From an optimization exercise on the open Yosys and OpenROAD flow, aimed at small area and a short achievable clock period; shortcuts taken in it are not production practice.
RTL that was checked went through simulation tests only; none was proved equivalent to the original.
The series may have gaps, and a smaller design here may also do less where the tests do not look.
Only the layout flow was run in runs 2 and 4; the RTL was not checked for function there.
Power and IR drop assume default switching activity.

**Run 1: wiring by layer**

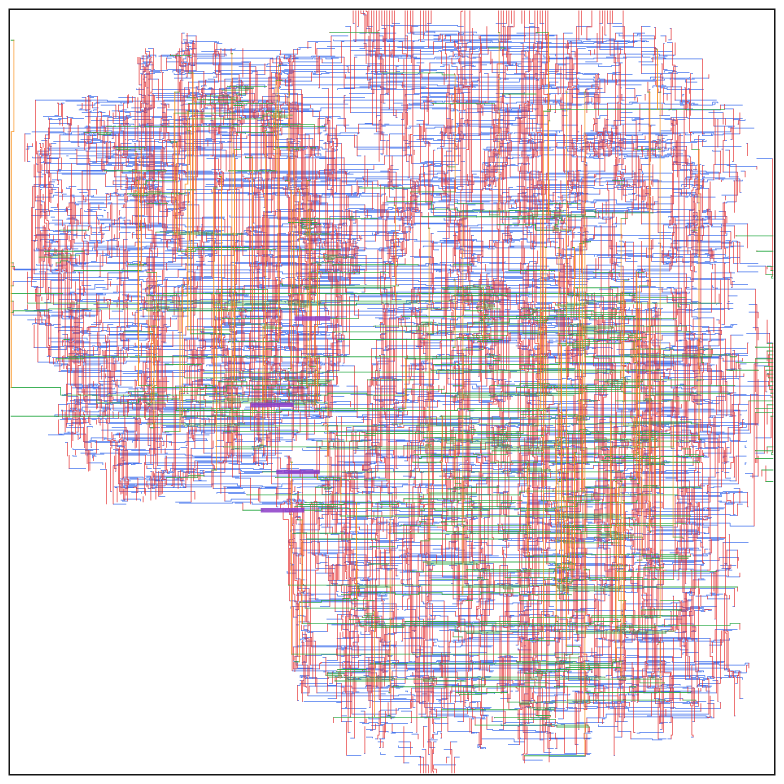
**Run 1: clock tree after CTS**

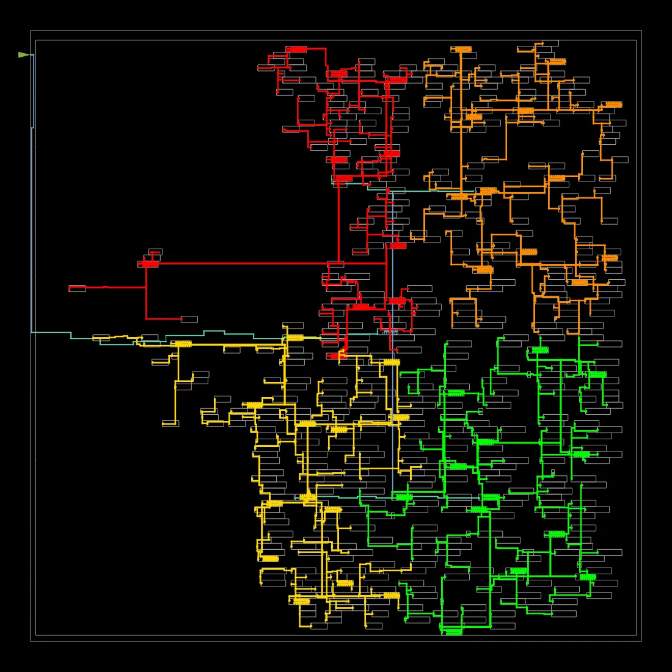
**Run 1: I/O nets highlighted**

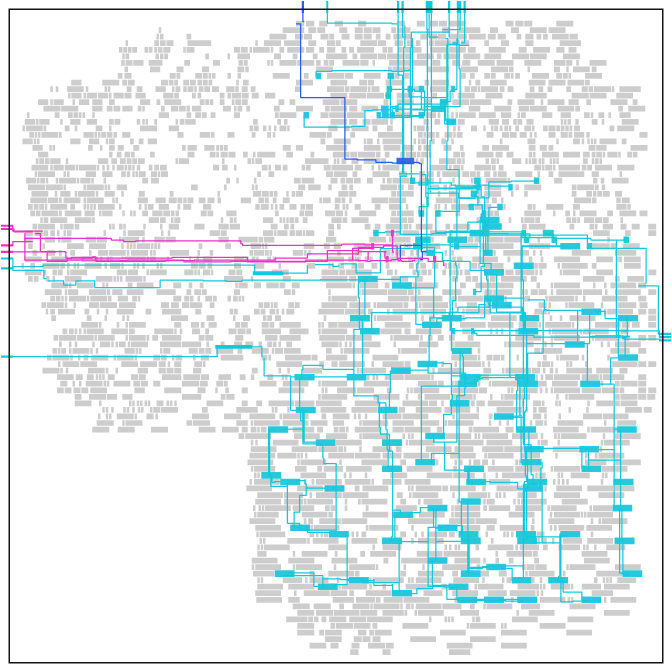
**Run 1: gate families picked out**

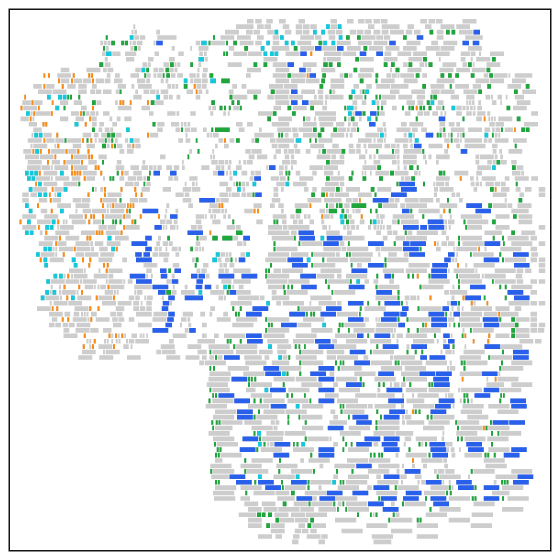
===== design.v =====
`timescale 1ns / 10ps
`timescale 1ns / 10ps
module PC1(
       clk,
		 rst,       
		 nextPC,		 
		 currPC);
		 input clk,rst;		 
		 input [16 - 1:0]nextPC;		  
		 output reg [16 - 1:0]currPC;
always @( posedge clk)
begin
if (rst) begin
	 currPC <= 16'h0000;
	end else begin
	 currPC <= nextPC;
	end
end
endmodule	
`timescale 1ns / 10ps
module control(
  input [3:0] inst, 
  output reg wen,
  output reg mem_read,
  output reg mem_write,
  output reg regDst,
  output reg ALUSrc,
  output reg MemToReg,
  output reg branch,
  output reg jump,
  output reg jr,
  output reg jal,
  output reg [3:0] aluop
  );
  always@(*)
 	 begin
		wen = 1;
		mem_read = 0;
		mem_write = 0;
		regDst = 0;
		ALUSrc = 0;
		MemToReg = 1;
		branch = 0;
		aluop = inst[3:0];
		jump=0;
		jr=0;
		jal=0;
		if(aluop==4'b1000)  
		begin
			ALUSrc = 1;
			mem_read = 1;
			MemToReg = 0;
		end
		if(aluop==4'b1001)  
		begin
			wen = 0;
			ALUSrc = 1;
			wen = 0;
			mem_write = 1;
			regDst = 1;
		end
		if(aluop==4'b0100|aluop==4'b0101) 
		begin
			ALUSrc = 1;
		end
		if(aluop==4'b1010) 
		begin
			wen = 0;
			branch = 1;
			regDst = 1;
		end
		if(aluop==4'b1011) 
		begin
			wen = 0;
			jump = 1;
		end
		if(aluop==4'b1100) 
		begin
			wen = 0;
			jr = 1;
		end
		if(aluop==4'b1101) 
		begin
			wen = 1;
			jr = 1;
			jal = 1;
		end
	end
endmodule
`timescale 1ns / 10ps
module regfile (
	clk,
	rst,
	wen,
	raddr1, 
	raddr2, 
	waddr, 
	wdata, 
	rdata1,
	rdata2
	);
	input clk;
	input rst;
	input wen;
	input [4-1:0] raddr1; 
	input [4-1:0] raddr2; 
	input [4-1:0] waddr; 
	input [16-1:0] wdata; 
	output [16-1:0] rdata1;
	output [16-1:0] rdata2;
	reg [16-1:0] regdata [0:16-1];
integer i;
	always@(posedge clk)
		begin
			if(rst)
				begin
					for (i=0; i<16; i=i+1)
						regdata[i] <=0;
					regdata[0] <=6; 
					regdata[1] <=66; 
					regdata[2] <=0; 
					regdata[3] <=3; 
					regdata[7] <=0; 
					regdata[8] <=66; 
				end
			else
				regdata[waddr] <= ((wen == 1)) ? wdata : regdata[waddr];
		end
	assign rdata1 = ((wen) && (waddr == raddr1)) ? wdata : regdata[raddr1];
	assign rdata2 = ((wen) && (waddr == raddr2)) ? wdata : regdata[raddr2];
endmodule 
`timescale 1ns / 10ps
module ID_EXE_stage (
	input  clk,  rst, wen_in1, mem_read_in, mem_write_in, mem_to_reg_in, jal_in,
	input [16-1:0] rdata1_in,
	input [16-1:0] rdata2_in1,
	input [16-1:0] rdata2_in2,
	input [16-1:0] imm_in,
	input [3:0] opcode_in,
	input [4-1:0]waddr_in, 
	input [16-1:0]nPC_in,
	input branch_in,
	output reg wen_out1, mem_read_out, mem_write_out, mem_to_reg_out, jal_out,
	output reg [16-1:0] rdata1_out,
	output reg [16-1:0] rdata2_out1,
	output reg [16-1:0] rdata2_out2,
	output reg [16-1:0] imm_out,
	output reg [3:0] opcode_out,
	output reg[4-1:0]waddr_out,
	output reg [16-1:0]nPC_out,
	output reg branch_out
	);
always @ (posedge clk) begin
	if(rst)
	begin
		wen_out1<=0;
		mem_read_out<=0;
		mem_write_out<=0;
		mem_to_reg_out<=0;
		waddr_out <= 0;
		rdata1_out <= 0;
		rdata2_out1 <= 0;
		rdata2_out2 <= 0;
		imm_out<=0;
		opcode_out<=0;
		nPC_out<=0;
		branch_out<=0;
		jal_out<=0;
	end
   else
	begin
		wen_out1<=wen_in1;
		mem_read_out<=mem_read_in;
		mem_write_out<=mem_write_in;
		mem_to_reg_out<=mem_to_reg_in;
		waddr_out <= waddr_in;
		rdata1_out <= rdata1_in;
		rdata2_out1 <= rdata2_in1;
		rdata2_out2 <= rdata2_in2;
		imm_out<=imm_in;
		opcode_out<=opcode_in;
		nPC_out<=nPC_in;
		branch_out<=branch_in;
		jal_out<=jal_in;
	end
end
endmodule
`timescale 1ns / 10ps
module alu(
   a,    
   b,    
   op,    
   imm,    
   out,    
	zero    
   );
   input [16-1:0] a, b;
   input [3:0] op;
   input [16-1:0] imm;
   output reg [16-1:0] out;
   output reg zero;
always @(a or b or op or imm)
begin
   case(op)
       4'b0000: out = a+b;
       4'b0001: out = a - b;
       4'b0010: out = a & b;
       4'b0011: out = a^b;
       4'b0100: out = a << imm;
       4'b0101: out = a >> imm;
       4'b0110: out = a<=b;
       4'b0111: out = a*b;
       4'b1000: out = a + imm;
		 4'b1001: out = a + imm;
		 4'b1010: out = a - b;
       default: out = 0;
   endcase
	if(out==0)
		zero=1;
	else
		zero=0;
end
endmodule
`timescale 1ns / 1ps
`timescale 1ns / 10ps
module EXE_DM_stage(
    input clk, rst, wen_in2, mem_read_in, mem_write_in, mem_to_reg_in, jal_in,
	 input [4-1:0] waddr_in, 
	 input [16-1:0] aluout_in,
	 input [16-1:0] read_data2_in,
    input [16-1:0] nPC_in,
	 output reg wen_out2, mem_read_out, mem_write_out, mem_to_reg_out, jal_out, 
	 output reg[4-1:0] waddr_out,
	 output reg[16-1:0] aluout_out,
	 output reg[16-1:0] read_data2_out,
	 output reg[16-1:0] nPC_out
    );
always@(posedge clk)
begin
	if(rst)
	begin
		wen_out2<=0;
		mem_read_out<=0;
		mem_write_out<=0;
		mem_to_reg_out<=0;
		waddr_out<=0;
		aluout_out<=0;
		read_data2_out<=0;
		jal_out<=0;
		nPC_out<=0;
	end
	else begin
		wen_out2<=wen_in2;
		mem_read_out<=mem_read_in;
		mem_write_out<=mem_write_in;
		mem_to_reg_out<=mem_to_reg_in;
		waddr_out<=waddr_in;
		aluout_out<=aluout_in;
		read_data2_out<=read_data2_in;
		jal_out<=jal_in;
		nPC_out<=nPC_in;
	end
end
endmodule
`timescale 1ns / 1ps
`timescale 1ns / 10ps
module DM_WB_stage(
    input clk, rst, MemtoReg_in, wen_in, jal_in,
    input [16-1:0] aluout_in,
    input [4-1:0] waddr_in,
	 input [16-1:0] dm_in,
	 input [16-1:0] nPC_in,
	 output reg [16-1:0] dm_out,
    output reg wen_out, jal_out,
    output reg MemtoReg_out,
    output reg [16-1:0]aluout_out,
    output reg [4-1:0] waddr_out,
	 output reg [16-1:0] nPC_out
    );
always @(posedge clk)
begin
	if(rst)
	begin
		wen_out<=0;
		MemtoReg_out<=0;
		aluout_out<=0;			
		waddr_out<=0;
		dm_out<=0;
		jal_out<=0;
		nPC_out<=0;
	end
	else
	begin
		dm_out<=dm_in;
		wen_out<=wen_in;
		MemtoReg_out<=MemtoReg_in;
		aluout_out<=aluout_in;
		waddr_out<=waddr_in;
		jal_out<=jal_in;
		nPC_out<=nPC_in;
	end
end
endmodule
`timescale 1ns / 1ps
`timescale 1ns / 10ps
module pipelined_regfile_4stage(clk, rst, imem_addr, imem_rdata, dmem_addr, dmem_wdata, dmem_we, dmem_rdata, wb_en, wb_addr, wb_data);
input clk;
input rst;
output [16-1:0] imem_addr;
input [16-1:0] imem_rdata;
output [16-1:0] dmem_addr;
output [16-1:0] dmem_wdata;
output dmem_we;
input [16-1:0] dmem_rdata;
output wb_en;
output [4-1:0] wb_addr;
output [16-1:0] wb_data;
wire [16-1:0] dm_out_DM_WB; 
wire [16-1:0] aluout_DM_WB; 
wire [4-1:0] waddr_out_DM_WB; 
wire [16-1:0] PCOUT;
wire [16-1:0] rdata1;
wire [16-1:0] rdata1_ID_EXE;
wire [16-1:0] rdata2;
wire [16-1:0] rdata2_ID_EXE_mux;
wire [16-1:0] rdata2_ID_EXE_pure;
wire [16-1:0] res;
wire [16-1:0] INST;
wire [3:0] aluop;
wire [3:0] aluop_ID_EXE;
wire [4-1:0] waddr_out_ID_EXE;
wire [16-1:0] aluout;
wire [4-1:0] waddr_out_EXE_DM;
wire [16-1:0] aluout_EXE_DM;
wire branch_out_ID_EXE;
wire [16-1:0]PCIN;
wire [16-1:0]nPC_out_ID_EXE;
wire [16-1:0]nPC_out_EXE_DM;
wire [16-1:0]nPC_out_DM_WB;
wire mem_read;
wire mem_read_ID_EXE;
wire mem_read_EXE_DM;
wire PCSrc;  
wire branch_cont;  
wire reg_dst;
wire alu_src;
wire jump;
wire jump_reg;
wire jal;
wire jal_ID_EXE;
wire jal_EXE_DM;
wire jal_DM_WB;
wire mem_write;
wire mem_write_ID_EXE;
wire mem_write_EXE_DM;
wire mem_to_reg;
wire mem_to_reg_ID_EXE;
wire mem_to_reg_EXE_DM;
wire MemtoReg_DM_WB; 
wire zero_out;  
wire [16-1:0] imm;
wire [16-1:0] imm_ID_EXE;
wire wen;
wire wen_out_ID_EXE;
wire wen_out_EXE_DM;
wire wen_out_DM_WB; 
wire [16-1:0] rdata2_EXE_DM;
wire [16-1:0] dm_data_out;
wire [4-1:0] read_addr2;
wire [16-1:0] alu_input2;
wire [16-1:0] write_data_reg;
wire [16-1:0] write_data_mux;
wire [16-1:0] PC_value;
wire [16-1:0] PC_value_mux;
wire [16-1:0] PC_value_jump;
wire [16-1:0] PC_value_jump_reg;
wire [4-1:0] waddr_mux;
assign PCSrc=(branch_out_ID_EXE)&&(zero_out);  
assign PCIN = PCOUT + 16'b1;  
assign PC_value = (PCSrc==1) ? (res):(PCIN); 
assign PC_value_jump = {{PCOUT[15:12]},{INST[11:0]}}; 
assign PC_value_mux=(jump==1) ? PC_value_jump : PC_value; 
assign PC_value_jump_reg = (jump_reg==1) ? rdata1 : PC_value_mux; 
assign write_data_mux = (jal_DM_WB==1) ? nPC_out_DM_WB : write_data_reg; 
assign read_addr2=(reg_dst==1)? INST[11:8]: INST[3:0];  
assign imm={{12{INST[3]}}, {{INST[3:0]}}};
assign alu_input2=(alu_src==1)?imm:rdata2;
assign res=imm_ID_EXE+nPC_out_ID_EXE;  
assign write_data_reg=(MemtoReg_DM_WB==1)? (aluout_DM_WB) : (dm_out_DM_WB);  
assign waddr_mux=(jal_DM_WB==1)? 4'b1111 : waddr_out_DM_WB;
PC1 pc(.clk(clk), .rst(rst), .nextPC(PC_value_jump_reg), .currPC(PCOUT)); 
assign imem_addr = PCOUT;
assign INST = imem_rdata;
assign dmem_addr = aluout_EXE_DM;
assign dmem_wdata = rdata2_EXE_DM;
assign dmem_we = mem_write_EXE_DM;
assign dm_data_out = (mem_read_EXE_DM==1'b1) ? dmem_rdata : 16'b0;
assign wb_en = wen_out_DM_WB;
assign wb_addr = waddr_mux;
assign wb_data = write_data_mux;
control C0 (.inst(INST[15:12]), .wen(wen), .aluop(aluop), .mem_read(mem_read), .mem_write(mem_write), .regDst(reg_dst), .ALUSrc(alu_src), .MemToReg(mem_to_reg), .branch(branch_cont), .jump(jump), .jr(jump_reg), .jal(jal));
regfile  RF0 (.clk(clk), .rst(rst), .wen(wen_out_DM_WB), .raddr1(INST[7:4]), .raddr2(read_addr2), .waddr(waddr_mux), .wdata(write_data_mux), .rdata1(rdata1), .rdata2(rdata2)); 
ID_EXE_stage PIPE1(.clk(clk), .rst(rst), .wen_in1(wen), .nPC_in(PCIN), .mem_read_in(mem_read), .mem_write_in(mem_write), .mem_to_reg_in(mem_to_reg), .jal_in(jal), .rdata1_in(rdata1), .rdata2_in1(alu_input2), .rdata2_in2(rdata2), .imm_in(imm),.opcode_in(aluop), .waddr_in(INST[11:8]), .wen_out1(wen_out_ID_EXE), .mem_read_out(mem_read_ID_EXE), .mem_write_out(mem_write_ID_EXE), .mem_to_reg_out(mem_to_reg_ID_EXE), .jal_out(jal_ID_EXE), .waddr_out(waddr_out_ID_EXE), .imm_out(imm_ID_EXE), .rdata1_out(rdata1_ID_EXE), .rdata2_out1(rdata2_ID_EXE_mux), .rdata2_out2(rdata2_ID_EXE_pure),.nPC_out(nPC_out_ID_EXE), .opcode_out(aluop_ID_EXE),.branch_in(branch_cont),.branch_out(branch_out_ID_EXE));
alu ALU0(.a(rdata1_ID_EXE), .b(rdata2_ID_EXE_mux), .op(aluop_ID_EXE), .imm(imm_ID_EXE), .out(aluout),.zero(zero_out)); 
EXE_DM_stage PIPE2(.clk(clk), .rst(rst), .wen_in2(wen_out_ID_EXE), .mem_read_in(mem_read_ID_EXE), .mem_write_in(mem_write_ID_EXE), .mem_to_reg_in(mem_to_reg_ID_EXE), .jal_in(jal_ID_EXE), .nPC_in(nPC_out_ID_EXE), .waddr_in(waddr_out_ID_EXE), .aluout_in(aluout), .read_data2_in(rdata2_ID_EXE_pure), .wen_out2(wen_out_EXE_DM), .mem_read_out(mem_read_EXE_DM), .mem_write_out(mem_write_EXE_DM), .mem_to_reg_out(mem_to_reg_EXE_DM), .jal_out(jal_EXE_DM), .nPC_out(nPC_out_EXE_DM),.waddr_out(waddr_out_EXE_DM), .aluout_out(aluout_EXE_DM), .read_data2_out(rdata2_EXE_DM));
DM_WB_stage PIPE3(.clk(clk), .rst(rst), .MemtoReg_in(mem_to_reg_EXE_DM), .wen_in(wen_out_EXE_DM), .jal_in(jal_EXE_DM), .nPC_in(nPC_out_EXE_DM), .aluout_in(aluout_EXE_DM), .waddr_in(waddr_out_EXE_DM), .dm_in(dm_data_out), .dm_out(dm_out_DM_WB), .wen_out(wen_out_DM_WB), .jal_out(jal_DM_WB), .nPC_out(nPC_out_DM_WB), .MemtoReg_out(MemtoReg_DM_WB), .aluout_out(aluout_DM_WB), .waddr_out(waddr_out_DM_WB));
endmodule

===== constraint.sdc =====
create_clock -name core_clock -period 9.0 [get_ports {clk}]
set_input_delay 1.8000 -clock core_clock [delete_from_list [all_inputs] [get_ports {clk}]]
set_output_delay 1.8000 -clock core_clock [all_outputs]
set_load 0.01 [all_outputs]

===== config.mk =====
export PLATFORM = sky130hd
export DESIGN_NAME = pipelined_regfile_4stage
export DESIGN_NICKNAME = pipelined_regfile_4stage
export VERILOG_FILES = /design/flow/design.v
export SDC_FILE = /design/flow/constraint.sdc
export NUM_CORES = 4
export LEC_CHECK = 0
export CAP_MARGIN = 20
export CORE_MARGIN = 2
export CORE_UTILIZATION = 40
export PLACE_DENSITY = 0.6
export SLEW_MARGIN = 20

===== run.sh =====
#!/bin/bash
# synth_recipe.tcl (not shown) runs the flow's synth.tcl, then flattens the netlist and writes it again
# the make line also repeats each setting of config.mk as NAME=value (left out here)
make -C /OpenROAD-flow-scripts/flow DESIGN_CONFIG=/design/flow/config.mk WORK_HOME=/design/flow/orfs CLKGATE_MAP_FILE= SYNTH_SCRIPT=/design/flow/synth_recipe.tcl finish

==> flow_summary.ini, run 1 <==
[timing]
finalSetupViolations = 0
rsz0062_at_grt = false
period_needed_ps = 7454
slew_violations = 0
max_slew_margin_pct = 21.65
max_slew.worst_pin.slew_ps = 1171
fin_crit_sh_pct = 82.82
worst_slack_ps = 1546
finClkSkew_ps = 30.68
hold_ws_ps = 432.9
max_freq_ghz = 0.1342
fin_setup_tns_ps = 0
hold_viol = 0

[cells_and_area]
regMostFlops = RF0.regdata
layout_commonest_cell = nor2_1
syn_to_final_growth_pct = 12.99
mostFrequentLayoutCells = nor2_1 (373), edfxtp_1 (256), nand2_1 (216)
final_cells = 3659
utilization_pct = 45.79
layout-drive-gt1-share_pct = 12.38
multi_input_area_um2 = 15210
final_area_um2 = 32180
largest_reg_flops = 256
fin_nets = 2902
regArea_um2 = 11890
nFillCells = 6465

[critical_path]
worstSetupPathType = register to register
crit_fanout = 12
cpMostUsedCell = xnor2_1
cpMaxStageDelayCell = dfxtp_1
endpoint_kind = register
max_stage_delay_ps = 870
worst_setup_path_start_kind = register
worstPathRequired_ps = 9520
crit_chain = inv_1 > nor2_1 > ha_1 > ha_1 > fa_1 > fa_1 > inv_1 > fa_1 > fa_1 > xnor2_1 > xnor2_1 > xnor2_1 > xnor2_1 > xnor3_1 > xnor2_1 > o21ai_0 > a221oi_2 > and4_1 > mux2_2 > o21ai_0

[place]
place_area_um2 = 30420
place_ws_ps = 1721
dp_cells = 3560
gp_congestion = 0.9349
hpwlAfterDp_um = 71740

[power]
p_sw_share_pct = 29.99
clkPwrFrac_pct = 37.0
total_leakage_power_nw = 12.22
power_density_nw_per_um2 = 182.7
combPwrFrac_pct = 21.4
ir_drop_mv = 0.1413
p_int_mw = 4.116
total_power_mw = 5.879
p_seq_share_pct = 41.6
p_switching_mw = 1.763

[cts]
clock_latency_ps = 620
clock-sinks = 466
path_clk_slew_ps = 70
cts_buffer_depth = 3
cts_resized = 0
cts_tree = done
cts_setup_buffers = 0
ctsHoldBuffers = 0
numCtsBuffers = 51

[die]
core_um2 = 70270
dieArea_um2 = 73350
die_width_um = 270.8
rows = 97
initial_core_util_pct = 40.53
die_h_um = 270.8

[logic_synthesis]
syn_inst = 2644
synth_top_area_cell = edfxtp_1
yosysUniqueCellTypes = 92
postSynthAreaPerCell_um2 = 10.77
ys_ff_latch = 466
synthesis.area_um2 = 28480
synth_top_area_share_pct = 26.99
synth-seq-area-share_pct = 41.75
synth_fp_nets = 2873
synth_area_leaders = edfxtp_1 (27%), dfxtp_1 (15%), mux4_2 (12%)
ys_async_sr_fraction_pct = 0
synth_edf_count = 256
yosysWarningCount = 7

[routing]
drc = 0
wl_per_cell_um = 26.88
viasPerCell = 5.902
drtAntennaViolNets = 0
drtIter0Drc = 2412
wl_um = 98360
num_vias = 21600
drtPass1Iterations = 5

[flow_run]
cap_violations = 0

[global_routing]
grt_pass1_wl_um = 144200
antenna_found_initial = 8
grtUsageTotal_pct = 26.53
grt_overflow = 0
grt_pass1_vias = 21320
grt_max_degree = 80

[min_path]
hp-class = register to register

[status]
status = complete, no violations
Notes on 'wiring by layer' above:
colour	layer	wire length
green	metal 3	10400 um
red	metal 2	43.0 mm
orange	metal 4	5220 um
purple	metal 5	52.4 um
blue	metal 1	39.8 mm

Notes on 'clock tree after CTS' above:
clk root buf: clkbuf_16
H-tree depth: 2

Notes on 'I/O nets highlighted' above:
colour	port	bits	direction	edge	end cells	buffers	wire
blue	`wb_en`	1	output	top	1	1	175 um
magenta	`wb_addr`	4	output	left	4	4	772 um
cyan	`imem_rdata`	16	input	10 top, 3 right, 3 left	132	20	5380 um
I/O Buffers: 103
Ports: 104

Notes on 'gate families picked out' above:
colour	family	cells
green	NOR gates	524
blue	multiplexers	233
orange	inverters	176
cyan	AND and OR gates	114

## run 1: cell families (layout without fill, tap and decap cells)
group	count (synthesis)	count (layout)	synth area share (%)
AOI/OAI and AO/OA	364	364	9.155
xor gates and xnor gates	88	88	2.754
adders and majority gates	195	195	10.75
buffers and inverters	361	431	5.096
DFF	466	466	41.75
muxes	233	233	15.08
other	0	5	0
and+or+nand+nor	937	937	15.41
## run 1: power groups by stage
stage               logic (mW)  clock network, mW  registers [mW]
detailed placement        1.23                  0            2.49
CTS                       1.24               2.19            2.45
finish                    1.26               2.17            2.45
global route              1.35               2.26            2.46
floorplan                0.822                  0            2.45
global placement          1.23                  0            2.49
## run 1: routing by layer
layer / part of all wire (%) / vias to the layer above / track usage [%]
met3: 11 / 214 / 7.313
met1: 40 / 10870 / 35.89
met4: 5.3 / 8 / 12.50
met5: 0.053 / - / 0
met2: 44 / 1109 / 39.40
li1: - / 9392 / -
## run 1: worst max-delay path, delay by kind of cell, from the launching register on
| family | cells | cell delay, ps |
|---|---|---|
| fa+ha+maj | 6 | 2380 |
| simple gates | 2 | 960 |
| flops | 1 | 870 |
| mux | 1 | 390 |
| compound gates | 3 | 790 |
| xor+xnor | 6 | 1400 |
| buf+inv | 2 | 520 |
## run 1: final timing paths
kind,slack (ps),cells past startpoint,to,start
worst max-delay path,1550,20,pc.currPC[9],PIPE1.rdata1_out[0]
worst min-delay path,430,1,PIPE2.read_data2_out[4],PIPE1.rdata2_out2[4]
worst max register to register,1550,20,pc.currPC[9],PIPE1.rdata1_out[0]
worst min register to register,430,1,PIPE2.read_data2_out[4],PIPE1.rdata2_out2[4]
## run 1: synthesized netlist by cell type (all sizes together) (29+ instances only)
master	number
inv	175
xor2	29
nor2b	108
nand2	216
xnor2	58
a211oi	38
edfxtp	256
nand2b	38
o21ai	52
nor2	373
ha	112
clkbuf	132
a21o	39
fa	83
mux4	155
a21oi	72
and2	83
buf	53
dfxtp	210
nand3	32
mux2i	72
## run 1: final cells by class
class	count	area share, %
Antenna cell	5	0.03888
Timing Repair Buffer	161	4.615
Sequential cell	466	36.96
Clock buffer	75	4.786
Inverter	176	2.053
Multi-Input combinational cell	1817	47.27
Tap cell	940	3.655
Clock inverter	19	0.6260
**Run 1: power grid**

Pins as bars on the die edge. Tap cells in grey.
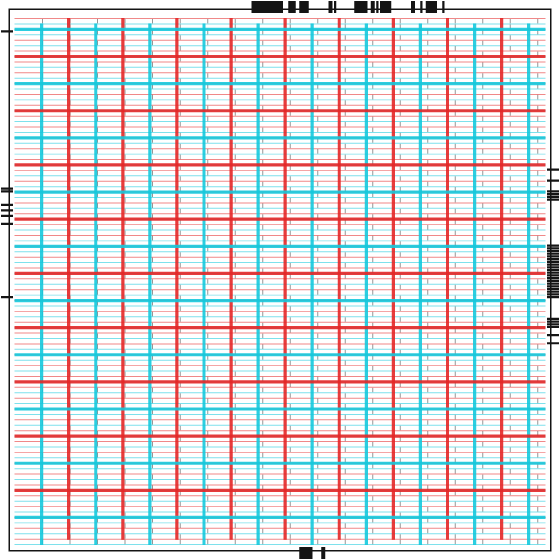

--- run 2 (changed files replaced; the others as in run 1) ---
removed: run.sh
==> design.v <==
`timescale 1ns / 10ps
module mul16_csa(input [15:0] a, input [15:0] b, output [15:0] s, output [15:0] c, output [15:0] t);
wire m1;
wire m2;
wire m3;
wire m4;
wire m5;
wire m6;
wire m7;
wire m8;
wire m9;
wire m10;
wire m11;
wire m12;
wire m13;
wire m14;
wire m15;
wire m16;
wire m17;
wire m18;
wire m19;
wire m20;
wire m21;
wire m22;
wire m23;
wire m24;
wire m25;
wire m26;
wire m27;
wire m28;
wire m29;
wire m30;
wire m31;
wire m32;
wire m33;
wire m34;
wire m35;
wire m36;
wire m37;
wire m38;
wire m39;
wire m40;
wire m41;
wire m42;
wire m43;
wire m44;
wire m45;
wire m46;
wire m47;
wire m48;
wire m49;
wire m50;
wire m51;
wire m52;
wire m53;
wire m54;
wire m55;
wire m56;
wire m57;
wire m58;
wire m59;
wire m60;
wire m61;
wire m62;
wire m63;
wire m64;
wire m65;
wire m66;
wire m67;
wire m68;
wire m69;
wire m70;
wire m71;
wire m72;
wire m73;
wire m74;
wire m75;
wire m76;
wire m77;
wire m78;
wire m79;
wire m80;
wire m81;
wire m82;
wire m83;
wire m84;
wire m85;
wire m86;
wire m87;
wire m88;
wire m89;
wire m90;
wire m91;
wire m92;
wire m93;
wire m94;
wire m95;
wire m96;
wire m97;
wire m98;
wire m99;
wire m100;
wire m101;
wire m102;
wire m103;
wire m104;
wire m105;
wire m106;
wire m107;
wire m108;
wire m109;
wire m110;
wire m111;
wire m112;
wire m113;
wire m114;
wire m115;
wire m116;
wire m117;
wire m118;
wire m119;
wire m120;
wire m121;
wire m122;
wire m123;
wire m124;
wire m125;
wire m126;
wire m127;
wire m128;
wire m129;
wire m130;
wire m131;
wire m132;
wire m133;
wire m134;
wire m135;
wire m136;
wire m137;
wire m138;
wire m139;
wire m140;
wire m141;
wire m142;
wire m143;
wire m144;
wire m145;
wire m146;
wire m147;
wire m148;
wire m149;
wire m150;
wire m151;
wire m152;
wire m153;
wire m154;
wire m155;
wire m156;
wire m157;
wire m158;
wire m159;
wire m160;
wire m161;
wire m162;
wire m163;
wire m164;
wire m165;
wire m166;
wire m167;
wire m168;
wire m169;
wire pp0_0 = a[0] & b[0];
wire pp0_1 = a[1] & b[0];
wire pp1_0 = a[0] & b[1];
wire pp0_2 = a[2] & b[0];
wire pp1_1 = a[1] & b[1];
wire pp2_0 = a[0] & b[2];
wire pp0_3 = a[3] & b[0];
wire pp1_2 = a[2] & b[1];
wire pp2_1 = a[1] & b[2];
wire pp3_0 = a[0] & b[3];
wire pp0_4 = a[4] & b[0];
wire pp1_3 = a[3] & b[1];
wire pp2_2 = a[2] & b[2];
wire pp3_1 = a[1] & b[3];
wire pp4_0 = a[0] & b[4];
wire pp0_5 = a[5] & b[0];
wire pp1_4 = a[4] & b[1];
wire pp2_3 = a[3] & b[2];
wire pp3_2 = a[2] & b[3];
wire pp4_1 = a[1] & b[4];
wire pp5_0 = a[0] & b[5];
wire pp0_6 = a[6] & b[0];
wire pp1_5 = a[5] & b[1];
wire pp2_4 = a[4] & b[2];
wire pp3_3 = a[3] & b[3];
wire pp4_2 = a[2] & b[4];
wire pp5_1 = a[1] & b[5];
wire pp6_0 = a[0] & b[6];
wire pp0_7 = a[7] & b[0];
wire pp1_6 = a[6] & b[1];
wire pp2_5 = a[5] & b[2];
wire pp3_4 = a[4] & b[3];
wire pp4_3 = a[3] & b[4];
wire pp5_2 = a[2] & b[5];
wire pp6_1 = a[1] & b[6];
wire pp7_0 = a[0] & b[7];
wire pp0_8 = a[8] & b[0];
wire pp1_7 = a[7] & b[1];
wire pp2_6 = a[6] & b[2];
wire pp3_5 = a[5] & b[3];
wire pp4_4 = a[4] & b[4];
wire pp5_3 = a[3] & b[5];
wire pp6_2 = a[2] & b[6];
wire pp7_1 = a[1] & b[7];
wire pp8_0 = a[0] & b[8];
wire pp0_9 = a[9] & b[0];
wire pp1_8 = a[8] & b[1];
wire pp2_7 = a[7] & b[2];
wire pp3_6 = a[6] & b[3];
wire pp4_5 = a[5] & b[4];
wire pp5_4 = a[4] & b[5];
wire pp6_3 = a[3] & b[6];
wire pp7_2 = a[2] & b[7];
wire pp8_1 = a[1] & b[8];
wire pp9_0 = a[0] & b[9];
wire pp0_10 = a[10] & b[0];
wire pp1_9 = a[9] & b[1];
wire pp2_8 = a[8] & b[2];
wire pp3_7 = a[7] & b[3];
wire pp4_6 = a[6] & b[4];
wire pp5_5 = a[5] & b[5];
wire pp6_4 = a[4] & b[6];
wire pp7_3 = a[3] & b[7];
wire pp8_2 = a[2] & b[8];
wire pp9_1 = a[1] & b[9];
wire pp10_0 = a[0] & b[10];
wire pp0_11 = a[11] & b[0];
wire pp1_10 = a[10] & b[1];
wire pp2_9 = a[9] & b[2];
wire pp3_8 = a[8] & b[3];
wire pp4_7 = a[7] & b[4];
wire pp5_6 = a[6] & b[5];
wire pp6_5 = a[5] & b[6];
wire pp7_4 = a[4] & b[7];
wire pp8_3 = a[3] & b[8];
wire pp9_2 = a[2] & b[9];
wire pp10_1 = a[1] & b[10];
wire pp11_0 = a[0] & b[11];
wire pp0_12 = a[12] & b[0];
wire pp1_11 = a[11] & b[1];
wire pp2_10 = a[10] & b[2];
wire pp3_9 = a[9] & b[3];
wire pp4_8 = a[8] & b[4];
wire pp5_7 = a[7] & b[5];
wire pp6_6 = a[6] & b[6];
wire pp7_5 = a[5] & b[7];
wire pp8_4 = a[4] & b[8];
wire pp9_3 = a[3] & b[9];
wire pp10_2 = a[2] & b[10];
wire pp11_1 = a[1] & b[11];
wire pp12_0 = a[0] & b[12];
wire pp0_13 = a[13] & b[0];
wire pp1_12 = a[12] & b[1];
wire pp2_11 = a[11] & b[2];
wire pp3_10 = a[10] & b[3];
wire pp4_9 = a[9] & b[4];
wire pp5_8 = a[8] & b[5];
wire pp6_7 = a[7] & b[6];
wire pp7_6 = a[6] & b[7];
wire pp8_5 = a[5] & b[8];
wire pp9_4 = a[4] & b[9];
wire pp10_3 = a[3] & b[10];
wire pp11_2 = a[2] & b[11];
wire pp12_1 = a[1] & b[12];
wire pp13_0 = a[0] & b[13];
wire pp0_14 = a[14] & b[0];
wire pp1_13 = a[13] & b[1];
wire pp2_12 = a[12] & b[2];
wire pp3_11 = a[11] & b[3];
wire pp4_10 = a[10] & b[4];
wire pp5_9 = a[9] & b[5];
wire pp6_8 = a[8] & b[6];
wire pp7_7 = a[7] & b[7];
wire pp8_6 = a[6] & b[8];
wire pp9_5 = a[5] & b[9];
wire pp10_4 = a[4] & b[10];
wire pp11_3 = a[3] & b[11];
wire pp12_2 = a[2] & b[12];
wire pp13_1 = a[1] & b[13];
wire pp14_0 = a[0] & b[14];
wire pp0_15 = a[15] & b[0];
wire pp1_14 = a[14] & b[1];
wire pp2_13 = a[13] & b[2];
wire pp3_12 = a[12] & b[3];
wire pp4_11 = a[11] & b[4];
wire pp5_10 = a[10] & b[5];
wire pp6_9 = a[9] & b[6];
wire pp7_8 = a[8] & b[7];
wire pp8_7 = a[7] & b[8];
wire pp9_6 = a[6] & b[9];
wire pp10_5 = a[5] & b[10];
wire pp11_4 = a[4] & b[11];
wire pp12_3 = a[3] & b[12];
wire pp13_2 = a[2] & b[13];
wire pp14_1 = a[1] & b[14];
wire pp15_0 = a[0] & b[15];
assign m1 = pp0_3 ^ pp1_2;
assign m2 = pp0_3 & pp1_2;
assign m3 = pp0_4 ^ pp1_3 ^ pp2_2;
assign m4 = (pp0_4 & pp1_3) | (pp2_2 & (pp0_4 ^ pp1_3));
assign m5 = pp3_1 ^ pp4_0;
assign m6 = pp3_1 & pp4_0;
assign m7 = pp0_5 ^ pp1_4 ^ pp2_3;
assign m8 = (pp0_5 & pp1_4) | (pp2_3 & (pp0_5 ^ pp1_4));
assign m9 = pp3_2 ^ pp4_1 ^ pp5_0;
assign m10 = (pp3_2 & pp4_1) | (pp5_0 & (pp3_2 ^ pp4_1));
assign m11 = m6 ^ m4;
assign m12 = m6 & m4;
assign m13 = pp0_6 ^ pp1_5 ^ pp2_4;
assign m14 = (pp0_6 & pp1_5) | (pp2_4 & (pp0_6 ^ pp1_5));
assign m15 = pp3_3 ^ pp4_2 ^ pp5_1;
assign m16 = (pp3_3 & pp4_2) | (pp5_1 & (pp3_3 ^ pp4_2));
assign m17 = pp6_0 ^ m10 ^ m8;
assign m18 = (pp6_0 & m10) | (m8 & (pp6_0 ^ m10));
assign m19 = m13 ^ m15;
assign m20 = m13 & m15;
assign m21 = pp0_7 ^ pp1_6 ^ pp2_5;
assign m22 = (pp0_7 & pp1_6) | (pp2_5 & (pp0_7 ^ pp1_6));
assign m23 = pp3_4 ^ pp4_3 ^ pp5_2;
assign m24 = (pp3_4 & pp4_3) | (pp5_2 & (pp3_4 ^ pp4_3));
assign m25 = pp6_1 ^ pp7_0 ^ m14;
assign m26 = (pp6_1 & pp7_0) | (m14 & (pp6_1 ^ pp7_0));
assign m27 = m16 ^ m21 ^ m23;
assign m28 = (m16 & m21) | (m23 & (m16 ^ m21));
assign m29 = m20 ^ m18;
assign m30 = m20 & m18;
assign m31 = pp0_8 ^ pp1_7 ^ pp2_6;
assign m32 = (pp0_8 & pp1_7) | (pp2_6 & (pp0_8 ^ pp1_7));
assign m33 = pp3_5 ^ pp4_4 ^ pp5_3;
assign m34 = (pp3_5 & pp4_4) | (pp5_3 & (pp3_5 ^ pp4_4));
assign m35 = pp6_2 ^ pp7_1 ^ pp8_0;
assign m36 = (pp6_2 & pp7_1) | (pp8_0 & (pp6_2 ^ pp7_1));
assign m37 = m22 ^ m24 ^ m31;
assign m38 = (m22 & m24) | (m31 & (m22 ^ m24));
assign m39 = m33 ^ m35 ^ m26;
assign m40 = (m33 & m35) | (m26 & (m33 ^ m35));
assign m41 = m28 ^ m37;
assign m42 = m28 & m37;
assign m43 = pp0_9 ^ pp1_8 ^ pp2_7;
assign m44 = (pp0_9 & pp1_8) | (pp2_7 & (pp0_9 ^ pp1_8));
assign m45 = pp3_6 ^ pp4_5 ^ pp5_4;
assign m46 = (pp3_6 & pp4_5) | (pp5_4 & (pp3_6 ^ pp4_5));
assign m47 = pp6_3 ^ pp7_2 ^ pp8_1;
assign m48 = (pp6_3 & pp7_2) | (pp8_1 & (pp6_3 ^ pp7_2));
assign m49 = pp9_0 ^ m32 ^ m34;
assign m50 = (pp9_0 & m32) | (m34 & (pp9_0 ^ m32));
assign m51 = m36 ^ m43 ^ m45;
assign m52 = (m36 & m43) | (m45 & (m36 ^ m43));
assign m53 = m47 ^ m38 ^ m49;
assign m54 = (m47 & m38) | (m49 & (m47 ^ m38));
assign m55 = m51 ^ m42;
assign m56 = m51 & m42;
assign m57 = pp0_10 ^ pp10_0 ^ pp1_9;
assign m58 = (pp0_10 & pp10_0) | (pp1_9 & (pp0_10 ^ pp10_0));
assign m59 = pp2_8 ^ pp3_7 ^ pp4_6;
assign m60 = (pp2_8 & pp3_7) | (pp4_6 & (pp2_8 ^ pp3_7));
assign m61 = pp5_5 ^ pp6_4 ^ pp7_3;
assign m62 = (pp5_5 & pp6_4) | (pp7_3 & (pp5_5 ^ pp6_4));
assign m63 = pp8_2 ^ pp9_1 ^ m44;
assign m64 = (pp8_2 & pp9_1) | (m44 & (pp8_2 ^ pp9_1));
assign m65 = m46 ^ m48 ^ m57;
assign m66 = (m46 & m48) | (m57 & (m46 ^ m48));
assign m67 = m59 ^ m61 ^ m50;
assign m68 = (m59 & m61) | (m50 & (m59 ^ m61));
assign m69 = m52 ^ m63 ^ m65;
assign m70 = (m52 & m63) | (m65 & (m52 ^ m63));
assign m71 = m54 ^ m56;
assign m72 = m54 & m56;
assign m73 = pp0_11 ^ pp10_1 ^ pp11_0;
assign m74 = (pp0_11 & pp10_1) | (pp11_0 & (pp0_11 ^ pp10_1));
assign m75 = pp1_10 ^ pp2_9 ^ pp3_8;
assign m76 = (pp1_10 & pp2_9) | (pp3_8 & (pp1_10 ^ pp2_9));
assign m77 = pp4_7 ^ pp5_6 ^ pp6_5;
assign m78 = (pp4_7 & pp5_6) | (pp6_5 & (pp4_7 ^ pp5_6));
assign m79 = pp7_4 ^ pp8_3 ^ pp9_2;
assign m80 = (pp7_4 & pp8_3) | (pp9_2 & (pp7_4 ^ pp8_3));
assign m81 = m58 ^ m60 ^ m62;
assign m82 = (m58 & m60) | (m62 & (m58 ^ m60));
assign m83 = m73 ^ m75 ^ m77;
assign m84 = (m73 & m75) | (m77 & (m73 ^ m75));
assign m85 = m79 ^ m64 ^ m66;
assign m86 = (m79 & m64) | (m66 & (m79 ^ m64));
assign m87 = m81 ^ m83 ^ m68;
assign m88 = (m81 & m83) | (m68 & (m81 ^ m83));
assign m89 = m70 ^ m85;
assign m90 = m70 & m85;
assign m91 = pp0_12 ^ pp10_2 ^ pp11_1;
assign m92 = (pp0_12 & pp10_2) | (pp11_1 & (pp0_12 ^ pp10_2));
assign m93 = pp12_0 ^ pp1_11 ^ pp2_10;
assign m94 = (pp12_0 & pp1_11) | (pp2_10 & (pp12_0 ^ pp1_11));
assign m95 = pp3_9 ^ pp4_8 ^ pp5_7;
assign m96 = (pp3_9 & pp4_8) | (pp5_7 & (pp3_9 ^ pp4_8));
assign m97 = pp6_6 ^ pp7_5 ^ pp8_4;
assign m98 = (pp6_6 & pp7_5) | (pp8_4 & (pp6_6 ^ pp7_5));
assign m99 = pp9_3 ^ m74 ^ m76;
assign m100 = (pp9_3 & m74) | (m76 & (pp9_3 ^ m74));
assign m101 = m78 ^ m80 ^ m91;
assign m102 = (m78 & m80) | (m91 & (m78 ^ m80));
assign m103 = m93 ^ m95 ^ m97;
assign m104 = (m93 & m95) | (m97 & (m93 ^ m95));
assign m105 = m82 ^ m84 ^ m99;
assign m106 = (m82 & m84) | (m99 & (m82 ^ m84));
assign m107 = m101 ^ m103 ^ m86;
assign m108 = (m101 & m103) | (m86 & (m101 ^ m103));
assign m109 = m105 ^ m90;
assign m110 = m105 & m90;
assign m111 = pp0_13 ^ pp10_3 ^ pp11_2;
assign m112 = (pp0_13 & pp10_3) | (pp11_2 & (pp0_13 ^ pp10_3));
assign m113 = pp12_1 ^ pp13_0 ^ pp1_12;
assign m114 = (pp12_1 & pp13_0) | (pp1_12 & (pp12_1 ^ pp13_0));
assign m115 = pp2_11 ^ pp3_10 ^ pp4_9;
assign m116 = (pp2_11 & pp3_10) | (pp4_9 & (pp2_11 ^ pp3_10));
assign m117 = pp5_8 ^ pp6_7 ^ pp7_6;
assign m118 = (pp5_8 & pp6_7) | (pp7_6 & (pp5_8 ^ pp6_7));
assign m119 = pp8_5 ^ pp9_4 ^ m92;
assign m120 = (pp8_5 & pp9_4) | (m92 & (pp8_5 ^ pp9_4));
assign m121 = m94 ^ m96 ^ m98;
assign m122 = (m94 & m96) | (m98 & (m94 ^ m96));
assign m123 = m111 ^ m113 ^ m115;
assign m124 = (m111 & m113) | (m115 & (m111 ^ m113));
assign m125 = m117 ^ m100 ^ m102;
assign m126 = (m117 & m100) | (m102 & (m117 ^ m100));
assign m127 = m104 ^ m119 ^ m121;
assign m128 = (m104 & m119) | (m121 & (m104 ^ m119));
assign m129 = m123 ^ m106 ^ m125;
assign m130 = (m123 & m106) | (m125 & (m123 ^ m106));
assign m131 = m127 ^ m108;
assign m132 = m127 & m108;
assign m133 = pp0_14 ^ pp10_4 ^ pp11_3;
assign m134 = (pp0_14 & pp10_4) | (pp11_3 & (pp0_14 ^ pp10_4));
assign m135 = pp12_2 ^ pp13_1 ^ pp14_0;
assign m136 = (pp12_2 & pp13_1) | (pp14_0 & (pp12_2 ^ pp13_1));
assign m137 = pp1_13 ^ pp2_12 ^ pp3_11;
assign m138 = (pp1_13 & pp2_12) | (pp3_11 & (pp1_13 ^ pp2_12));
assign m139 = pp4_10 ^ pp5_9 ^ pp6_8;
assign m140 = (pp4_10 & pp5_9) | (pp6_8 & (pp4_10 ^ pp5_9));
assign m141 = pp7_7 ^ pp8_6 ^ pp9_5;
assign m142 = (pp7_7 & pp8_6) | (pp9_5 & (pp7_7 ^ pp8_6));
assign m143 = m112 ^ m114 ^ m116;
assign m144 = (m112 & m114) | (m116 & (m112 ^ m114));
assign m145 = m118 ^ m133 ^ m135;
assign m146 = (m118 & m133) | (m135 & (m118 ^ m133));
assign m147 = m137 ^ m139 ^ m141;
assign m148 = (m137 & m139) | (m141 & (m137 ^ m139));
assign m149 = m120 ^ m122 ^ m124;
assign m150 = (m120 & m122) | (m124 & (m120 ^ m122));
assign m151 = m143 ^ m145 ^ m147;
assign m152 = (m143 & m145) | (m147 & (m143 ^ m145));
assign m153 = m126 ^ m128 ^ m149;
assign m154 = (m126 & m128) | (m149 & (m126 ^ m128));
assign m155 = m151 ^ m130;
assign m156 = m151 & m130;
assign m157 = pp0_15 ^ pp10_5 ^ pp11_4;
assign m158 = pp12_3 ^ pp13_2 ^ pp14_1;
assign m159 = pp15_0 ^ pp1_14 ^ pp2_13;
assign m160 = pp3_12 ^ pp4_11 ^ pp5_10;
assign m161 = pp6_9 ^ pp7_8 ^ pp8_7;
assign m162 = pp9_6 ^ m157 ^ m158;
assign m163 = m159 ^ m160 ^ m161;
assign m164 = m134 ^ m136 ^ m138;
assign m165 = m140 ^ m142 ^ m162;
assign m166 = m163 ^ m164 ^ m144;
assign m167 = m146 ^ m148 ^ m165;
assign m168 = m166 ^ m150 ^ m152;
assign m169 = m167 ^ m168 ^ m154;
assign s[0] = pp0_0;
assign c[0] = 1'b0;
assign t[0] = 1'b0;
assign s[1] = pp0_1;
assign c[1] = pp1_0;
assign t[1] = 1'b0;
assign s[2] = pp0_2;
assign c[2] = pp1_1;
assign t[2] = pp2_0;
assign s[3] = pp2_1;
assign c[3] = pp3_0;
assign t[3] = m1;
assign s[4] = m2;
assign c[4] = m3;
assign t[4] = m5;
assign s[5] = m7;
assign c[5] = m9;
assign t[5] = m11;
assign s[6] = m12;
assign c[6] = m17;
assign t[6] = m19;
assign s[7] = m25;
assign c[7] = m27;
assign t[7] = m29;
assign s[8] = m30;
assign c[8] = m39;
assign t[8] = m41;
assign s[9] = m40;
assign c[9] = m53;
assign t[9] = m55;
assign s[10] = m67;
assign c[10] = m69;
assign t[10] = m71;
assign s[11] = m72;
assign c[11] = m87;
assign t[11] = m89;
assign s[12] = m88;
assign c[12] = m107;
assign t[12] = m109;
assign s[13] = m110;
assign c[13] = m129;
assign t[13] = m131;
assign s[14] = m153;
assign c[14] = m132;
assign t[14] = m155;
assign s[15] = m156;
assign c[15] = m169;
assign t[15] = 1'b0;
endmodule
`timescale 1ns / 1ps
module pipelined_regfile_4stage(clk, rst, imem_addr, imem_rdata, dmem_addr, dmem_wdata, dmem_we, dmem_rdata, wb_en, wb_addr, wb_data);
input clk;
input rst;
output [15:0] imem_addr;
input [15:0] imem_rdata;
output [15:0] dmem_addr;
output [15:0] dmem_wdata;
output dmem_we;
input [15:0] dmem_rdata;
output wb_en;
output [3:0] wb_addr;
output [15:0] wb_data;
reg [15:0] pc_q;           
reg        jr_q;           
reg [3:0]  op_q;           
reg [15:0] a_q, b_q, npc_q;
reg [3:0]  imm_q, rd_q;
reg        we_q, ld_q, wen2_q, cin_q, com_q;    
reg [3:0]  waddr2_q;
reg [15:0] x_q, y_q, z_q;
reg        wen3_q;         
reg [3:0]  waddr3_q;
reg [15:0] wdata3_q;
wire [15:0] inst = imem_rdata;
wire [3:0]  op = inst[15:12];
wire [3:0]  rs = inst[7:4];
wire [3:0]  r2 = (op == 4'h9 || op == 4'hA) ? inst[11:8] : inst[3:0];
wire [15:0] wsel = wen3_q ? (16'd1 << waddr3_q) : 16'd0;
wire [15:0] rs_oh = 16'd1 << rs;
wire        sll = (op == 4'h4);
wire [15:0] r2_oh = sll ? 16'd0 : (16'd1 << r2);
wire [15:0] shf = inst[3] ? 16'd0 : (16'd1 << inst[2:0]);
wire [15:0] regq [0:15];
reg [15:0] rd1, rd2;
integer k;
always @(*) begin
	rd1 = (|(rs_oh & wsel)) ? wdata3_q : 16'd0;
	rd2 = (|(r2_oh & wsel)) ? wdata3_q : sll ? shf : 16'd0;
	for (k = 0; k < 16; k = k + 1) begin
		rd1 = rd1 | ({16{rs_oh[k] & ~wsel[k]}} & regq[k]);
		rd2 = rd2 | ({16{r2_oh[k] & ~wsel[k]}} & regq[k]);
	end
end
wire [15:0] cur = jr_q ? a_q : pc_q;    
wire [15:0] cur1 = cur + 16'd1;
wire [15:0] simm = {{12{imm_q[3]}}, imm_q};
wire        eq = (a_q == b_q);
wire        taken = (op_q == 4'hA) && eq;
wire [15:0] asum = ((op_q == 4'hA) ? npc_q : a_q) + simm;
wire [15:0] target = asum;
wire [15:0] pc_next = (op == 4'hB) ? {cur[15:12], inst[11:0]} :
                      taken ? target : cur1;
wire [15:0] ms, mc, mt;
mul16_csa MUL0(.a(a_q), .b(b_q), .s(ms), .c(mc), .t(mt));
wire [15:0] shr = imm_q[3] ? 16'd0 : (a_q >> imm_q[2:0]);
wire [15:0] addr = asum;
reg [15:0] x_d, y_d;
always @(*) begin
	y_d = 16'd0;
	case (op_q)
		4'h0: begin x_d = a_q; y_d = b_q; end
		4'h1: begin x_d = a_q; y_d = ~b_q; end
		4'h2: x_d = a_q & b_q;
		4'h3: x_d = a_q ^ b_q;
		4'h4: begin x_d = ms; y_d = mc; end
		4'h5: x_d = shr;
		4'h6: begin x_d = ~a_q; y_d = b_q; end
		4'h7: begin x_d = ms; y_d = mc; end
		4'h8: x_d = addr;
		4'h9: begin x_d = addr; y_d = b_q; end
		4'hD: x_d = npc_q;
		default: x_d = 16'd0;
	endcase
end
wire wen_e = !(op_q == 4'h9 || op_q == 4'hA || op_q == 4'hB || op_q == 4'hC);
wire [15:0] p3 = x_q ^ y_q ^ z_q;
wire [15:0] g3 = (x_q & y_q) | (z_q & (x_q ^ y_q));
wire [16:0] sum = {1'b0, p3} + {g3, 1'b0} + {16'd0, cin_q};
wire [15:0] wdata_d = ld_q ? dmem_rdata : com_q ? {15'd0, sum[16]} : sum[15:0];
assign imem_addr = cur;
assign dmem_addr = x_q;
assign dmem_wdata = y_q;
assign dmem_we = we_q;
assign wb_en = wen3_q;
assign wb_addr = waddr3_q;
assign wb_data = wdata3_q;
always @(posedge clk) begin
	if (rst) begin
		pc_q <= 16'd0;
		jr_q <= 1'b0;
		op_q <= 4'hB;
		we_q <= 1'b0;
		ld_q <= 1'b0;
		wen2_q <= 1'b0;
		wen3_q <= 1'b0;
	end else begin
		pc_q <= pc_next;
		jr_q <= (op == 4'hC || op == 4'hD);
		op_q <= op;
		we_q <= (op_q == 4'h9);
		ld_q <= (op_q == 4'h8);
		wen2_q <= wen_e;
		wen3_q <= wen2_q;
	end
	a_q <= rd1;
	b_q <= rd2;
	npc_q <= cur1;
	imm_q <= inst[3:0];
	rd_q <= inst[11:8];
	x_q <= x_d;
	y_q <= y_d;
	z_q <= (op_q == 4'h7 || op_q == 4'h4) ? mt : 16'd0;
	cin_q <= (op_q == 4'h1 || op_q == 4'h6);
	com_q <= (op_q == 4'h6);
	waddr2_q <= (op_q == 4'hD) ? 4'hF : rd_q;
	waddr3_q <= waddr2_q;
	wdata3_q <= wdata_d;
end
wire [15:0] nrst = {16{~rst}};
wire [15:0] wd_0  = wdata3_q & nrst;
wire [15:0] wd_6  = (wdata3_q & nrst) | {13'd0, rst, rst, 1'b0};
wire [15:0] wd_66 = (wdata3_q & nrst) | {9'd0, rst, 4'd0, rst, 1'b0};
wire [15:0] wd_3  = (wdata3_q & nrst) | {14'd0, rst, rst};
genvar g;
generate
	for (g = 0; g < 16; g = g + 1) begin : RF
		reg [15:0] r;
		wire [15:0] d = (g == 0) ? wd_6 : (g == 1 || g == 8) ? wd_66 : (g == 3) ? wd_3 : wd_0;
		always @(posedge clk)
			if (rst | wsel[g])
				r <= d;
		assign regq[g] = r;
	end
endgenerate
endmodule
==> flow/run.sh <==
#!/bin/bash
# The standard layout (standard.sh, standard synthesis included), with one change:
# the buffers that placement puts on every input and output port are buf_4 cells instead of
# the resizer's default pick (a slow clock-delay buffer). The make output goes to
# standard.log; ORFS keeps each step's log under orfs/logs/.
set -euo pipefail
export BUFFER_PORTS_ARGS="-buffer_cell sky130_fd_sc_hd__buf_4"
bash standard.sh > standard.log 2>&1
==> standard.sh <==
#!/bin/bash
# synth_recipe.tcl (not shown) runs the flow's synth.tcl, then flattens the netlist and writes it again
# the make line also repeats each setting of config.mk as NAME=value (left out here)
make -C /OpenROAD-flow-scripts/flow DESIGN_CONFIG=/design/flow/config.mk WORK_HOME=/design/flow/orfs CLKGATE_MAP_FILE= SYNTH_SCRIPT=/design/flow/synth_recipe.tcl "${@:-finish}"
==> config.mk <==
export PLATFORM = sky130hd
export DESIGN_NAME = pipelined_regfile_4stage
export DESIGN_NICKNAME = pipelined_regfile_4stage
export VERILOG_FILES = /design/flow/design.v
export SDC_FILE = /design/flow/constraint.sdc
export NUM_CORES = 4
export LEC_CHECK = 0
export CAP_MARGIN = 20
export CORE_MARGIN = 2
export CORE_UTILIZATION = 40
export PLACE_DENSITY = 0.6
export SETUP_SLACK_MARGIN = 5
export SLEW_MARGIN = 20
**Run 2: power grid**

Pins as bars on the die edge. Tap cells in grey.
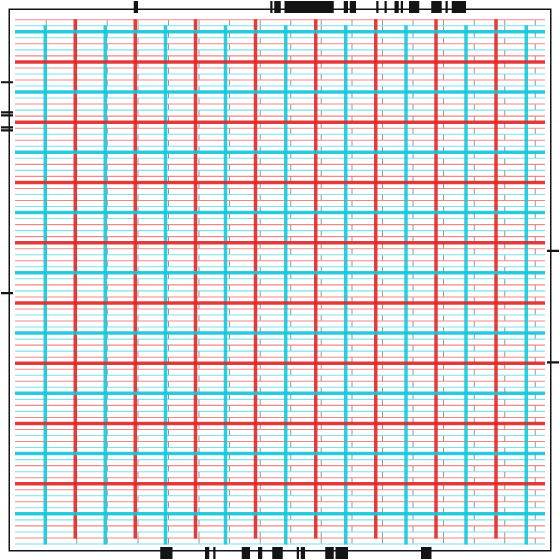
colour	net
red	VDD
cyan	VSS
signal pins	104
met1 rails	88
met4 straps	17
met5 straps	17
Die H: 243.8 um
maximum vdd ir drop: 0.1894 mV
Die Span X: 243.8 um
Core ar.: 56600 um2

**Run 2: I/O nets highlighted**

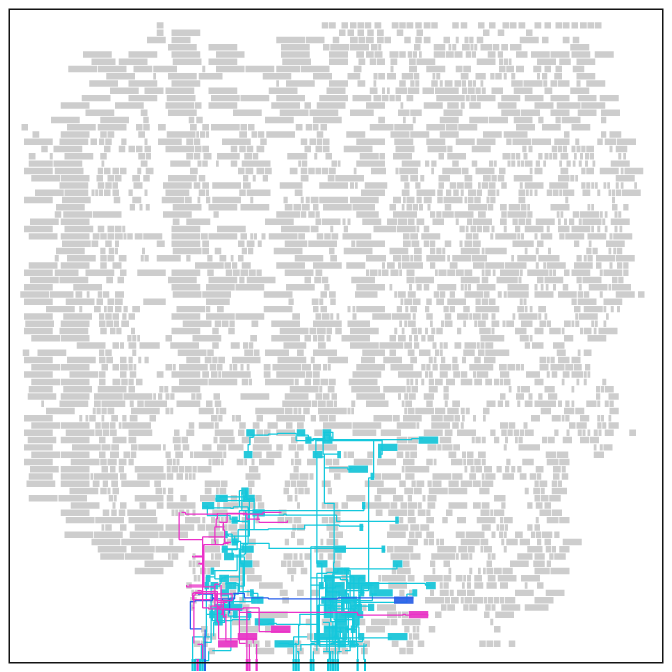
colour	port	bits	direction	edge	end cells	buffers	wire
blue	`wb_en`	1	output	bottom	1	1	128 um
magenta	`wb_addr`	4	output	bottom	4	4	539 um
cyan	`imem_rdata`	16	input	bottom	98	16	1900 um

==> run 2 against run 1 <==
  * Still clean on timing, DRC and antenna
  * Die area down 19%
  * Clock skew is 5.7 ps higher
  * Setup slack better by 3400 ps
  * Critical path type unchanged
  * Largest power group unchanged
==> flow_summary.ini, run 2 <==
[status]
status = complete, no violations

[timing]
max_freq_ghz = 0.2470
max_slew.worst_pin.slew_ps = 1126
max_slew_margin_pct = 24.51
rsz0062_at_grt = true
slew_violations = 0
period_needed_ps = 4048

[global_routing]
grt_pass1_vias = 20160
grt_util_met2_pct = 52.10
grt_max_degree = 41
antenna_found_initial = 3
grtUsageTotal_pct = 32.51
grt_overflow = 0
top_usage_layer = met2
use_met1_pct = 39.49
grt_pass1_wl_um = 140000

[logic_synthesis]
synth-xor-area-share_pct = 2.721
yosysUniqueCellTypes = 77
synth_edf_count = 256
synth_commonest_cells = edfxtp_1 (256), a22oi_1 (202), nand2_1 (168), dfxtp_1 (152), nor2_1 (125)
synth_top_family_by_area = compound AO/OA/AOI/OAI gates
yosysWarningCount = 1
synth_area_leaders = edfxtp_1 (33%), dfxtp_1 (13%), fa_1 (7.1%)
ys_ff_latch = 408
synth-seq-area-share_pct = 46.67
yosys.area_share.simple_pct = 14.82
synthMuxAreaShare_pct = 3.107
synth_fp_nets = 2357
synth-compound-area-share_pct = 18.33

[cts]
clock-sinks = 408
cts_buffer_depth = 3
numCtsBuffers = 44
cts_tree = done
cts-root-buf = clkbuf_16
clock_latency_ps = 600

[critical_path]
worstSetupPathType = register to register
crit_end = y_q[15]
r2r_cells = 15
critical_path.startpoint = b_q[3]
worstPathRequired_ps = 9470
endpoint_kind = register
r2r_slack_ps = 4950
crit_fanout = 7

[cells_and_area]
mostFrequentLayoutCells = edfxtp_1 (256), buf_4 (205), a22oi_1 (202)
largest_reg_flops = 256
insertedDiodeCount = 0
layout_commonest_cell = edfxtp_1
fin_nets = 2499
layout-drive-gt1-share_pct = 19.94
final_cells = 3113

[routing]
wl_um = 98910
drtAntennaViolNets = 0
drtIter0Drc = 2850
drc = 0
num_vias = 20360
viasPerCell = 6.539
drtPass1Iterations = 9

[place]
dp_cells = 2969
port_buffers = 103
gp_congestion = 0.9924

[power]
power_density_nw_per_um2 = 236.2

[die]
rows = 87
dieArea_um2 = 59410

[min_path]
hp-class = register to register
run 2: how the worst min path moves through the flow:
stage / start / endpoint / cells after the start
6_report: waddr2_q[0] / waddr3_q[0] / 0
5_1_grt: waddr2_q[1] / waddr3_q[1] / 0
4_1_cts: waddr2_q[0] / waddr3_q[0] / 0
3_5_place_dp: waddr2_q[0] / waddr3_q[0] / 0
3_3_place_gp: waddr2_q[3] / waddr3_q[3] / 0
2_1_floorplan: waddr2_q[0] / waddr3_q[0] / 0
run 2: kinds of logic (layout without fill, tap and decap cells):
| kind of cell | after synthesis | after routing |
|---|---|---|
| muxes | 65 | 65 |
| DFF | 408 | 408 |
| and+or+nand+nor | 675 | 675 |
| AOI/OAI and AO/OA | 584 | 584 |
| adders and majority gates | 144 | 144 |
| xor gates and xnor gates | 69 | 69 |
| buffers and inverters | 234 | 412 |
run 2: what timing repair did:
item	CTS	global route
resized for setup	65	68
gates cloned	0	4
pin swaps	10	14
endpoints found under the setup margin	28	30
setup buffers	21	35
hold buffers	0	0
run 2: worst max-delay path: stages (launching register included):
cell     delay [ps]
dfxtp_2         320
buf_8           130
and2_1          160
fa_1            510
inv_2            50
fa_2            380
fa_1            470
fa_2            400
xnor2_2         160
xnor2_1         140
xnor2_1         260
xnor2_1         170
xnor3_1         270
a31oi_1         210
o22a_1          180
o21ai_2          90
run 2: cell type report:
cell class | instances | area, um2
Inverter | 100 | 379.1
Multi-Input combinational cell | 1537 | 11970
Sequential cell | 408 | 10810
Tap cell | 756 | 945.9
Clock buffer | 51 | 1137
Fill cell | 5171 | 28970
Timing Repair Buffer | 230 | 1968
Clock inverter | 31 | 432.9
run 2: stage by stage:
stage          instance area (um2)  total power [mW]  setup WS [ps]  util [%]  hold slack (ps)
2_1_floorplan                23080             3.555           4830         -            309.6
3_3_place_gp                 25020             4.361           3851     44.21            313.5
3_5_place_dp                 25060             4.371           3710     44.27            316.4
4_1_cts                      27000             6.369           4905     47.71            332.0
5_1_grt                      27640             6.774           4851     48.82            338.8
6_report                     27640             6.526           4952     48.82            332.3
run 2: metal layers:
metal,wire [um],vias to the layer above
met3,10340,472
li1,-,8536
met4,7886,0
met2,44980,1484
met1,35700,9863
met5,0,-
run 2: power breakdown:
part | switching, mW | internal [mW] | total (mW)
logic | 1.11 | 0.736 | 1.84
registers | 0.371 | 2.36 | 2.73
clock network | 0.798 | 1.16 | 1.95
**Run 2: wiring by layer**

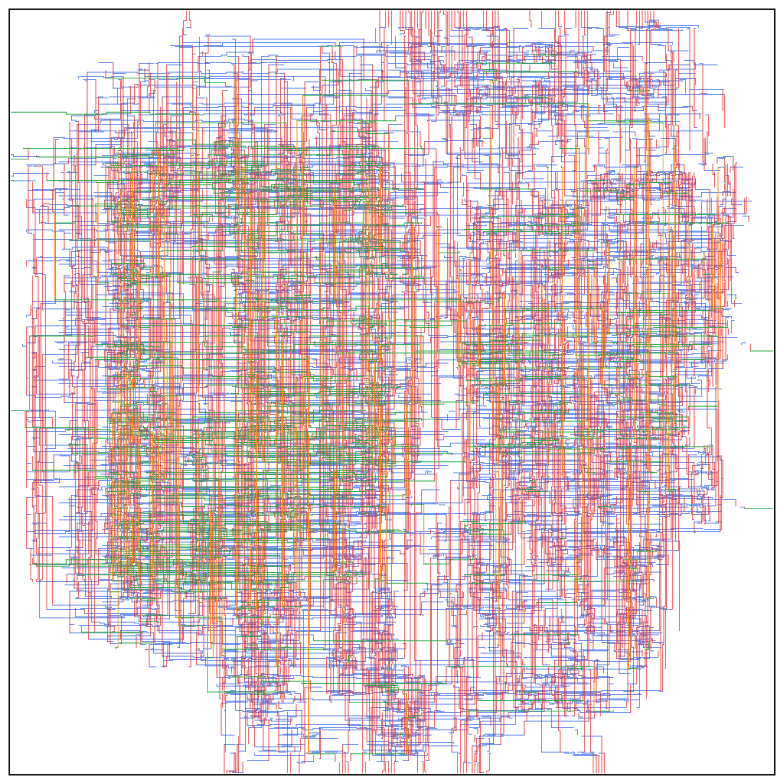

## Run 3: what changed since run 2
--- a/design.v
+++ b/design.v
@@ -541,7 +541,7 @@
 reg [3:0]  op_q;           
 reg [15:0] a_q, b_q, npc_q;
 reg [3:0]  imm_q, rd_q;
-reg        we_q, ld_q, wen2_q, cin_q, com_q;    
+reg        we_q, ld_q, wen2_q, cin_q;    
 reg [3:0]  waddr2_q;
 reg [15:0] x_q, y_q, z_q;
 reg        wen3_q;         
@@ -553,15 +553,13 @@
 wire [3:0]  r2 = (op == 4'h9 || op == 4'hA) ? inst[11:8] : inst[3:0];
 wire [15:0] wsel = wen3_q ? (16'd1 << waddr3_q) : 16'd0;
 wire [15:0] rs_oh = 16'd1 << rs;
-wire        sll = (op == 4'h4);
-wire [15:0] r2_oh = sll ? 16'd0 : (16'd1 << r2);
-wire [15:0] shf = inst[3] ? 16'd0 : (16'd1 << inst[2:0]);
+wire [15:0] r2_oh = 16'd1 << r2;
 wire [15:0] regq [0:15];
 reg [15:0] rd1, rd2;
 integer k;
 always @(*) begin
 	rd1 = (|(rs_oh & wsel)) ? wdata3_q : 16'd0;
-	rd2 = (|(r2_oh & wsel)) ? wdata3_q : sll ? shf : 16'd0;
+	rd2 = (|(r2_oh & wsel)) ? wdata3_q : 16'd0;
 	for (k = 0; k < 16; k = k + 1) begin
 		rd1 = rd1 | ({16{rs_oh[k] & ~wsel[k]}} & regq[k]);
 		rd2 = rd2 | ({16{r2_oh[k] & ~wsel[k]}} & regq[k]);
@@ -572,14 +570,14 @@
 wire [15:0] simm = {{12{imm_q[3]}}, imm_q};
 wire        eq = (a_q == b_q);
 wire        taken = (op_q == 4'hA) && eq;
-wire [15:0] asum = ((op_q == 4'hA) ? npc_q : a_q) + simm;
-wire [15:0] target = asum;
+wire [15:0] target = npc_q + simm;
 wire [15:0] pc_next = (op == 4'hB) ? {cur[15:12], inst[11:0]} :
                       taken ? target : cur1;
 wire [15:0] ms, mc, mt;
 mul16_csa MUL0(.a(a_q), .b(b_q), .s(ms), .c(mc), .t(mt));
+wire [15:0] shl = imm_q[3] ? 16'd0 : (a_q << imm_q[2:0]);
 wire [15:0] shr = imm_q[3] ? 16'd0 : (a_q >> imm_q[2:0]);
-wire [15:0] addr = asum;
+wire [15:0] addr = a_q + simm;
 reg [15:0] x_d, y_d;
 always @(*) begin
 	y_d = 16'd0;
@@ -588,9 +586,9 @@
 		4'h1: begin x_d = a_q; y_d = ~b_q; end
 		4'h2: x_d = a_q & b_q;
 		4'h3: x_d = a_q ^ b_q;
-		4'h4: begin x_d = ms; y_d = mc; end
+		4'h4: x_d = shl;
 		4'h5: x_d = shr;
-		4'h6: begin x_d = ~a_q; y_d = b_q; end
+		4'h6: x_d = {15'd0, a_q <= b_q};
 		4'h7: begin x_d = ms; y_d = mc; end
 		4'h8: x_d = addr;
 		4'h9: begin x_d = addr; y_d = b_q; end
@@ -601,8 +599,8 @@
 wire wen_e = !(op_q == 4'h9 || op_q == 4'hA || op_q == 4'hB || op_q == 4'hC);
 wire [15:0] p3 = x_q ^ y_q ^ z_q;
 wire [15:0] g3 = (x_q & y_q) | (z_q & (x_q ^ y_q));
-wire [16:0] sum = {1'b0, p3} + {g3, 1'b0} + {16'd0, cin_q};
-wire [15:0] wdata_d = ld_q ? dmem_rdata : com_q ? {15'd0, sum[16]} : sum[15:0];
+wire [15:0] sum = p3 + {g3[14:0], 1'b0} + {15'd0, cin_q};
+wire [15:0] wdata_d = ld_q ? dmem_rdata : sum;
 assign imem_addr = cur;
 assign dmem_addr = x_q;
 assign dmem_wdata = y_q;
@@ -635,9 +633,8 @@
 	rd_q <= inst[11:8];
 	x_q <= x_d;
 	y_q <= y_d;
-	z_q <= (op_q == 4'h7 || op_q == 4'h4) ? mt : 16'd0;
-	cin_q <= (op_q == 4'h1 || op_q == 4'h6);
-	com_q <= (op_q == 4'h6);
+	z_q <= (op_q == 4'h7) ? mt : 16'd0;
+	cin_q <= (op_q == 4'h1);
 	waddr2_q <= (op_q == 4'hD) ? 4'hF : rd_q;
 	waddr3_q <= waddr2_q;
 	wdata3_q <= wdata_d;
==> run.sh (new file) <==
#!/bin/bash
# synth_recipe.tcl (not shown) runs the flow's synth.tcl, then flattens the netlist and writes it again
# the make line also repeats each setting of config.mk as NAME=value (left out here)
make -C /OpenROAD-flow-scripts/flow DESIGN_CONFIG=/design/flow/config.mk WORK_HOME=/design/flow/orfs CLKGATE_MAP_FILE= SYNTH_SCRIPT=/design/flow/synth_recipe.tcl finish
removed: flow/run.sh
removed: standard.sh
**Run 3: wiring by layer**

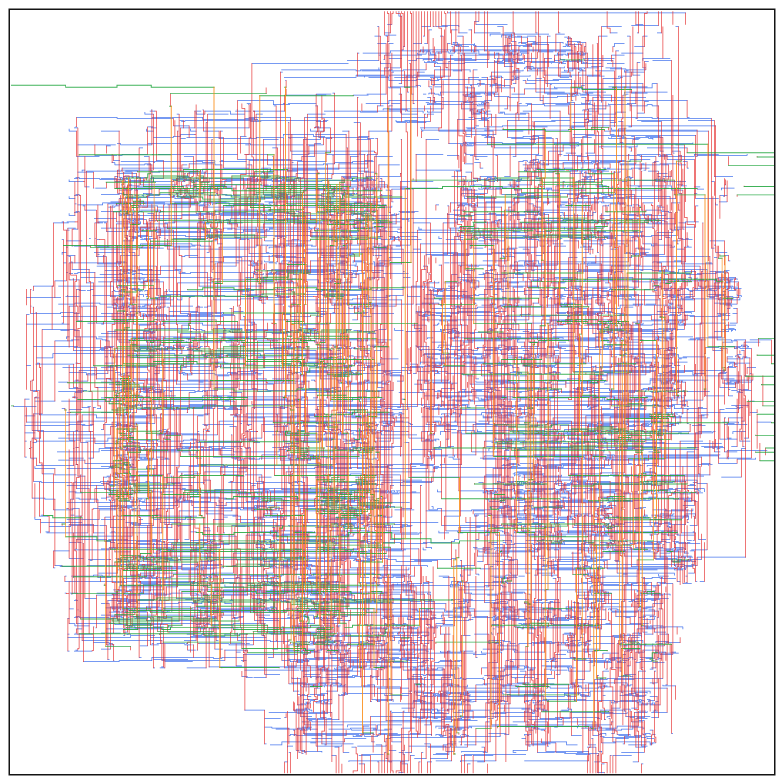
via count: 19980
drt wl/cell: 28.64 um
gr usage total: 29.39%
routed wire length: 89860 um

**Run 3: power grid**

Pins as bars on the die edge. Tap cells in grey.
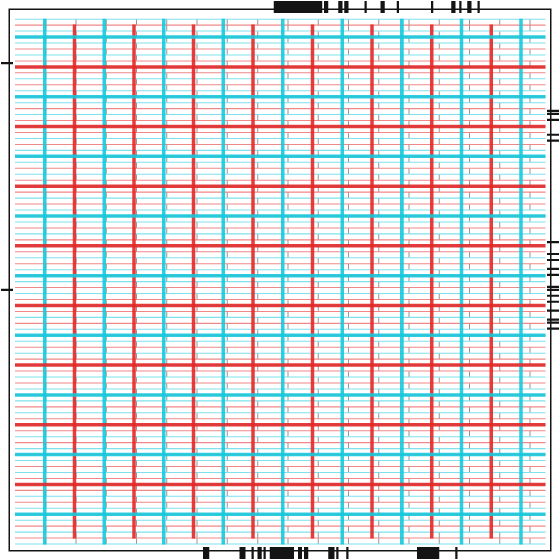
colour	net
red	VDD
cyan	VSS
met5 straps	17
rows	88
signal pins	104

==> run 3 against run 2 <==
  * Sequential cell count is 1 lower
  * Synthesized area is 2.1% higher
  * Global-route usage is 3.1 points lower
  * Maximum frequency is 1.8% higher
  * Critical path depth is 3 lower
  * Non-clock buffer count is 24 lower
  * Still clean on timing, DRC and antenna
  * Design area is 1.3% higher
  * Wire length is 9.1% lower
==> flow_summary.ini, run 3 <==
[die]
die_h_um = 246.3
dieArea_um2 = 60640
rows = 88
initial_core_util_pct = 40.54

[logic_synthesis]
ys_ff_latch = 407
synth_area_leaders = edfxtp_1 (33%), dfxtp_1 (13%), a22oi_1 (8.4%)
synth_edf_count = 256
synthesis.area_um2 = 23480
synth_top_area_cell = edfxtp_1
postSynthAreaPerCell_um2 = 10.65
synth_commonest_cells = a22oi_1 (262), edfxtp_1 (256), nand2_1 (170), nor2_1 (157), dfxtp_1 (151)
yosysUniqueCellTypes = 80
synth_fp_nets = 2413
synth-seq-area-share_pct = 45.62
ys_async_sr_fraction_pct = 0
yosysWarningCount = 1
syn_inst = 2204
synth_top_area_share_pct = 32.75

[cells_and_area]
mostFrequentLayoutCells = a22oi_1 (262), edfxtp_1 (256), nand2_1 (170)
largest_reg_flops = 256
layout-drive-gt1-share_pct = 13.44
utilization_pct = 48.33
regMostFlops = RF.r
syn_to_final_growth_pct = 19.22

[critical_path]
worstSetupPathType = primary input to register
crit_end = b_q[15]
regToRegEndpoint = x_q[13]
r2r_slack_ps = 5060
endpoint_kind = register
reg2reg_from = b_q[10]

[timing]
max_slew.worst_pin.slew_ps = 1113
slew_violations = 0
fin_crit_sh_pct = 44.17
hold_viol = 0
finalSetupViolations = 0
finClkSkew_ps = 24.74
max_freq_ghz = 0.2515

[power]
p_switching_mw = 2.291
p_sw_share_pct = 35.04
combPwrFrac_pct = 29.7
total_leakage_power_nw = 10.32

[cts]
cts_max_level = 2
cts_buffer_depth = 3
ctsHoldBuffers = 0
cts_tree = done
cts-root-buf = clkbuf_16
path_clk_slew_ps = 70
numCtsBuffers = 46

[routing]
drtPass1Iterations = 6
drc = 0
drtIter0Drc = 2538

[place]
port_buffers = 103
gp_congestion = 0.9216
hpwlAfterDp_um = 58160

[global_routing]
grt_pass1_vias = 19930
antenna_found_initial = 3

[min_path]
min_delay_worst_endpoint = waddr3_q[1]
hp-class = register to register

[status]
status = complete, no violations

[flow_run]
cap_violations = 0
-- run 3: metrics by stage --
| step | worst slack, ps | hold slack [ps] | total power [mW] | std cells | area [um2] |
|---|---|---|---|---|---|
| after detailed placement | 3867 | 312.1 | 4.518 | 2993 | 25560 |
| after global routing | 4952 | 338.3 | 6.831 | 3138 | 27990 |
| after global placement | 3697 | 310.6 | 4.497 | 2989 | 25510 |
| final | 5024 | 326.4 | 6.537 | 3138 | 27990 |
| after floorplan | 5085 | 309.6 | 3.695 | 2204 | 23480 |
| after CTS | 4925 | 328.0 | 6.471 | 3115 | 27610 |
-- run 3: area by class of cell --
class	count	area, um2	share of cell area (%)
flip-flops and latches	407	10740	38.37
well taps	765	957.2	3.420
repair buffers	206	2079	7.430
clock buffers	64	1250	4.466
inverters	118	451.7	1.614
multi-input cells	1556	12210	43.64
clock inverters	22	299.0	1.068
-- run 3: cell families (layout without fill, tap and decap cells) --
family | after synthesis | after routing | share of synthesized area, %
compound gates | 583 | 583 | 17.83
mux | 51 | 51 | 2.963
flops | 407 | 407 | 45.62
xor+xnor | 80 | 80 | 3.017
buf+inv | 242 | 410 | 4.072
simple gates | 666 | 667 | 14.54
fa+ha+maj | 175 | 175 | 11.95
-- run 3: metal layers --
| layer | routed length, um | vias up | GRT usage, % |
|---|---|---|---|
| met4 | 6625 | 0 | 17.98 |
| met5 | 0 | - | 0 |
| met1 | 33600 | 9806 | 36.33 |
| li1 | - | 8487 | - |
| met3 | 9010 | 366 | 7.015 |
| met2 | 40630 | 1323 | 46.46 |
-- run 3: power by group through the flow --
stage,clock [mW],sequential (mW),combinational (mW)
3_5_place_dp,0,2.68,1.84
2_1_floorplan,0,2.53,1.16
4_1_cts,1.95,2.65,1.87
6_report,1.94,2.66,1.94
3_3_place_gp,0,2.68,1.82
5_1_grt,2.04,2.69,2.11
-- run 3: timing repair --
item                       in CTS  in global routing
resized for setup              26                 34
setup endpoints to repair      58                 35
gates cloned                    1                  1
buffers inserted               35                 22
pin swaps                      15                  8
-- run 3: worst max-delay path, stage by stage --
cell	delay, ps
clkdlybuf4s50_1	520
and2b_2	290
nand2b_4	150
mux2_4	220
buf_6	160
nor2_1	60
a222oi_1	360
o32ai_2	170
nor3_4	290
buf_12	160
buf_8	130
o2111ai_1	110
**Run 3: I/O nets highlighted**

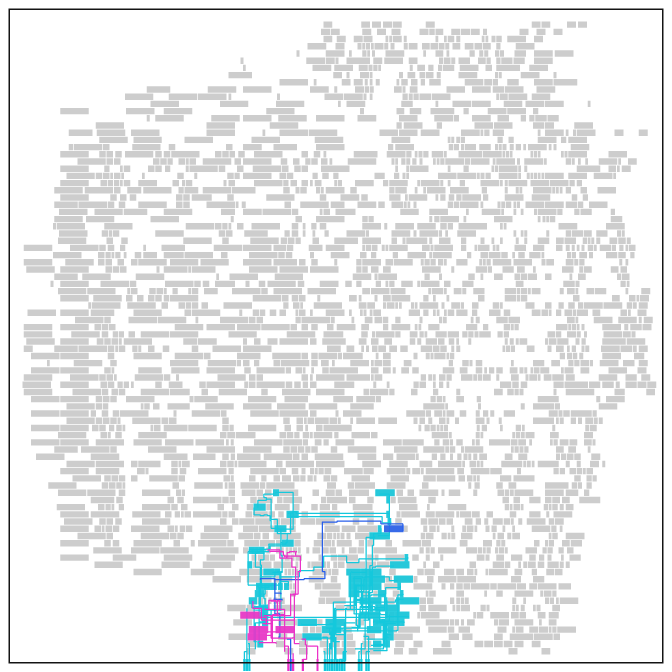

## Run 4: what changed since run 3
--- a/design.v
+++ b/design.v
@@ -1,5 +1,5 @@
 `timescale 1ns / 10ps
-module mul16_csa(input [15:0] a, input [15:0] b, output [15:0] s, output [15:0] c, output [15:0] t);
+module mul16_csa(input [15:0] a, input [15:0] b, output [15:0] s, output [15:0] c, output [15:0] t, output [2:0] e);
 wire m1;
 wire m2;
 wire m3;
@@ -167,8 +167,6 @@
 wire m165;
 wire m166;
 wire m167;
-wire m168;
-wire m169;
 wire pp0_0 = a[0] & b[0];
 wire pp0_1 = a[1] & b[0];
 wire pp1_0 = a[0] & b[1];
@@ -375,8 +373,8 @@
 assign m68 = (m59 & m61) | (m50 & (m59 ^ m61));
 assign m69 = m52 ^ m63 ^ m65;
 assign m70 = (m52 & m63) | (m65 & (m52 ^ m63));
-assign m71 = m54 ^ m56;
-assign m72 = m54 & m56;
+assign m71 = m56 ^ m54;
+assign m72 = m56 & m54;
 assign m73 = pp0_11 ^ pp10_1 ^ pp11_0;
 assign m74 = (pp0_11 & pp10_1) | (pp11_0 & (pp0_11 ^ pp10_1));
 assign m75 = pp1_10 ^ pp2_9 ^ pp3_8;
@@ -472,8 +470,6 @@
 assign m165 = m140 ^ m142 ^ m162;
 assign m166 = m163 ^ m164 ^ m144;
 assign m167 = m146 ^ m148 ^ m165;
-assign m168 = m166 ^ m150 ^ m152;
-assign m169 = m167 ^ m168 ^ m154;
 assign s[0] = pp0_0;
 assign c[0] = 1'b0;
 assign t[0] = 1'b0;
@@ -487,20 +483,20 @@
 assign c[3] = pp3_0;
 assign t[3] = m1;
 assign s[4] = m2;
-assign c[4] = m3;
-assign t[4] = m5;
+assign c[4] = m5;
+assign t[4] = m3;
 assign s[5] = m7;
 assign c[5] = m9;
 assign t[5] = m11;
 assign s[6] = m12;
-assign c[6] = m17;
-assign t[6] = m19;
+assign c[6] = m19;
+assign t[6] = m17;
 assign s[7] = m25;
 assign c[7] = m27;
 assign t[7] = m29;
 assign s[8] = m30;
-assign c[8] = m39;
-assign t[8] = m41;
+assign c[8] = m41;
+assign t[8] = m39;
 assign s[9] = m40;
 assign c[9] = m53;
 assign t[9] = m55;
@@ -508,8 +504,8 @@
 assign c[10] = m69;
 assign t[10] = m71;
 assign s[11] = m72;
-assign c[11] = m87;
-assign t[11] = m89;
+assign c[11] = m89;
+assign t[11] = m87;
 assign s[12] = m88;
 assign c[12] = m107;
 assign t[12] = m109;
@@ -519,9 +515,12 @@
 assign s[14] = m153;
 assign c[14] = m132;
 assign t[14] = m155;
-assign s[15] = m156;
-assign c[15] = m169;
-assign t[15] = 1'b0;
+assign e[0] = m167;
+assign e[1] = m154;
+assign e[2] = m156;
+assign s[15] = m166;
+assign c[15] = m150;
+assign t[15] = m152;
 endmodule
 `timescale 1ns / 1ps
 module pipelined_regfile_4stage(clk, rst, imem_addr, imem_rdata, dmem_addr, dmem_wdata, dmem_we, dmem_rdata, wb_en, wb_addr, wb_data);
@@ -537,20 +536,21 @@
 output [3:0] wb_addr;
 output [15:0] wb_data;
 reg [15:0] pc_q;           
-reg        jr_q;           
 reg [3:0]  op_q;           
 reg [15:0] a_q, b_q, npc_q;
 reg [3:0]  imm_q, rd_q;
 reg        we_q, ld_q, wen2_q, cin_q;    
+reg [1:0]  rsel_q;         
 reg [3:0]  waddr2_q;
 reg [15:0] x_q, y_q, z_q;
+reg [2:0]  e_q;            
 reg        wen3_q;         
 reg [3:0]  waddr3_q;
 reg [15:0] wdata3_q;
 wire [15:0] inst = imem_rdata;
 wire [3:0]  op = inst[15:12];
 wire [3:0]  rs = inst[7:4];
-wire [3:0]  r2 = (op == 4'h9 || op == 4'hA) ? inst[11:8] : inst[3:0];
+wire [3:0]  r2 = op[3] ? inst[11:8] : inst[3:0];
 wire [15:0] wsel = wen3_q ? (16'd1 << waddr3_q) : 16'd0;
 wire [15:0] rs_oh = 16'd1 << rs;
 wire [15:0] r2_oh = 16'd1 << r2;
@@ -565,16 +565,20 @@
 		rd2 = rd2 | ({16{r2_oh[k] & ~wsel[k]}} & regq[k]);
 	end
 end
-wire [15:0] cur = jr_q ? a_q : pc_q;    
+wire [15:0] cur = pc_q;    
 wire [15:0] cur1 = cur + 16'd1;
 wire [15:0] simm = {{12{imm_q[3]}}, imm_q};
 wire        eq = (a_q == b_q);
 wire        taken = (op_q == 4'hA) && eq;
 wire [15:0] target = npc_q + simm;
-wire [15:0] pc_next = (op == 4'hB) ? {cur[15:12], inst[11:0]} :
-                      taken ? target : cur1;
+wire        jump = (op == 4'hB);
+wire        jr = (op == 4'hC || op == 4'hD);
+wire [15:0] pc_next = jr ? rd1 :
+                      (taken && !jump) ? target :
+                      jump ? {cur[15:12], inst[11:0]} : cur1;
 wire [15:0] ms, mc, mt;
-mul16_csa MUL0(.a(a_q), .b(b_q), .s(ms), .c(mc), .t(mt));
+wire [2:0]  me;
+mul16_csa MUL0(.a(a_q), .b(b_q), .s(ms), .c(mc), .t(mt), .e(me));
 wire [15:0] shl = imm_q[3] ? 16'd0 : (a_q << imm_q[2:0]);
 wire [15:0] shr = imm_q[3] ? 16'd0 : (a_q >> imm_q[2:0]);
 wire [15:0] addr = a_q + simm;
@@ -584,11 +588,11 @@
 	case (op_q)
 		4'h0: begin x_d = a_q; y_d = b_q; end
 		4'h1: begin x_d = a_q; y_d = ~b_q; end
-		4'h2: x_d = a_q & b_q;
-		4'h3: x_d = a_q ^ b_q;
+		4'h2: begin x_d = a_q; y_d = b_q; end
+		4'h3: begin x_d = a_q; y_d = b_q; end
 		4'h4: x_d = shl;
 		4'h5: x_d = shr;
-		4'h6: x_d = {15'd0, a_q <= b_q};
+		4'h6: begin x_d = ~a_q; y_d = b_q; end
 		4'h7: begin x_d = ms; y_d = mc; end
 		4'h8: x_d = addr;
 		4'h9: begin x_d = addr; y_d = b_q; end
@@ -599,8 +603,16 @@
 wire wen_e = !(op_q == 4'h9 || op_q == 4'hA || op_q == 4'hB || op_q == 4'hC);
 wire [15:0] p3 = x_q ^ y_q ^ z_q;
 wire [15:0] g3 = (x_q & y_q) | (z_q & (x_q ^ y_q));
-wire [15:0] sum = p3 + {g3[14:0], 1'b0} + {15'd0, cin_q};
-wire [15:0] wdata_d = ld_q ? dmem_rdata : sum;
+wire [16:0] sum = {1'b0, p3} + {g3, 1'b0} + {16'd0, cin_q};
+reg [15:0] res;
+always @(*)
+	case (rsel_q)
+		2'd0: res = {sum[15] ^ (^e_q), sum[14:0]};
+		2'd1: res = {15'd0, sum[16]};
+		2'd2: res = g3;
+		default: res = p3;
+	endcase
+wire [15:0] wdata_d = ld_q ? dmem_rdata : res;
 assign imem_addr = cur;
 assign dmem_addr = x_q;
 assign dmem_wdata = y_q;
@@ -611,7 +623,6 @@
 always @(posedge clk) begin
 	if (rst) begin
 		pc_q <= 16'd0;
-		jr_q <= 1'b0;
 		op_q <= 4'hB;
 		we_q <= 1'b0;
 		ld_q <= 1'b0;
@@ -619,7 +630,6 @@
 		wen3_q <= 1'b0;
 	end else begin
 		pc_q <= pc_next;
-		jr_q <= (op == 4'hC || op == 4'hD);
 		op_q <= op;
 		we_q <= (op_q == 4'h9);
 		ld_q <= (op_q == 4'h8);
@@ -634,7 +644,9 @@
 	x_q <= x_d;
 	y_q <= y_d;
 	z_q <= (op_q == 4'h7) ? mt : 16'd0;
-	cin_q <= (op_q == 4'h1);
+	e_q <= (op_q == 4'h7) ? me : 3'd0;
+	cin_q <= (op_q == 4'h1 || op_q == 4'h6);
+	rsel_q <= (op_q == 4'h6) ? 2'd1 : (op_q == 4'h2) ? 2'd2 : (op_q == 4'h3) ? 2'd3 : 2'd0;
 	waddr2_q <= (op_q == 4'hD) ? 4'hF : rd_q;
 	waddr3_q <= waddr2_q;
 	wdata3_q <= wdata_d;
==> flow/run.sh (new file) <==
#!/bin/bash
set -euo pipefail
export BUFFER_PORTS_ARGS="-buffer_cell sky130_fd_sc_hd__buf_4"
export SETUP_SLACK_MARGIN=5.5
bash standard.sh > standard.log 2>&1
==> standard.sh (new file) <==
#!/bin/bash
# synth_recipe.tcl (not shown) runs the flow's synth.tcl, then flattens the netlist and writes it again
# the make line also repeats each setting of config.mk as NAME=value (left out here)
make -C /OpenROAD-flow-scripts/flow DESIGN_CONFIG=/design/flow/config.mk WORK_HOME=/design/flow/orfs CLKGATE_MAP_FILE= SYNTH_SCRIPT=/design/flow/synth_recipe.tcl "${@:-finish}"
--- a/config.mk
+++ b/config.mk
@@ -7,7 +7,8 @@
 export LEC_CHECK = 0
 export CAP_MARGIN = 20
 export CORE_MARGIN = 2
-export CORE_UTILIZATION = 40
-export PLACE_DENSITY = 0.6
-export SETUP_SLACK_MARGIN = 5
+export CORE_UTILIZATION = 55
+export CTS_CLUSTER_DIAMETER = 100
+export CTS_CLUSTER_SIZE = 22
+export PLACE_DENSITY = 0.7
 export SLEW_MARGIN = 20
removed: run.sh
**Run 4: I/O nets highlighted**

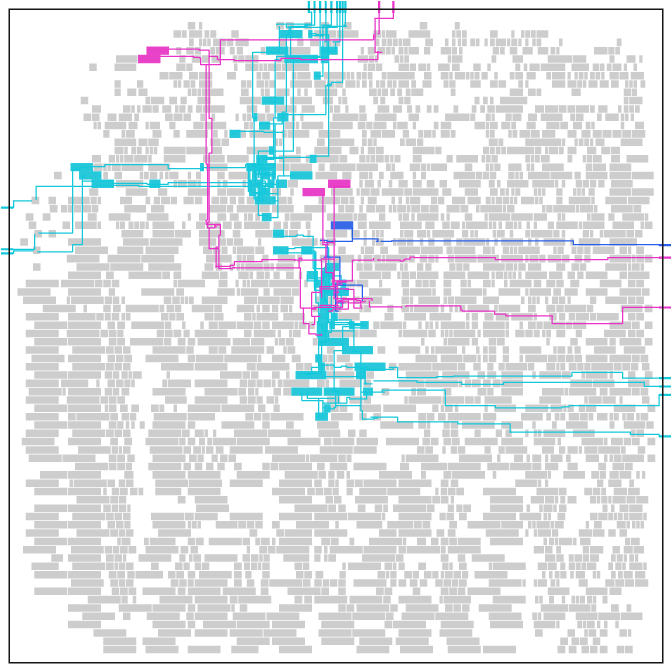
colour	port	bits	direction	edge	end cells	buffers	wire
cyan	`imem_rdata`	16	input	9 top, 4 right, 3 left	80	16	1970 um
magenta	`wb_addr`	4	output	2 top, 2 right	4	4	889 um
blue	`wb_en`	1	output	right	1	1	165 um

**Run 4: gate families picked out**

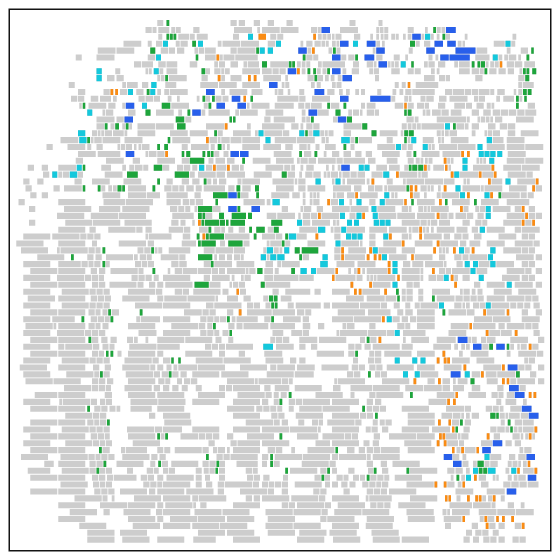
colour	family	cells
green	NOR gates	219
cyan	AND and OR gates	120
blue	multiplexers	55
orange	inverters	142
most common cell after layout, fill and taps aside: a22oi_1
Final Non-Filler Cells: 3023

==> run 4 against run 3 <==
  * Global-route usage rose by 10 points
  * Die area fell by 25%
  * First-iteration DRC count rose by 34%
  * Cell count fell by 3.7%
  * Combinational power barely moved
  * Critical path type unchanged
  * Critical endpoint is now pc_q[13]
  * Largest power group unchanged
  * Highest routed layer unchanged
==> flow_summary.ini, run 4 <==
[status]
status = complete, no violations

[place]
place_area_um2 = 25630
hpwlAfterDp_um = 60590
port_buffers = 103
gp_congestion = 0.9618
place_ws_ps = 4527

[critical_path]
worstPathRequired_ps = 9500
critPathArrivalTime_ps = 4030
crit_family = compound AO/OA/AOI/OAI gates
cp_num_buf_inv = 2
worstSetupPathType = primary input to register
worst_setup_path_start_kind = primary input
cpMaxStageDelayCell = a211oi_4
crit_fanout = 16
endpoint_kind = register
crit_chain = buf_4 > nand2_2 > a211oi_4 > buf_4 > a22oi_1 > nand4_1 > nor2_1 > o21ai_2 > nor2_1 > nor4_2
max_stage_delay_ps = 580

[cts]
cts_tree = done
cts-root-buf = clkbuf_16
cts_max_level = 1
numCtsBuffers = 23
clock_latency_ps = 600
clock-sinks = 412
path_clk_slew_ps = 90
cts_buffer_depth = 3

[power]
power_density_nw_per_um2 = 212.6
ir_drop_mv = 0.1928
total_leakage_power_nw = 10.35

[die]
ioPinCount = 104
die_h_um = 213.2
dieArea_um2 = 45470
die_width_um = 213.2
initial_core_util_pct = 55.77
core_um2 = 43170
rows = 76

[timing]
finClkSkew_ps = 33.67
slew_violations = 0
rsz0062_at_grt = true
period_needed_ps = 3531
max_slew_margin_pct = 23.54
finalSetupViolations = 0
max_freq_ghz = 0.2832
max_slew.worst_pin.slew_ps = 1145
fin_setup_tns_ps = 0
hold_viol = 0
worst_slack_ps = 5469
fin_crit_sh_pct = 39.23

[routing]
wl_um = 91560
num_vias = 21160
wl_per_cell_um = 30.29
drtIter0Drc = 3410
drtPass1Iterations = 7
drc = 0
drtAntennaViolNets = 0
viasPerCell = 7.000

[global_routing]
grt_overflow = 0
antenna_found_initial = 2
grt_pass1_wl_um = 131700
grt_max_degree = 45
grt_pass1_vias = 20050
grtUsageTotal_pct = 39.87

[flow_run]
cap_violations = 0

[cells_and_area]
mostFrequentLayoutCells = a22oi_1 (285), edfxtp_1 (256), buf_4 (198)
final_area_um2 = 27230
largest_reg_flops = 256
layout-drive-gt1-share_pct = 16.64
fin_nets = 2606
syn_to_final_growth_pct = 13.09
nFillCells = 3408
regMostFlops = RF.r
utilization_pct = 63.08
multi_input_area_um2 = 12420
regArea_um2 = 10900

[logic_synthesis]
synth_fp_nets = 2509
ys_ff_latch = 412
synth_edf_count = 256
synth_top_area_share_pct = 31.93
synth_area_leaders = edfxtp_1 (32%), dfxtp_1 (13%), a22oi_1 (8.9%)
synth_commonest_cells = a22oi_1 (285), edfxtp_1 (256), nand2_1 (182), dfxtp_1 (156), nor2_1 (154)
synth_ff_type = edfxtp_1
postSynthAreaPerCell_um2 = 10.37
yosysUniqueCellTypes = 84
synth.most_common_cell = a22oi_1
syn_inst = 2322
synth_top_area_cell = edfxtp_1
synthesis.area_um2 = 24080
ys_async_sr_fraction_pct = 0
yosysWarningCount = 1
synth-seq-area-share_pct = 44.90

[min_path]
hp-class = register to register
==> run 4: cell type report <==
type | count | area share (%)
clock buffers | 37 | 2.307
diodes | 4 | 0.03676
inverters | 142 | 1.976
clock inverters | 3 | 0.1884
multi-input cells | 1619 | 45.61
flip-flops and latches | 412 | 40.02
well taps | 585 | 2.688
repair buffers | 221 | 7.177
==> run 4: worst register-to-register path: stages (launching register included) <==
cell,delay (ps)
dfxtp_4,370
buf_12,130
and2_4,130
fa_1,510
inv_2,50
fa_2,350
fa_1,500
inv_2,40
fa_1,510
a22oi_1,160
o21ai_1,120
a2111oi_2,340
nand3_1,130
==> run 4: final timing paths <==
kind | from | to | slack (ps) | cells past startpoint
max | imem_rdata[7] | pc_q[13] | 5470 | 10
min | waddr2_q[1] | waddr3_q[1] | 330 | 0
max reg2reg | a_q[2] | x_q[14] | 5530 | 12
min reg2reg | waddr2_q[1] | waddr3_q[1] | 330 | 0
==> run 4: cell families after synthesis <==
logic type	synth area share, %
buf+inv	4.900
mux	2.510
compound gates	19.70
simple gates	13.99
fa+ha+maj	10.54
flops	44.90
xor+xnor	3.456
==> run 4: metrics by stage <==
stage	power [mW]	cells	hold slack (ps)
after global placement	4.440	2922	315.7
after floorplan	3.714	2322	309.6
final	5.789	3023	333.6
after global routing	6.009	3019	341.3
after CTS	5.609	2978	333.3
after detailed placement	4.476	2923	312.1
==> run 4: per-layer routing <==
metal	wire length, um	vias to the layer above	global-route usage (%)	share of wire [%]
li1	-	8815	-	-
met1	32520	10090	52.29	36
met2	38470	1822	58.72	42
met3	14130	430	12.59	15
met4	6440	0	22.01	7.0
met5	0	-	0.3337	0
==> run 4: repair_timing <==
| action | CTS | global route |
|---|---|---|
| cloned | 1 | 3 |
| setup endpoints to repair | 38 | 29 |
| hold buffers | 0 | 0 |
| gates resized for setup | 56 | 57 |
| endpoints found under the hold margin | 0 | 0 |
| setup buffers | 14 | 37 |
| pin swaps | 9 | 20 |
==> run 4: power by group <==
part	switching [mW]	total (mW)	internal, mW
logic	1.19	1.96	0.765
registers	0.330	2.71	2.38
clock network	0.628	1.12	0.494
total	2.15	5.79	3.64
**Run 4: clock tree after CTS**

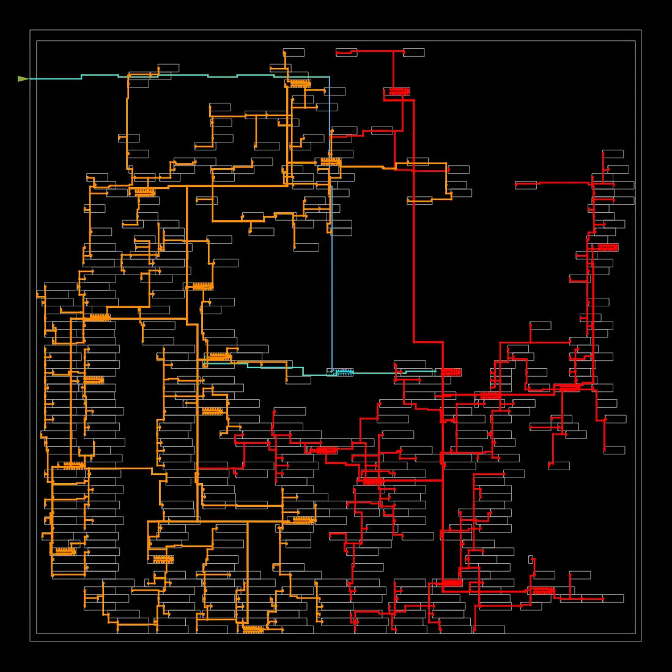

## Run 5: what changed since run 4
--- a/design.v
+++ b/design.v
@@ -539,8 +539,7 @@
 reg [3:0]  op_q;           
 reg [15:0] a_q, b_q, npc_q;
 reg [3:0]  imm_q, rd_q;
-reg        we_q, ld_q, wen2_q, cin_q;    
-reg [1:0]  rsel_q;         
+reg        we_q, ld_q, wen2_q, cin_q, com_q;    
 reg [3:0]  waddr2_q;
 reg [15:0] x_q, y_q, z_q;
 reg [2:0]  e_q;            
@@ -553,13 +552,15 @@
 wire [3:0]  r2 = op[3] ? inst[11:8] : inst[3:0];
 wire [15:0] wsel = wen3_q ? (16'd1 << waddr3_q) : 16'd0;
 wire [15:0] rs_oh = 16'd1 << rs;
-wire [15:0] r2_oh = 16'd1 << r2;
+wire        sll = (op == 4'h4);
+wire [15:0] r2_oh = sll ? 16'd0 : (16'd1 << r2);
+wire [15:0] shf = inst[3] ? 16'd0 : (16'd1 << inst[2:0]);
 wire [15:0] regq [0:15];
 reg [15:0] rd1, rd2;
 integer k;
 always @(*) begin
 	rd1 = (|(rs_oh & wsel)) ? wdata3_q : 16'd0;
-	rd2 = (|(r2_oh & wsel)) ? wdata3_q : 16'd0;
+	rd2 = (|(r2_oh & wsel)) ? wdata3_q : sll ? shf : 16'd0;
 	for (k = 0; k < 16; k = k + 1) begin
 		rd1 = rd1 | ({16{rs_oh[k] & ~wsel[k]}} & regq[k]);
 		rd2 = rd2 | ({16{r2_oh[k] & ~wsel[k]}} & regq[k]);
@@ -579,7 +580,6 @@
 wire [15:0] ms, mc, mt;
 wire [2:0]  me;
 mul16_csa MUL0(.a(a_q), .b(b_q), .s(ms), .c(mc), .t(mt), .e(me));
-wire [15:0] shl = imm_q[3] ? 16'd0 : (a_q << imm_q[2:0]);
 wire [15:0] shr = imm_q[3] ? 16'd0 : (a_q >> imm_q[2:0]);
 wire [15:0] addr = a_q + simm;
 reg [15:0] x_d, y_d;
@@ -588,9 +588,9 @@
 	case (op_q)
 		4'h0: begin x_d = a_q; y_d = b_q; end
 		4'h1: begin x_d = a_q; y_d = ~b_q; end
-		4'h2: begin x_d = a_q; y_d = b_q; end
-		4'h3: begin x_d = a_q; y_d = b_q; end
-		4'h4: x_d = shl;
+		4'h2: x_d = a_q & b_q;
+		4'h3: x_d = a_q ^ b_q;
+		4'h4: begin x_d = ms; y_d = mc; end
 		4'h5: x_d = shr;
 		4'h6: begin x_d = ~a_q; y_d = b_q; end
 		4'h7: begin x_d = ms; y_d = mc; end
@@ -604,15 +604,7 @@
 wire [15:0] p3 = x_q ^ y_q ^ z_q;
 wire [15:0] g3 = (x_q & y_q) | (z_q & (x_q ^ y_q));
 wire [16:0] sum = {1'b0, p3} + {g3, 1'b0} + {16'd0, cin_q};
-reg [15:0] res;
-always @(*)
-	case (rsel_q)
-		2'd0: res = {sum[15] ^ (^e_q), sum[14:0]};
-		2'd1: res = {15'd0, sum[16]};
-		2'd2: res = g3;
-		default: res = p3;
-	endcase
-wire [15:0] wdata_d = ld_q ? dmem_rdata : res;
+wire [15:0] wdata_d = ld_q ? dmem_rdata : com_q ? {15'd0, sum[16]} : {sum[15] ^ (^e_q), sum[14:0]};
 assign imem_addr = cur;
 assign dmem_addr = x_q;
 assign dmem_wdata = y_q;
@@ -643,10 +635,10 @@
 	rd_q <= inst[11:8];
 	x_q <= x_d;
 	y_q <= y_d;
-	z_q <= (op_q == 4'h7) ? mt : 16'd0;
-	e_q <= (op_q == 4'h7) ? me : 3'd0;
+	z_q <= (op_q == 4'h7 || op_q == 4'h4) ? mt : 16'd0;
+	e_q <= (op_q == 4'h7 || op_q == 4'h4) ? me : 3'd0;
 	cin_q <= (op_q == 4'h1 || op_q == 4'h6);
-	rsel_q <= (op_q == 4'h6) ? 2'd1 : (op_q == 4'h2) ? 2'd2 : (op_q == 4'h3) ? 2'd3 : 2'd0;
+	com_q <= (op_q == 4'h6);
 	waddr2_q <= (op_q == 4'hD) ? 4'hF : rd_q;
 	waddr3_q <= waddr2_q;
 	wdata3_q <= wdata_d;
**Run 5: clock tree after CTS**

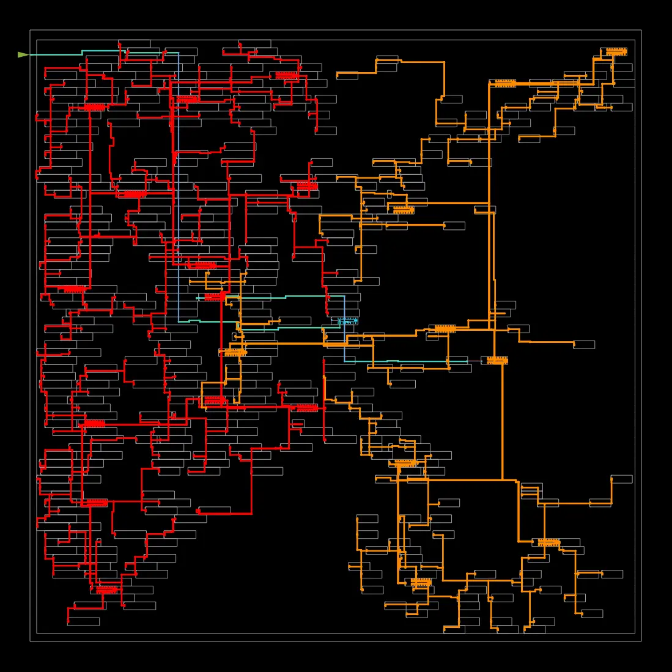
sequential cell count: 411
Num Clock Sinks: 411
Num CTS Buffers: 23
H-tree depth: 1

**Run 5: I/O nets highlighted**

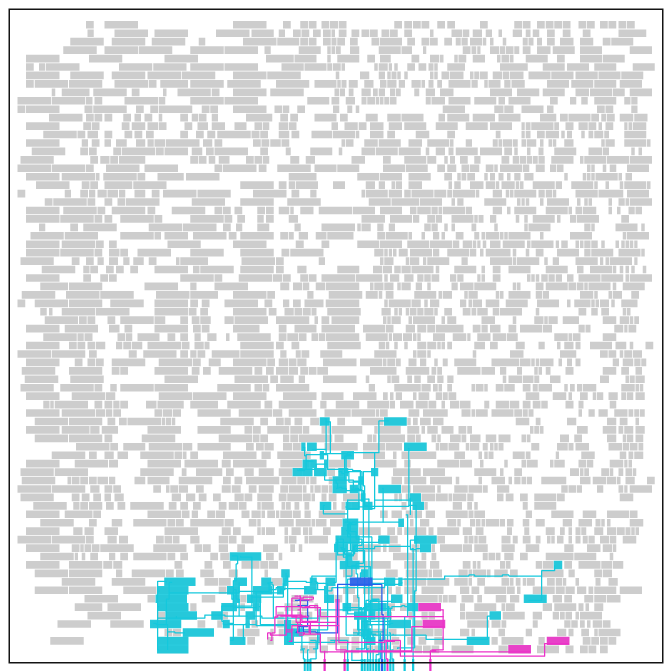
colour	port	bits	direction	edge	end cells	buffers	wire
magenta	`wb_addr`	4	output	bottom	4	4	486 um
blue	`wb_en`	1	output	bottom	1	1	92.3 um
cyan	`imem_rdata`	16	input	bottom	94	17	1800 um

==> run 5 against run 4 <==
  * Via count is 4.6% lower
  * Count of clock-buffer cells in the layout down 1
  * Non-clock buffer count fell by 7
  * Register-to-register slack worse by 30 ps
  * Critical path type unchanged
==> flow_summary.ini, run 5 <==
[logic_synthesis]
synth_commonest_cells = edfxtp_1 (256), a22oi_1 (220), nand2_1 (164), dfxtp_1 (155), clkbuf_1 (114)
synth_edf_count = 256
synthesis.area_um2 = 23370
ys_async_sr_fraction_pct = 0
synth_top_area_share_pct = 32.89
synth.most_common_cell = edfxtp_1
ys_ff_latch = 411
synth_ff_type = edfxtp_1
synth_area_leaders = edfxtp_1 (33%), dfxtp_1 (13%), fa_1 (7.1%)
yosysWarningCount = 1
synth_fp_nets = 2352
postSynthAreaPerCell_um2 = 10.83

[cells_and_area]
mostFrequentLayoutCells = edfxtp_1 (256), a22oi_1 (214), buf_4 (188)
regMostFlops = RF.r
largest_reg_flops = 256
fin_nets = 2445
layout-drive-gt1-share_pct = 17.52
nFillCells = 3368
layout_commonest_cell = edfxtp_1
syn_to_final_growth_pct = 13.55

[global_routing]
grtUsageTotal_pct = 39.97
grt_overflow = 0
grt_pass1_wl_um = 129400
grt_max_degree = 41
antenna_found_initial = 1
grt_pass1_vias = 19480

[routing]
drtPass1Iterations = 7
drtIter0Drc = 3084
wl_per_cell_um = 31.91
drtAntennaViolNets = 0
drc = 0

[timing]
rsz0062_at_grt = true
hold_viol = 0
slew_violations = 0
finClkSkew_ps = 22.70
finalSetupViolations = 0
max_slew.worst_pin.slew_ps = 1111
max_freq_ghz = 0.2839
fin_setup_tns_ps = 0
fin_crit_sh_pct = 39.14
period_needed_ps = 3522
worst_slack_ps = 5478
max_slew_margin_pct = 25.42

[status]
status = complete, no violations

[cts]
cts_resized = 82
ctsHoldBuffers = 0
cts_setup_buffers = 18
cts-root-buf = clkbuf_16

[flow_run]
cap_violations = 0

[die]
ioPinCount = 104
rows = 75
initial_core_util_pct = 55.71
dieArea_um2 = 44150
die_h_um = 210.1
core_um2 = 41950

[critical_path]
worst_setup_path_start_kind = primary input
worstSetupPathType = primary input to register
critPathArrivalTime_ps = 4020
crit_fanout = 7
endpoint_kind = register

[min_path]
hp-class = register to register

[power]
ir_drop_mv = 0.2111
power_density_nw_per_um2 = 226.2
total_leakage_power_nw = 10.44

[place]
port_buffers = 103
gp_congestion = 0.9724
place_ws_ps = 4150
hpwlAfterDp_um = 59380
-- run 5: cell types whose count changed after synthesis, moves of 18 or more --
cell and change:
nand2_1 -18, o21ai_1 -18, a22oi_1 -65, inv_1 -55
xnor2_1 -22, nor2_1 -49, a211o_1 +26
-- run 5: routing by layer --
layer / GRT usage (%) / routed length, um / vias up
met4: 23.11 / 6757 / 2
met5: 0 / 45 / -
met1: 51.31 / 32320 / 9758
li1: - / - / 8431
met3: 9.163 / 10430 / 453
met2: 62.48 / 39980 / 1552
-- run 5: cell families after synthesis --
kind of cell	synth area share, %
AO/OA/AOI/OAI	20.25
XOR/XNOR	2.661
multiplexers	1.917
adder cells (fa/ha/maj)	11.23
buffers and inverters	4.026
AND/OR/NAND/NOR	13.74
flip-flops	46.17
-- run 5: cell type report --
cell class / count / area (um2) / area share (%)
Tap cell: 539 / 674.4 / 2.541
Clock inverter: 4 / 53.80 / 0.2028
Multi-Input combinational cell: 1513 / 12190 / 45.94
Inverter: 88 / 342.8 / 1.292
Antenna cell: 1 / 2.502 / 0.009430
Timing Repair Buffer: 214 / 1799 / 6.780
Clock buffer: 36 / 624.3 / 2.353
Sequential cell: 411 / 10850 / 40.89
-- run 5: final timing paths --
path	cells after the start	start	endpoint	slack, ps
setup / recovery	9	imem_rdata[13]	b_q[0]	5480
hold / removal	0	waddr2_q[2]	waddr3_q[2]	340
setup reg to reg	10	a_q[11]	x_q[14]	5500
hold reg to reg	0	waddr2_q[2]	waddr3_q[2]	340
-- run 5: per-stage QoR --
stage	cell area [um2]	utilization (%)	instances	hold WS, ps	total power [mW]
CTS	26060	62.13	2773	337.2	5.870
detailed placement	24990	59.58	2714	315.7	4.709
floorplan	23730	-	2158	309.6	3.817
global route	26530	63.25	2805	339.9	6.239
finish	26540	63.26	2806	336.8	6.004
global placement	24990	59.58	2714	310.4	4.692
-- run 5: where the power goes --
part | switching, mW | leakage (nW) | total (mW) | internal (mW)
combinational | 1.22 | 6.20 | 2.03 | 0.816
clock | 0.648 | 0.327 | 1.14 | 0.493
sequential | 0.426 | 3.91 | 2.83 | 2.40
-- run 5: critical path, stage by stage --
cell      delay, ps
buf_8           100
or3b_4          400
a22o_4          270
and4b_2         290
buf_12          140
a222oi_1        340
nand3_1         120
a211o_1         290
a221o_1         270
**Run 5: gate families picked out**

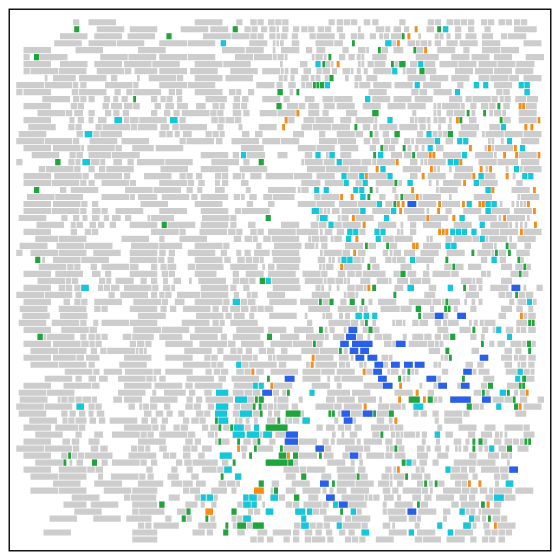

## Run 6: what changed since run 5
--- a/config.mk
+++ b/config.mk
@@ -7,8 +7,8 @@
 export LEC_CHECK = 0
 export CAP_MARGIN = 20
 export CORE_MARGIN = 2
-export CORE_UTILIZATION = 55
+export CORE_UTILIZATION = 40
 export CTS_CLUSTER_DIAMETER = 100
 export CTS_CLUSTER_SIZE = 22
-export PLACE_DENSITY = 0.7
+export PLACE_DENSITY = 0.6
 export SLEW_MARGIN = 20
**Run 6: gate families picked out**

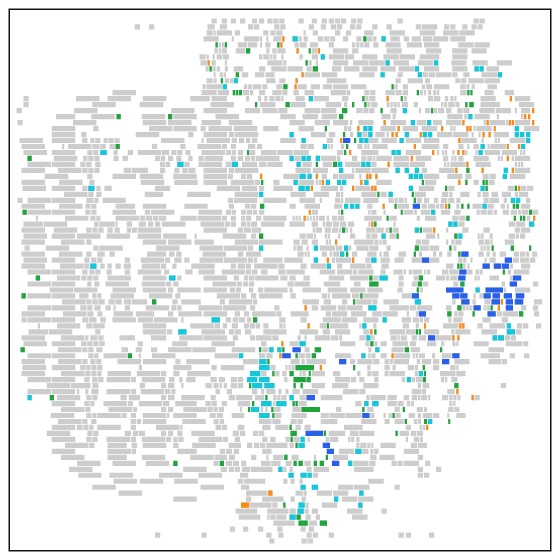
colour	family	cells
orange	inverters	88
green	NOR gates	168
blue	multiplexers	41
cyan	AND and OR gates	150

**Run 6: clock tree after CTS**

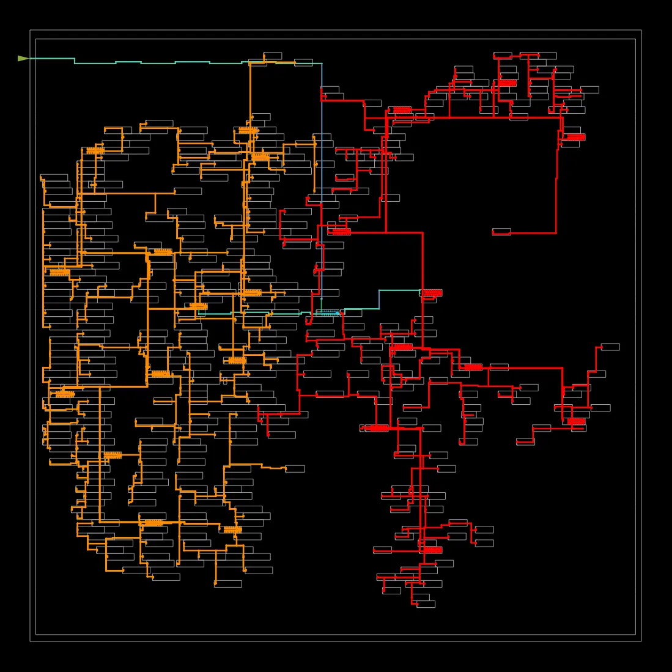
Num CTS Buffers: 24

==> run 6 against run 5 <==
  * Synthesized area unchanged
  * First-iteration DRC count down 8.1%
  * Die area up 37%
  * Hold slack about the same
  * Still clean
  * Largest cell class unchanged
  * Non-clock buffer count up 9
  * Cell count up 8.5%
  * Register-to-register slack better by 30 ps
  * Sequential power up 2%
  * Via count up 1.8%
  * Setup slack worse by 68 ps
  * Combinational power about the same
==> flow_summary.ini, run 6 <==
[routing]
wl_um = 95960
viasPerCell = 6.752
drc = 0
wl_per_cell_um = 31.51
num_vias = 20560
drtIter0Drc = 2834
drtAntennaViolNets = 0
drtPass1Iterations = 8

[logic_synthesis]
ys_ff_latch = 411
synth_top_area_cell = edfxtp_1
synth-xor-area-share_pct = 2.661
synth_area_leaders = edfxtp_1 (33%), dfxtp_1 (13%), fa_1 (7.1%)
synth-seq-area-share_pct = 46.17
synth-compound-area-share_pct = 20.25
synthMuxAreaShare_pct = 1.917
synthesis.area_um2 = 23370
synth_ff_type = edfxtp_1
synth_adder_area_share_pct = 11.23
postSynthAreaPerCell_um2 = 10.83
synth.most_common_cell = edfxtp_1
yosys.area_share.simple_pct = 13.74
synth_top_family_by_area = compound AO/OA/AOI/OAI gates
synth_edf_count = 256
synth_commonest_cells = edfxtp_1 (256), a22oi_1 (220), nand2_1 (164), dfxtp_1 (155), clkbuf_1 (114)
synth_top_area_share_pct = 32.89
ys_async_sr_fraction_pct = 0
syn_inst = 2158
yosysUniqueCellTypes = 80
yosysWarningCount = 1
synth_fp_nets = 2352

[timing]
hold_viol = 0
fin_crit_sh_pct = 39.89
finClkSkew_ps = 19.43
max_slew.worst_pin.slew_ps = 1076
max_slew_margin_pct = 28.00
fin_setup_tns_ps = 0
period_needed_ps = 3591
finalSetupViolations = 0
max_freq_ghz = 0.2785
slew_violations = 0
rsz0062_at_grt = true

[power]
p_int_mw = 3.775
clkPwrFrac_pct = 19.5
total_power_mw = 6.096
p_switching_mw = 2.321
ir_drop_mv = 0.1975
p_seq_share_pct = 47.3
power_density_nw_per_um2 = 225.2
combPwrFrac_pct = 33.3
total_leakage_power_nw = 10.54
p_sw_share_pct = 38.08

[die]
ioPinCount = 104
initial_core_util_pct = 40.51
core_um2 = 57700
die_h_um = 245.7
dieArea_um2 = 60370
die_width_um = 245.7
rows = 88

[global_routing]
grt_pass1_vias = 19820
grtUsageTotal_pct = 30.72
met3_usage_pct = 7.661
antenna_found_initial = 3
grt_max_degree = 41
grt_util_met2_pct = 47.35
use_met1_pct = 40.24
grt_overflow = 0
top_usage_layer = met2
grt_pass1_wl_um = 135700

[cts]
cts-root-buf = clkbuf_16
cts_buffer_depth = 3
clock-sinks = 411
cts_max_level = 1
cts_tree = done
clock_latency_ps = 590
path_clk_slew_ps = 90

[critical_path]
r2r_cells = 8
critical_path.startpoint = imem_rdata[13]
crit_end = b_q[0]
endpoint_kind = register
critPathArrivalTime_ps = 4070
cp_num_buf_inv = 2
path_depth = 9
r2r_slack_ps = 5530
worst_setup_path_start_kind = primary input
worstPathRequired_ps = 9480
crit_fanout = 14
crit_chain = buf_6 > or3b_4 > a22o_4 > and4b_1 > buf_12 > a222oi_1 > nand3_1 > a211o_1 > a221o_1
max_stage_delay_ps = 460
cpMaxStageDelayCell = or3b_4
worstSetupPathType = primary input to register
crit_family = compound AO/OA/AOI/OAI gates
regToRegEndpoint = wdata3_q[15]
reg2reg_from = x_q[2]

[flow_run]
cap_violations = 0

[cells_and_area]
largest_reg_flops = 256
final_cells = 3045
nFillCells = 5319
mostFrequentLayoutCells = edfxtp_1 (256), a22oi_1 (218), buf_4 (195)
regMostFlops = RF.r
layout-drive-gt1-share_pct = 17.95
final_area_um2 = 27070
fin_nets = 2457
syn_to_final_growth_pct = 15.83
layout_commonest_cell = edfxtp_1

[place]
dp_cells = 2931
hpwlAfterDp_um = 62290
place_area_um2 = 25260
gp_congestion = 0.9848
port_buffers = 103

[status]
status = complete, no violations

[min_path]
hp-class = register to register
-- run 6: worst reg2reg max path, stage by stage, from the launching register on --
cell	delay (ps)
dfxtp_1	520
fa_1	460
ha_1	320
a21o_1	200
a2111o_1	440
and3_1	190
o41ai_1	910
or4_1	230
nand3_1	100
-- run 6: repair_timing --
item	4_1_cts	5_1_grt
resized for setup	88	49
buffers inserted	20	47
pin swaps	7	26
hold buffers	0	0
setup endpoints to repair	45	33
gates cloned	1	3
-- run 6: worst min-delay path by stage --
stage,cells past startpoint,start,end,slack [ps]
after floorplan,0,waddr2_q[0],waddr3_q[0],310
after global placement,0,waddr2_q[1],waddr3_q[1],310
after detailed placement,0,waddr2_q[3],waddr3_q[3],310
after CTS,0,waddr2_q[0],waddr3_q[0],330
after global routing,0,waddr2_q[0],waddr3_q[0],350
final,0,waddr2_q[0],waddr3_q[0],340
-- run 6: layout make-up --
type	count	area (um2)	area share, %
clock inverters	6	78.83	0.2912
repair buffers	223	1962	7.248
multi-input cells	1515	12200	45.08
diodes	1	2.502	0.009244
clock buffers	36	666.9	2.464
inverters	88	340.3	1.257
well taps	765	957.2	3.536
flip-flops and latches	411	10860	40.12
-- run 6: cell families (layout without fill, tap and decap cells) --
logic type | count (synthesis) | count (layout)
buffers and inverters | 236 | 353
multiplexers | 41 | 41
AND/OR/NAND/NOR | 610 | 612
flip-flops | 411 | 411
XOR/XNOR | 71 | 71
adder cells (fa/ha/maj) | 160 | 160
AO/OA/AOI/OAI | 629 | 631
other | 0 | 1
-- run 6: power groups by stage --
stage	Combinational [mW]	Clock [mW]	Sequential (mW)
after floorplan	1.18	0	2.63
after global placement	1.79	0	2.92
after detailed placement	1.82	0	2.91
after CTS	1.89	1.19	2.87
after global routing	2.19	1.26	2.90
final	2.03	1.19	2.88
-- run 6: per-stage QoR --
step / hold WS [ps] / util [%] / setup WS [ps]
6_report: 337.3 / 46.92 / 5409
2_1_floorplan: 309.6 / - / 5178
4_1_cts: 333.4 / 45.76 / 5399
3_3_place_gp: 310.6 / 43.73 / 4460
3_5_place_dp: 312.1 / 43.77 / 4460
5_1_grt: 345.8 / 46.91 / 5469
-- run 6: metal layers --
layer,vias up,routed length [um],part of all wire (%)
met5,-,13,0.014
met4,2,6012,6.3
met3,417,11740,12
met2,1590,41850,44
met1,10070,36350,38
li1,8477,-,-
**Run 6: wiring by layer**

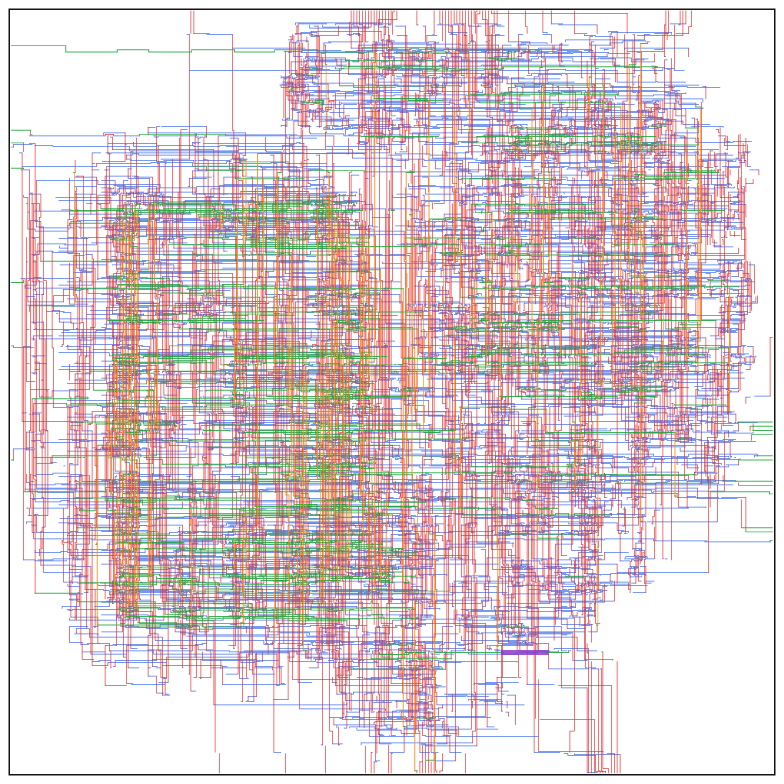

## Run 7: what changed since run 6
--- a/config.mk
+++ b/config.mk
@@ -7,8 +7,8 @@
 export LEC_CHECK = 0
 export CAP_MARGIN = 20
 export CORE_MARGIN = 2
-export CORE_UTILIZATION = 40
-export CTS_CLUSTER_DIAMETER = 100
-export CTS_CLUSTER_SIZE = 22
-export PLACE_DENSITY = 0.6
+export CORE_UTILIZATION = 55
+export CTS_CLUSTER_DIAMETER = 90
+export CTS_CLUSTER_SIZE = 26
+export PLACE_DENSITY = 0.7
 export SLEW_MARGIN = 20
**Run 7: wiring by layer**

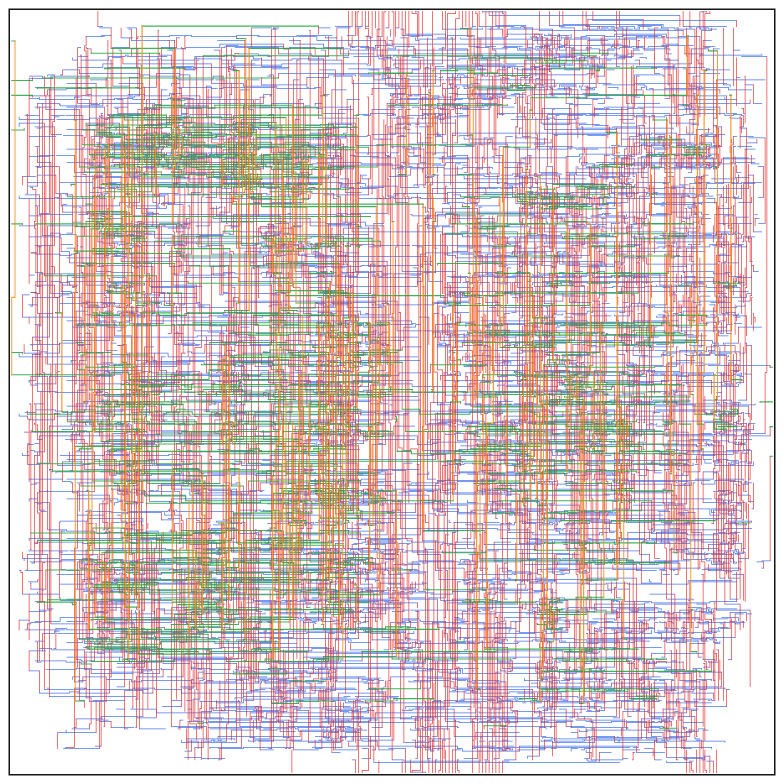
via count: 20180
routed wire length: 89050 um
drt wl/cell: 31.70 um
gr usage total: 39.63%

**Run 7: power grid**

Pins as bars on the die edge. Tap cells in grey.
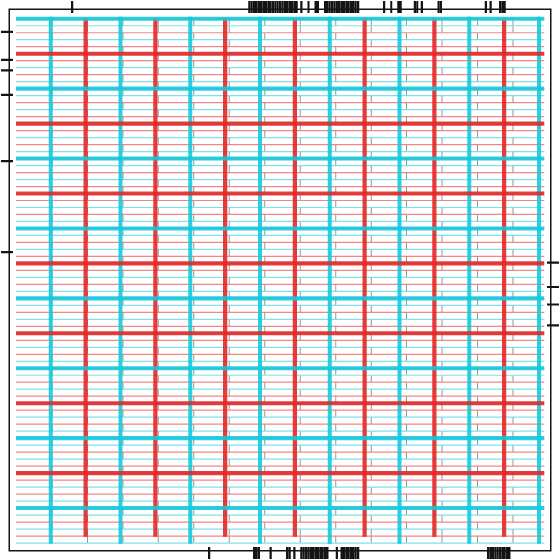
colour	net
red	VDD
cyan	VSS
met1 rails	76
signal pins	104
rows	75
tap cells	539
met5 straps	15

==> run 7 against run 6 <==
  * Die area down 27%
  * Non-clock buffer count down 5
  * Combinational power is essentially flat
  * Power is 1.3% lower
  * Sequential cell count is the same
  * First-iteration DRC count grew 6.6%
  * Register-to-register slack about the same
  * Largest cell class unchanged
  * Highest routed layer is now met4
==> flow_summary.ini, run 7 <==
[status]
status = complete, no violations

[timing]
fin_crit_sh_pct = 39.69
max_slew.worst_pin.slew_ps = 1162
hold_viol = 0
max_slew_margin_pct = 22.01
finalSetupViolations = 0
slew_violations = 0
rsz0062_at_grt = true

[global_routing]
use_met1_pct = 51.45
grt_pass1_vias = 19380
grt_max_degree = 41
met3_usage_pct = 8.269
grt_pass1_wl_um = 128500

[logic_synthesis]
synth_commonest_cells = edfxtp_1 (256), a22oi_1 (220), nand2_1 (164), dfxtp_1 (155), clkbuf_1 (114)
yosysWarningCount = 1
synth.most_common_cell = edfxtp_1
synth_top_area_share_pct = 32.89
postSynthAreaPerCell_um2 = 10.83
ys_ff_latch = 411
ys_async_sr_fraction_pct = 0
yosysUniqueCellTypes = 80
synthesis.area_um2 = 23370
synth_ff_type = edfxtp_1
synth_top_area_cell = edfxtp_1
synth-seq-area-share_pct = 46.17

[cts]
cts_tree = done
cts_buffer_depth = 3
clock_latency_ps = 590
cts-root-buf = clkbuf_16
numCtsBuffers = 22
path_clk_slew_ps = 100
ctsHoldBuffers = 0

[critical_path]
worstSetupPathType = primary input to register
endpoint_kind = register
crit_fanout = 5
worstPathRequired_ps = 9440

[die]
core_um2 = 41950
die_width_um = 210.1
die_h_um = 210.1

[cells_and_area]
regMostFlops = RF.r
fin_nets = 2448
mostFrequentLayoutCells = edfxtp_1 (256), a22oi_1 (218), buf_4 (197)
insertedDiodeCount = 0
syn_to_final_growth_pct = 13.53
layout_commonest_cell = edfxtp_1
layout-drive-gt1-share_pct = 17.89

[routing]
drc = 0
drtPass1Iterations = 12

[flow_run]
cap_violations = 0

[place]
hpwlAfterDp_um = 59380
gp_congestion = 0.9724
dp_cells = 2714
port_buffers = 103

[power]
total_leakage_power_nw = 10.45
[run 7: logic make-up (layout without fill, tap and decap cells)]
family	after synthesis	after routing	synth area share, %
flops	411	411	46.17
fa+ha+maj	160	160	11.23
xor+xnor	71	71	2.661
compound gates	629	630	20.25
simple gates	610	611	13.74
mux	41	41	1.917
buf+inv	236	346	4.026
[run 7: path summary, 6_finish.rpt]
kind / slack (ps) / from / to / cells after the start
setup / recovery: 5430 / imem_rdata[13] / b_q[0] / 9
hold / removal: 340 / waddr2_q[3] / waddr3_q[3] / 0
setup reg to reg: 5530 / x_q[2] / wdata3_q[14] / 10
hold reg to reg: 340 / waddr2_q[3] / waddr3_q[3] / 0
[run 7: per-layer routing]
layer	vias up	wire, um
li1	8452	-
met5	-	0
met3	448	10440
met1	9732	32250
met2	1547	39490
met4	0	6873
[run 7: timing repair]
item,4_1_cts,5_1_grt
setup buffers,14,39
gates resized for setup,84,52
cloned,1,1
pin swaps,11,19
setup endpoints to repair,56,37
[run 7: power breakdown]
part	switching, mW	internal [mW]
Sequential	0.415	2.40
Clock	0.657	0.486
Combinational	1.23	0.827
[run 7: critical path, stage by stage]
cell	delay, ps
buf_8	90
or3b_4	420
a22o_4	260
and4b_2	280
buf_12	150
a222oi_1	350
nand3_1	130
a211o_1	250
a221o_1	270
[run 7: area by class of cell]
class / instances / area (um2)
fillers: 3341 / 15410
multi-input cells: 1513 / 12150
clock inverters: 8 / 108.9
well taps: 539 / 674.4
repair buffers: 218 / 1813
inverters: 88 / 342.8
flip-flops and latches: 411 / 10850
clock buffers: 32 / 588.1
[run 7: per-stage QoR]
step	utilization, %	setup slack, ps	hold WS [ps]	area (um2)
floorplan	-	5178	309.6	23730
global placement	59.58	3853	310.4	24990
detailed placement	59.58	4150	315.7	24990
CTS	62.09	5455	340.1	26040
global route	63.25	5378	342.8	26530
finish	63.25	5428	338.9	26530

==> notes/layouts.md <==
Pictures saved along the way, in no particular order.

Clock tree after CTS.
panel A
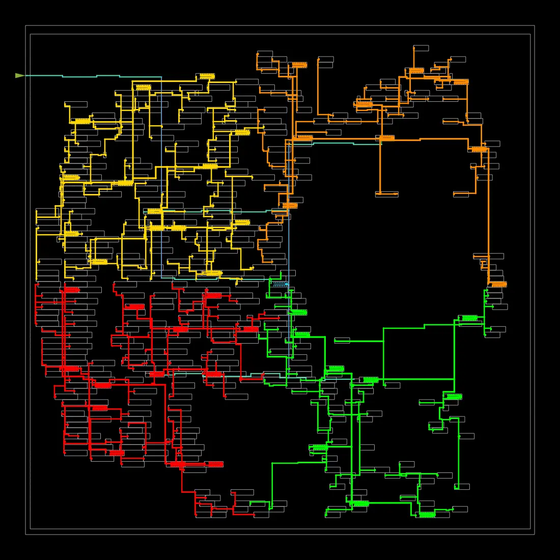
panel B
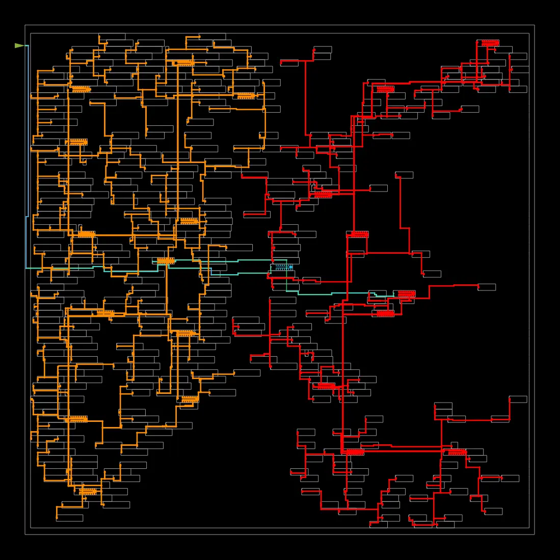
run 3 -> panel A
run 7 -> panel B

## separate check: timing with driven ports
In the flow no input, the clock included, has a driving cell. The finished layouts below were timed again as built, in two steps. Step 1 (the two cells are an assumption about what drives the block):
set clk [get_ports {clk}]
set_driving_cell -lib_cell sky130_fd_sc_hd__clkbuf_16 $clk
set_driving_cell -lib_cell sky130_fd_sc_hd__buf_2 [delete_from_list [all_inputs] $clk]
Step 2 times the ports against the registers' clock, not the clock port: input delays grow and output delays shrink by t, the midpoint of the rising clock arrivals with the driver on. a / b / c = ideal ports / drivers / drivers and shift; a / b = the first two.
run	shift t [ns]	setup WS [ns]	worst hold slack (ns)	pins driven straight from the clock port
run 1	0.667	1.546 / 1.546 / 1.546	0.433 / 0.433 / 0.433	1
run 2	0.643	4.952 / 4.952 / 4.407	0.332 / 0.332 / 0.332	1
run 3	0.659	5.024 / 5.009 / 4.403	0.326 / 0.326 / 0.326	1
run 4	0.646	5.469 / 5.406 / 4.760	0.334 / 0.334 / 0.334	1
run 5	0.659	5.478 / 5.500 / 4.843	0.337 / 0.337 / 0.337	1
run 6	0.639	5.409 / 5.402 / 4.763	0.337 / 0.337 / 0.337	1
run 7	0.625	5.428 / 5.446 / 4.820	0.339 / 0.339 / 0.339	1
After both steps every run listed still meets setup and hold. For run 4, which loses most, drivers alone change the setup slack by -0.063 ns; drivers and shift together by -0.709 ns.
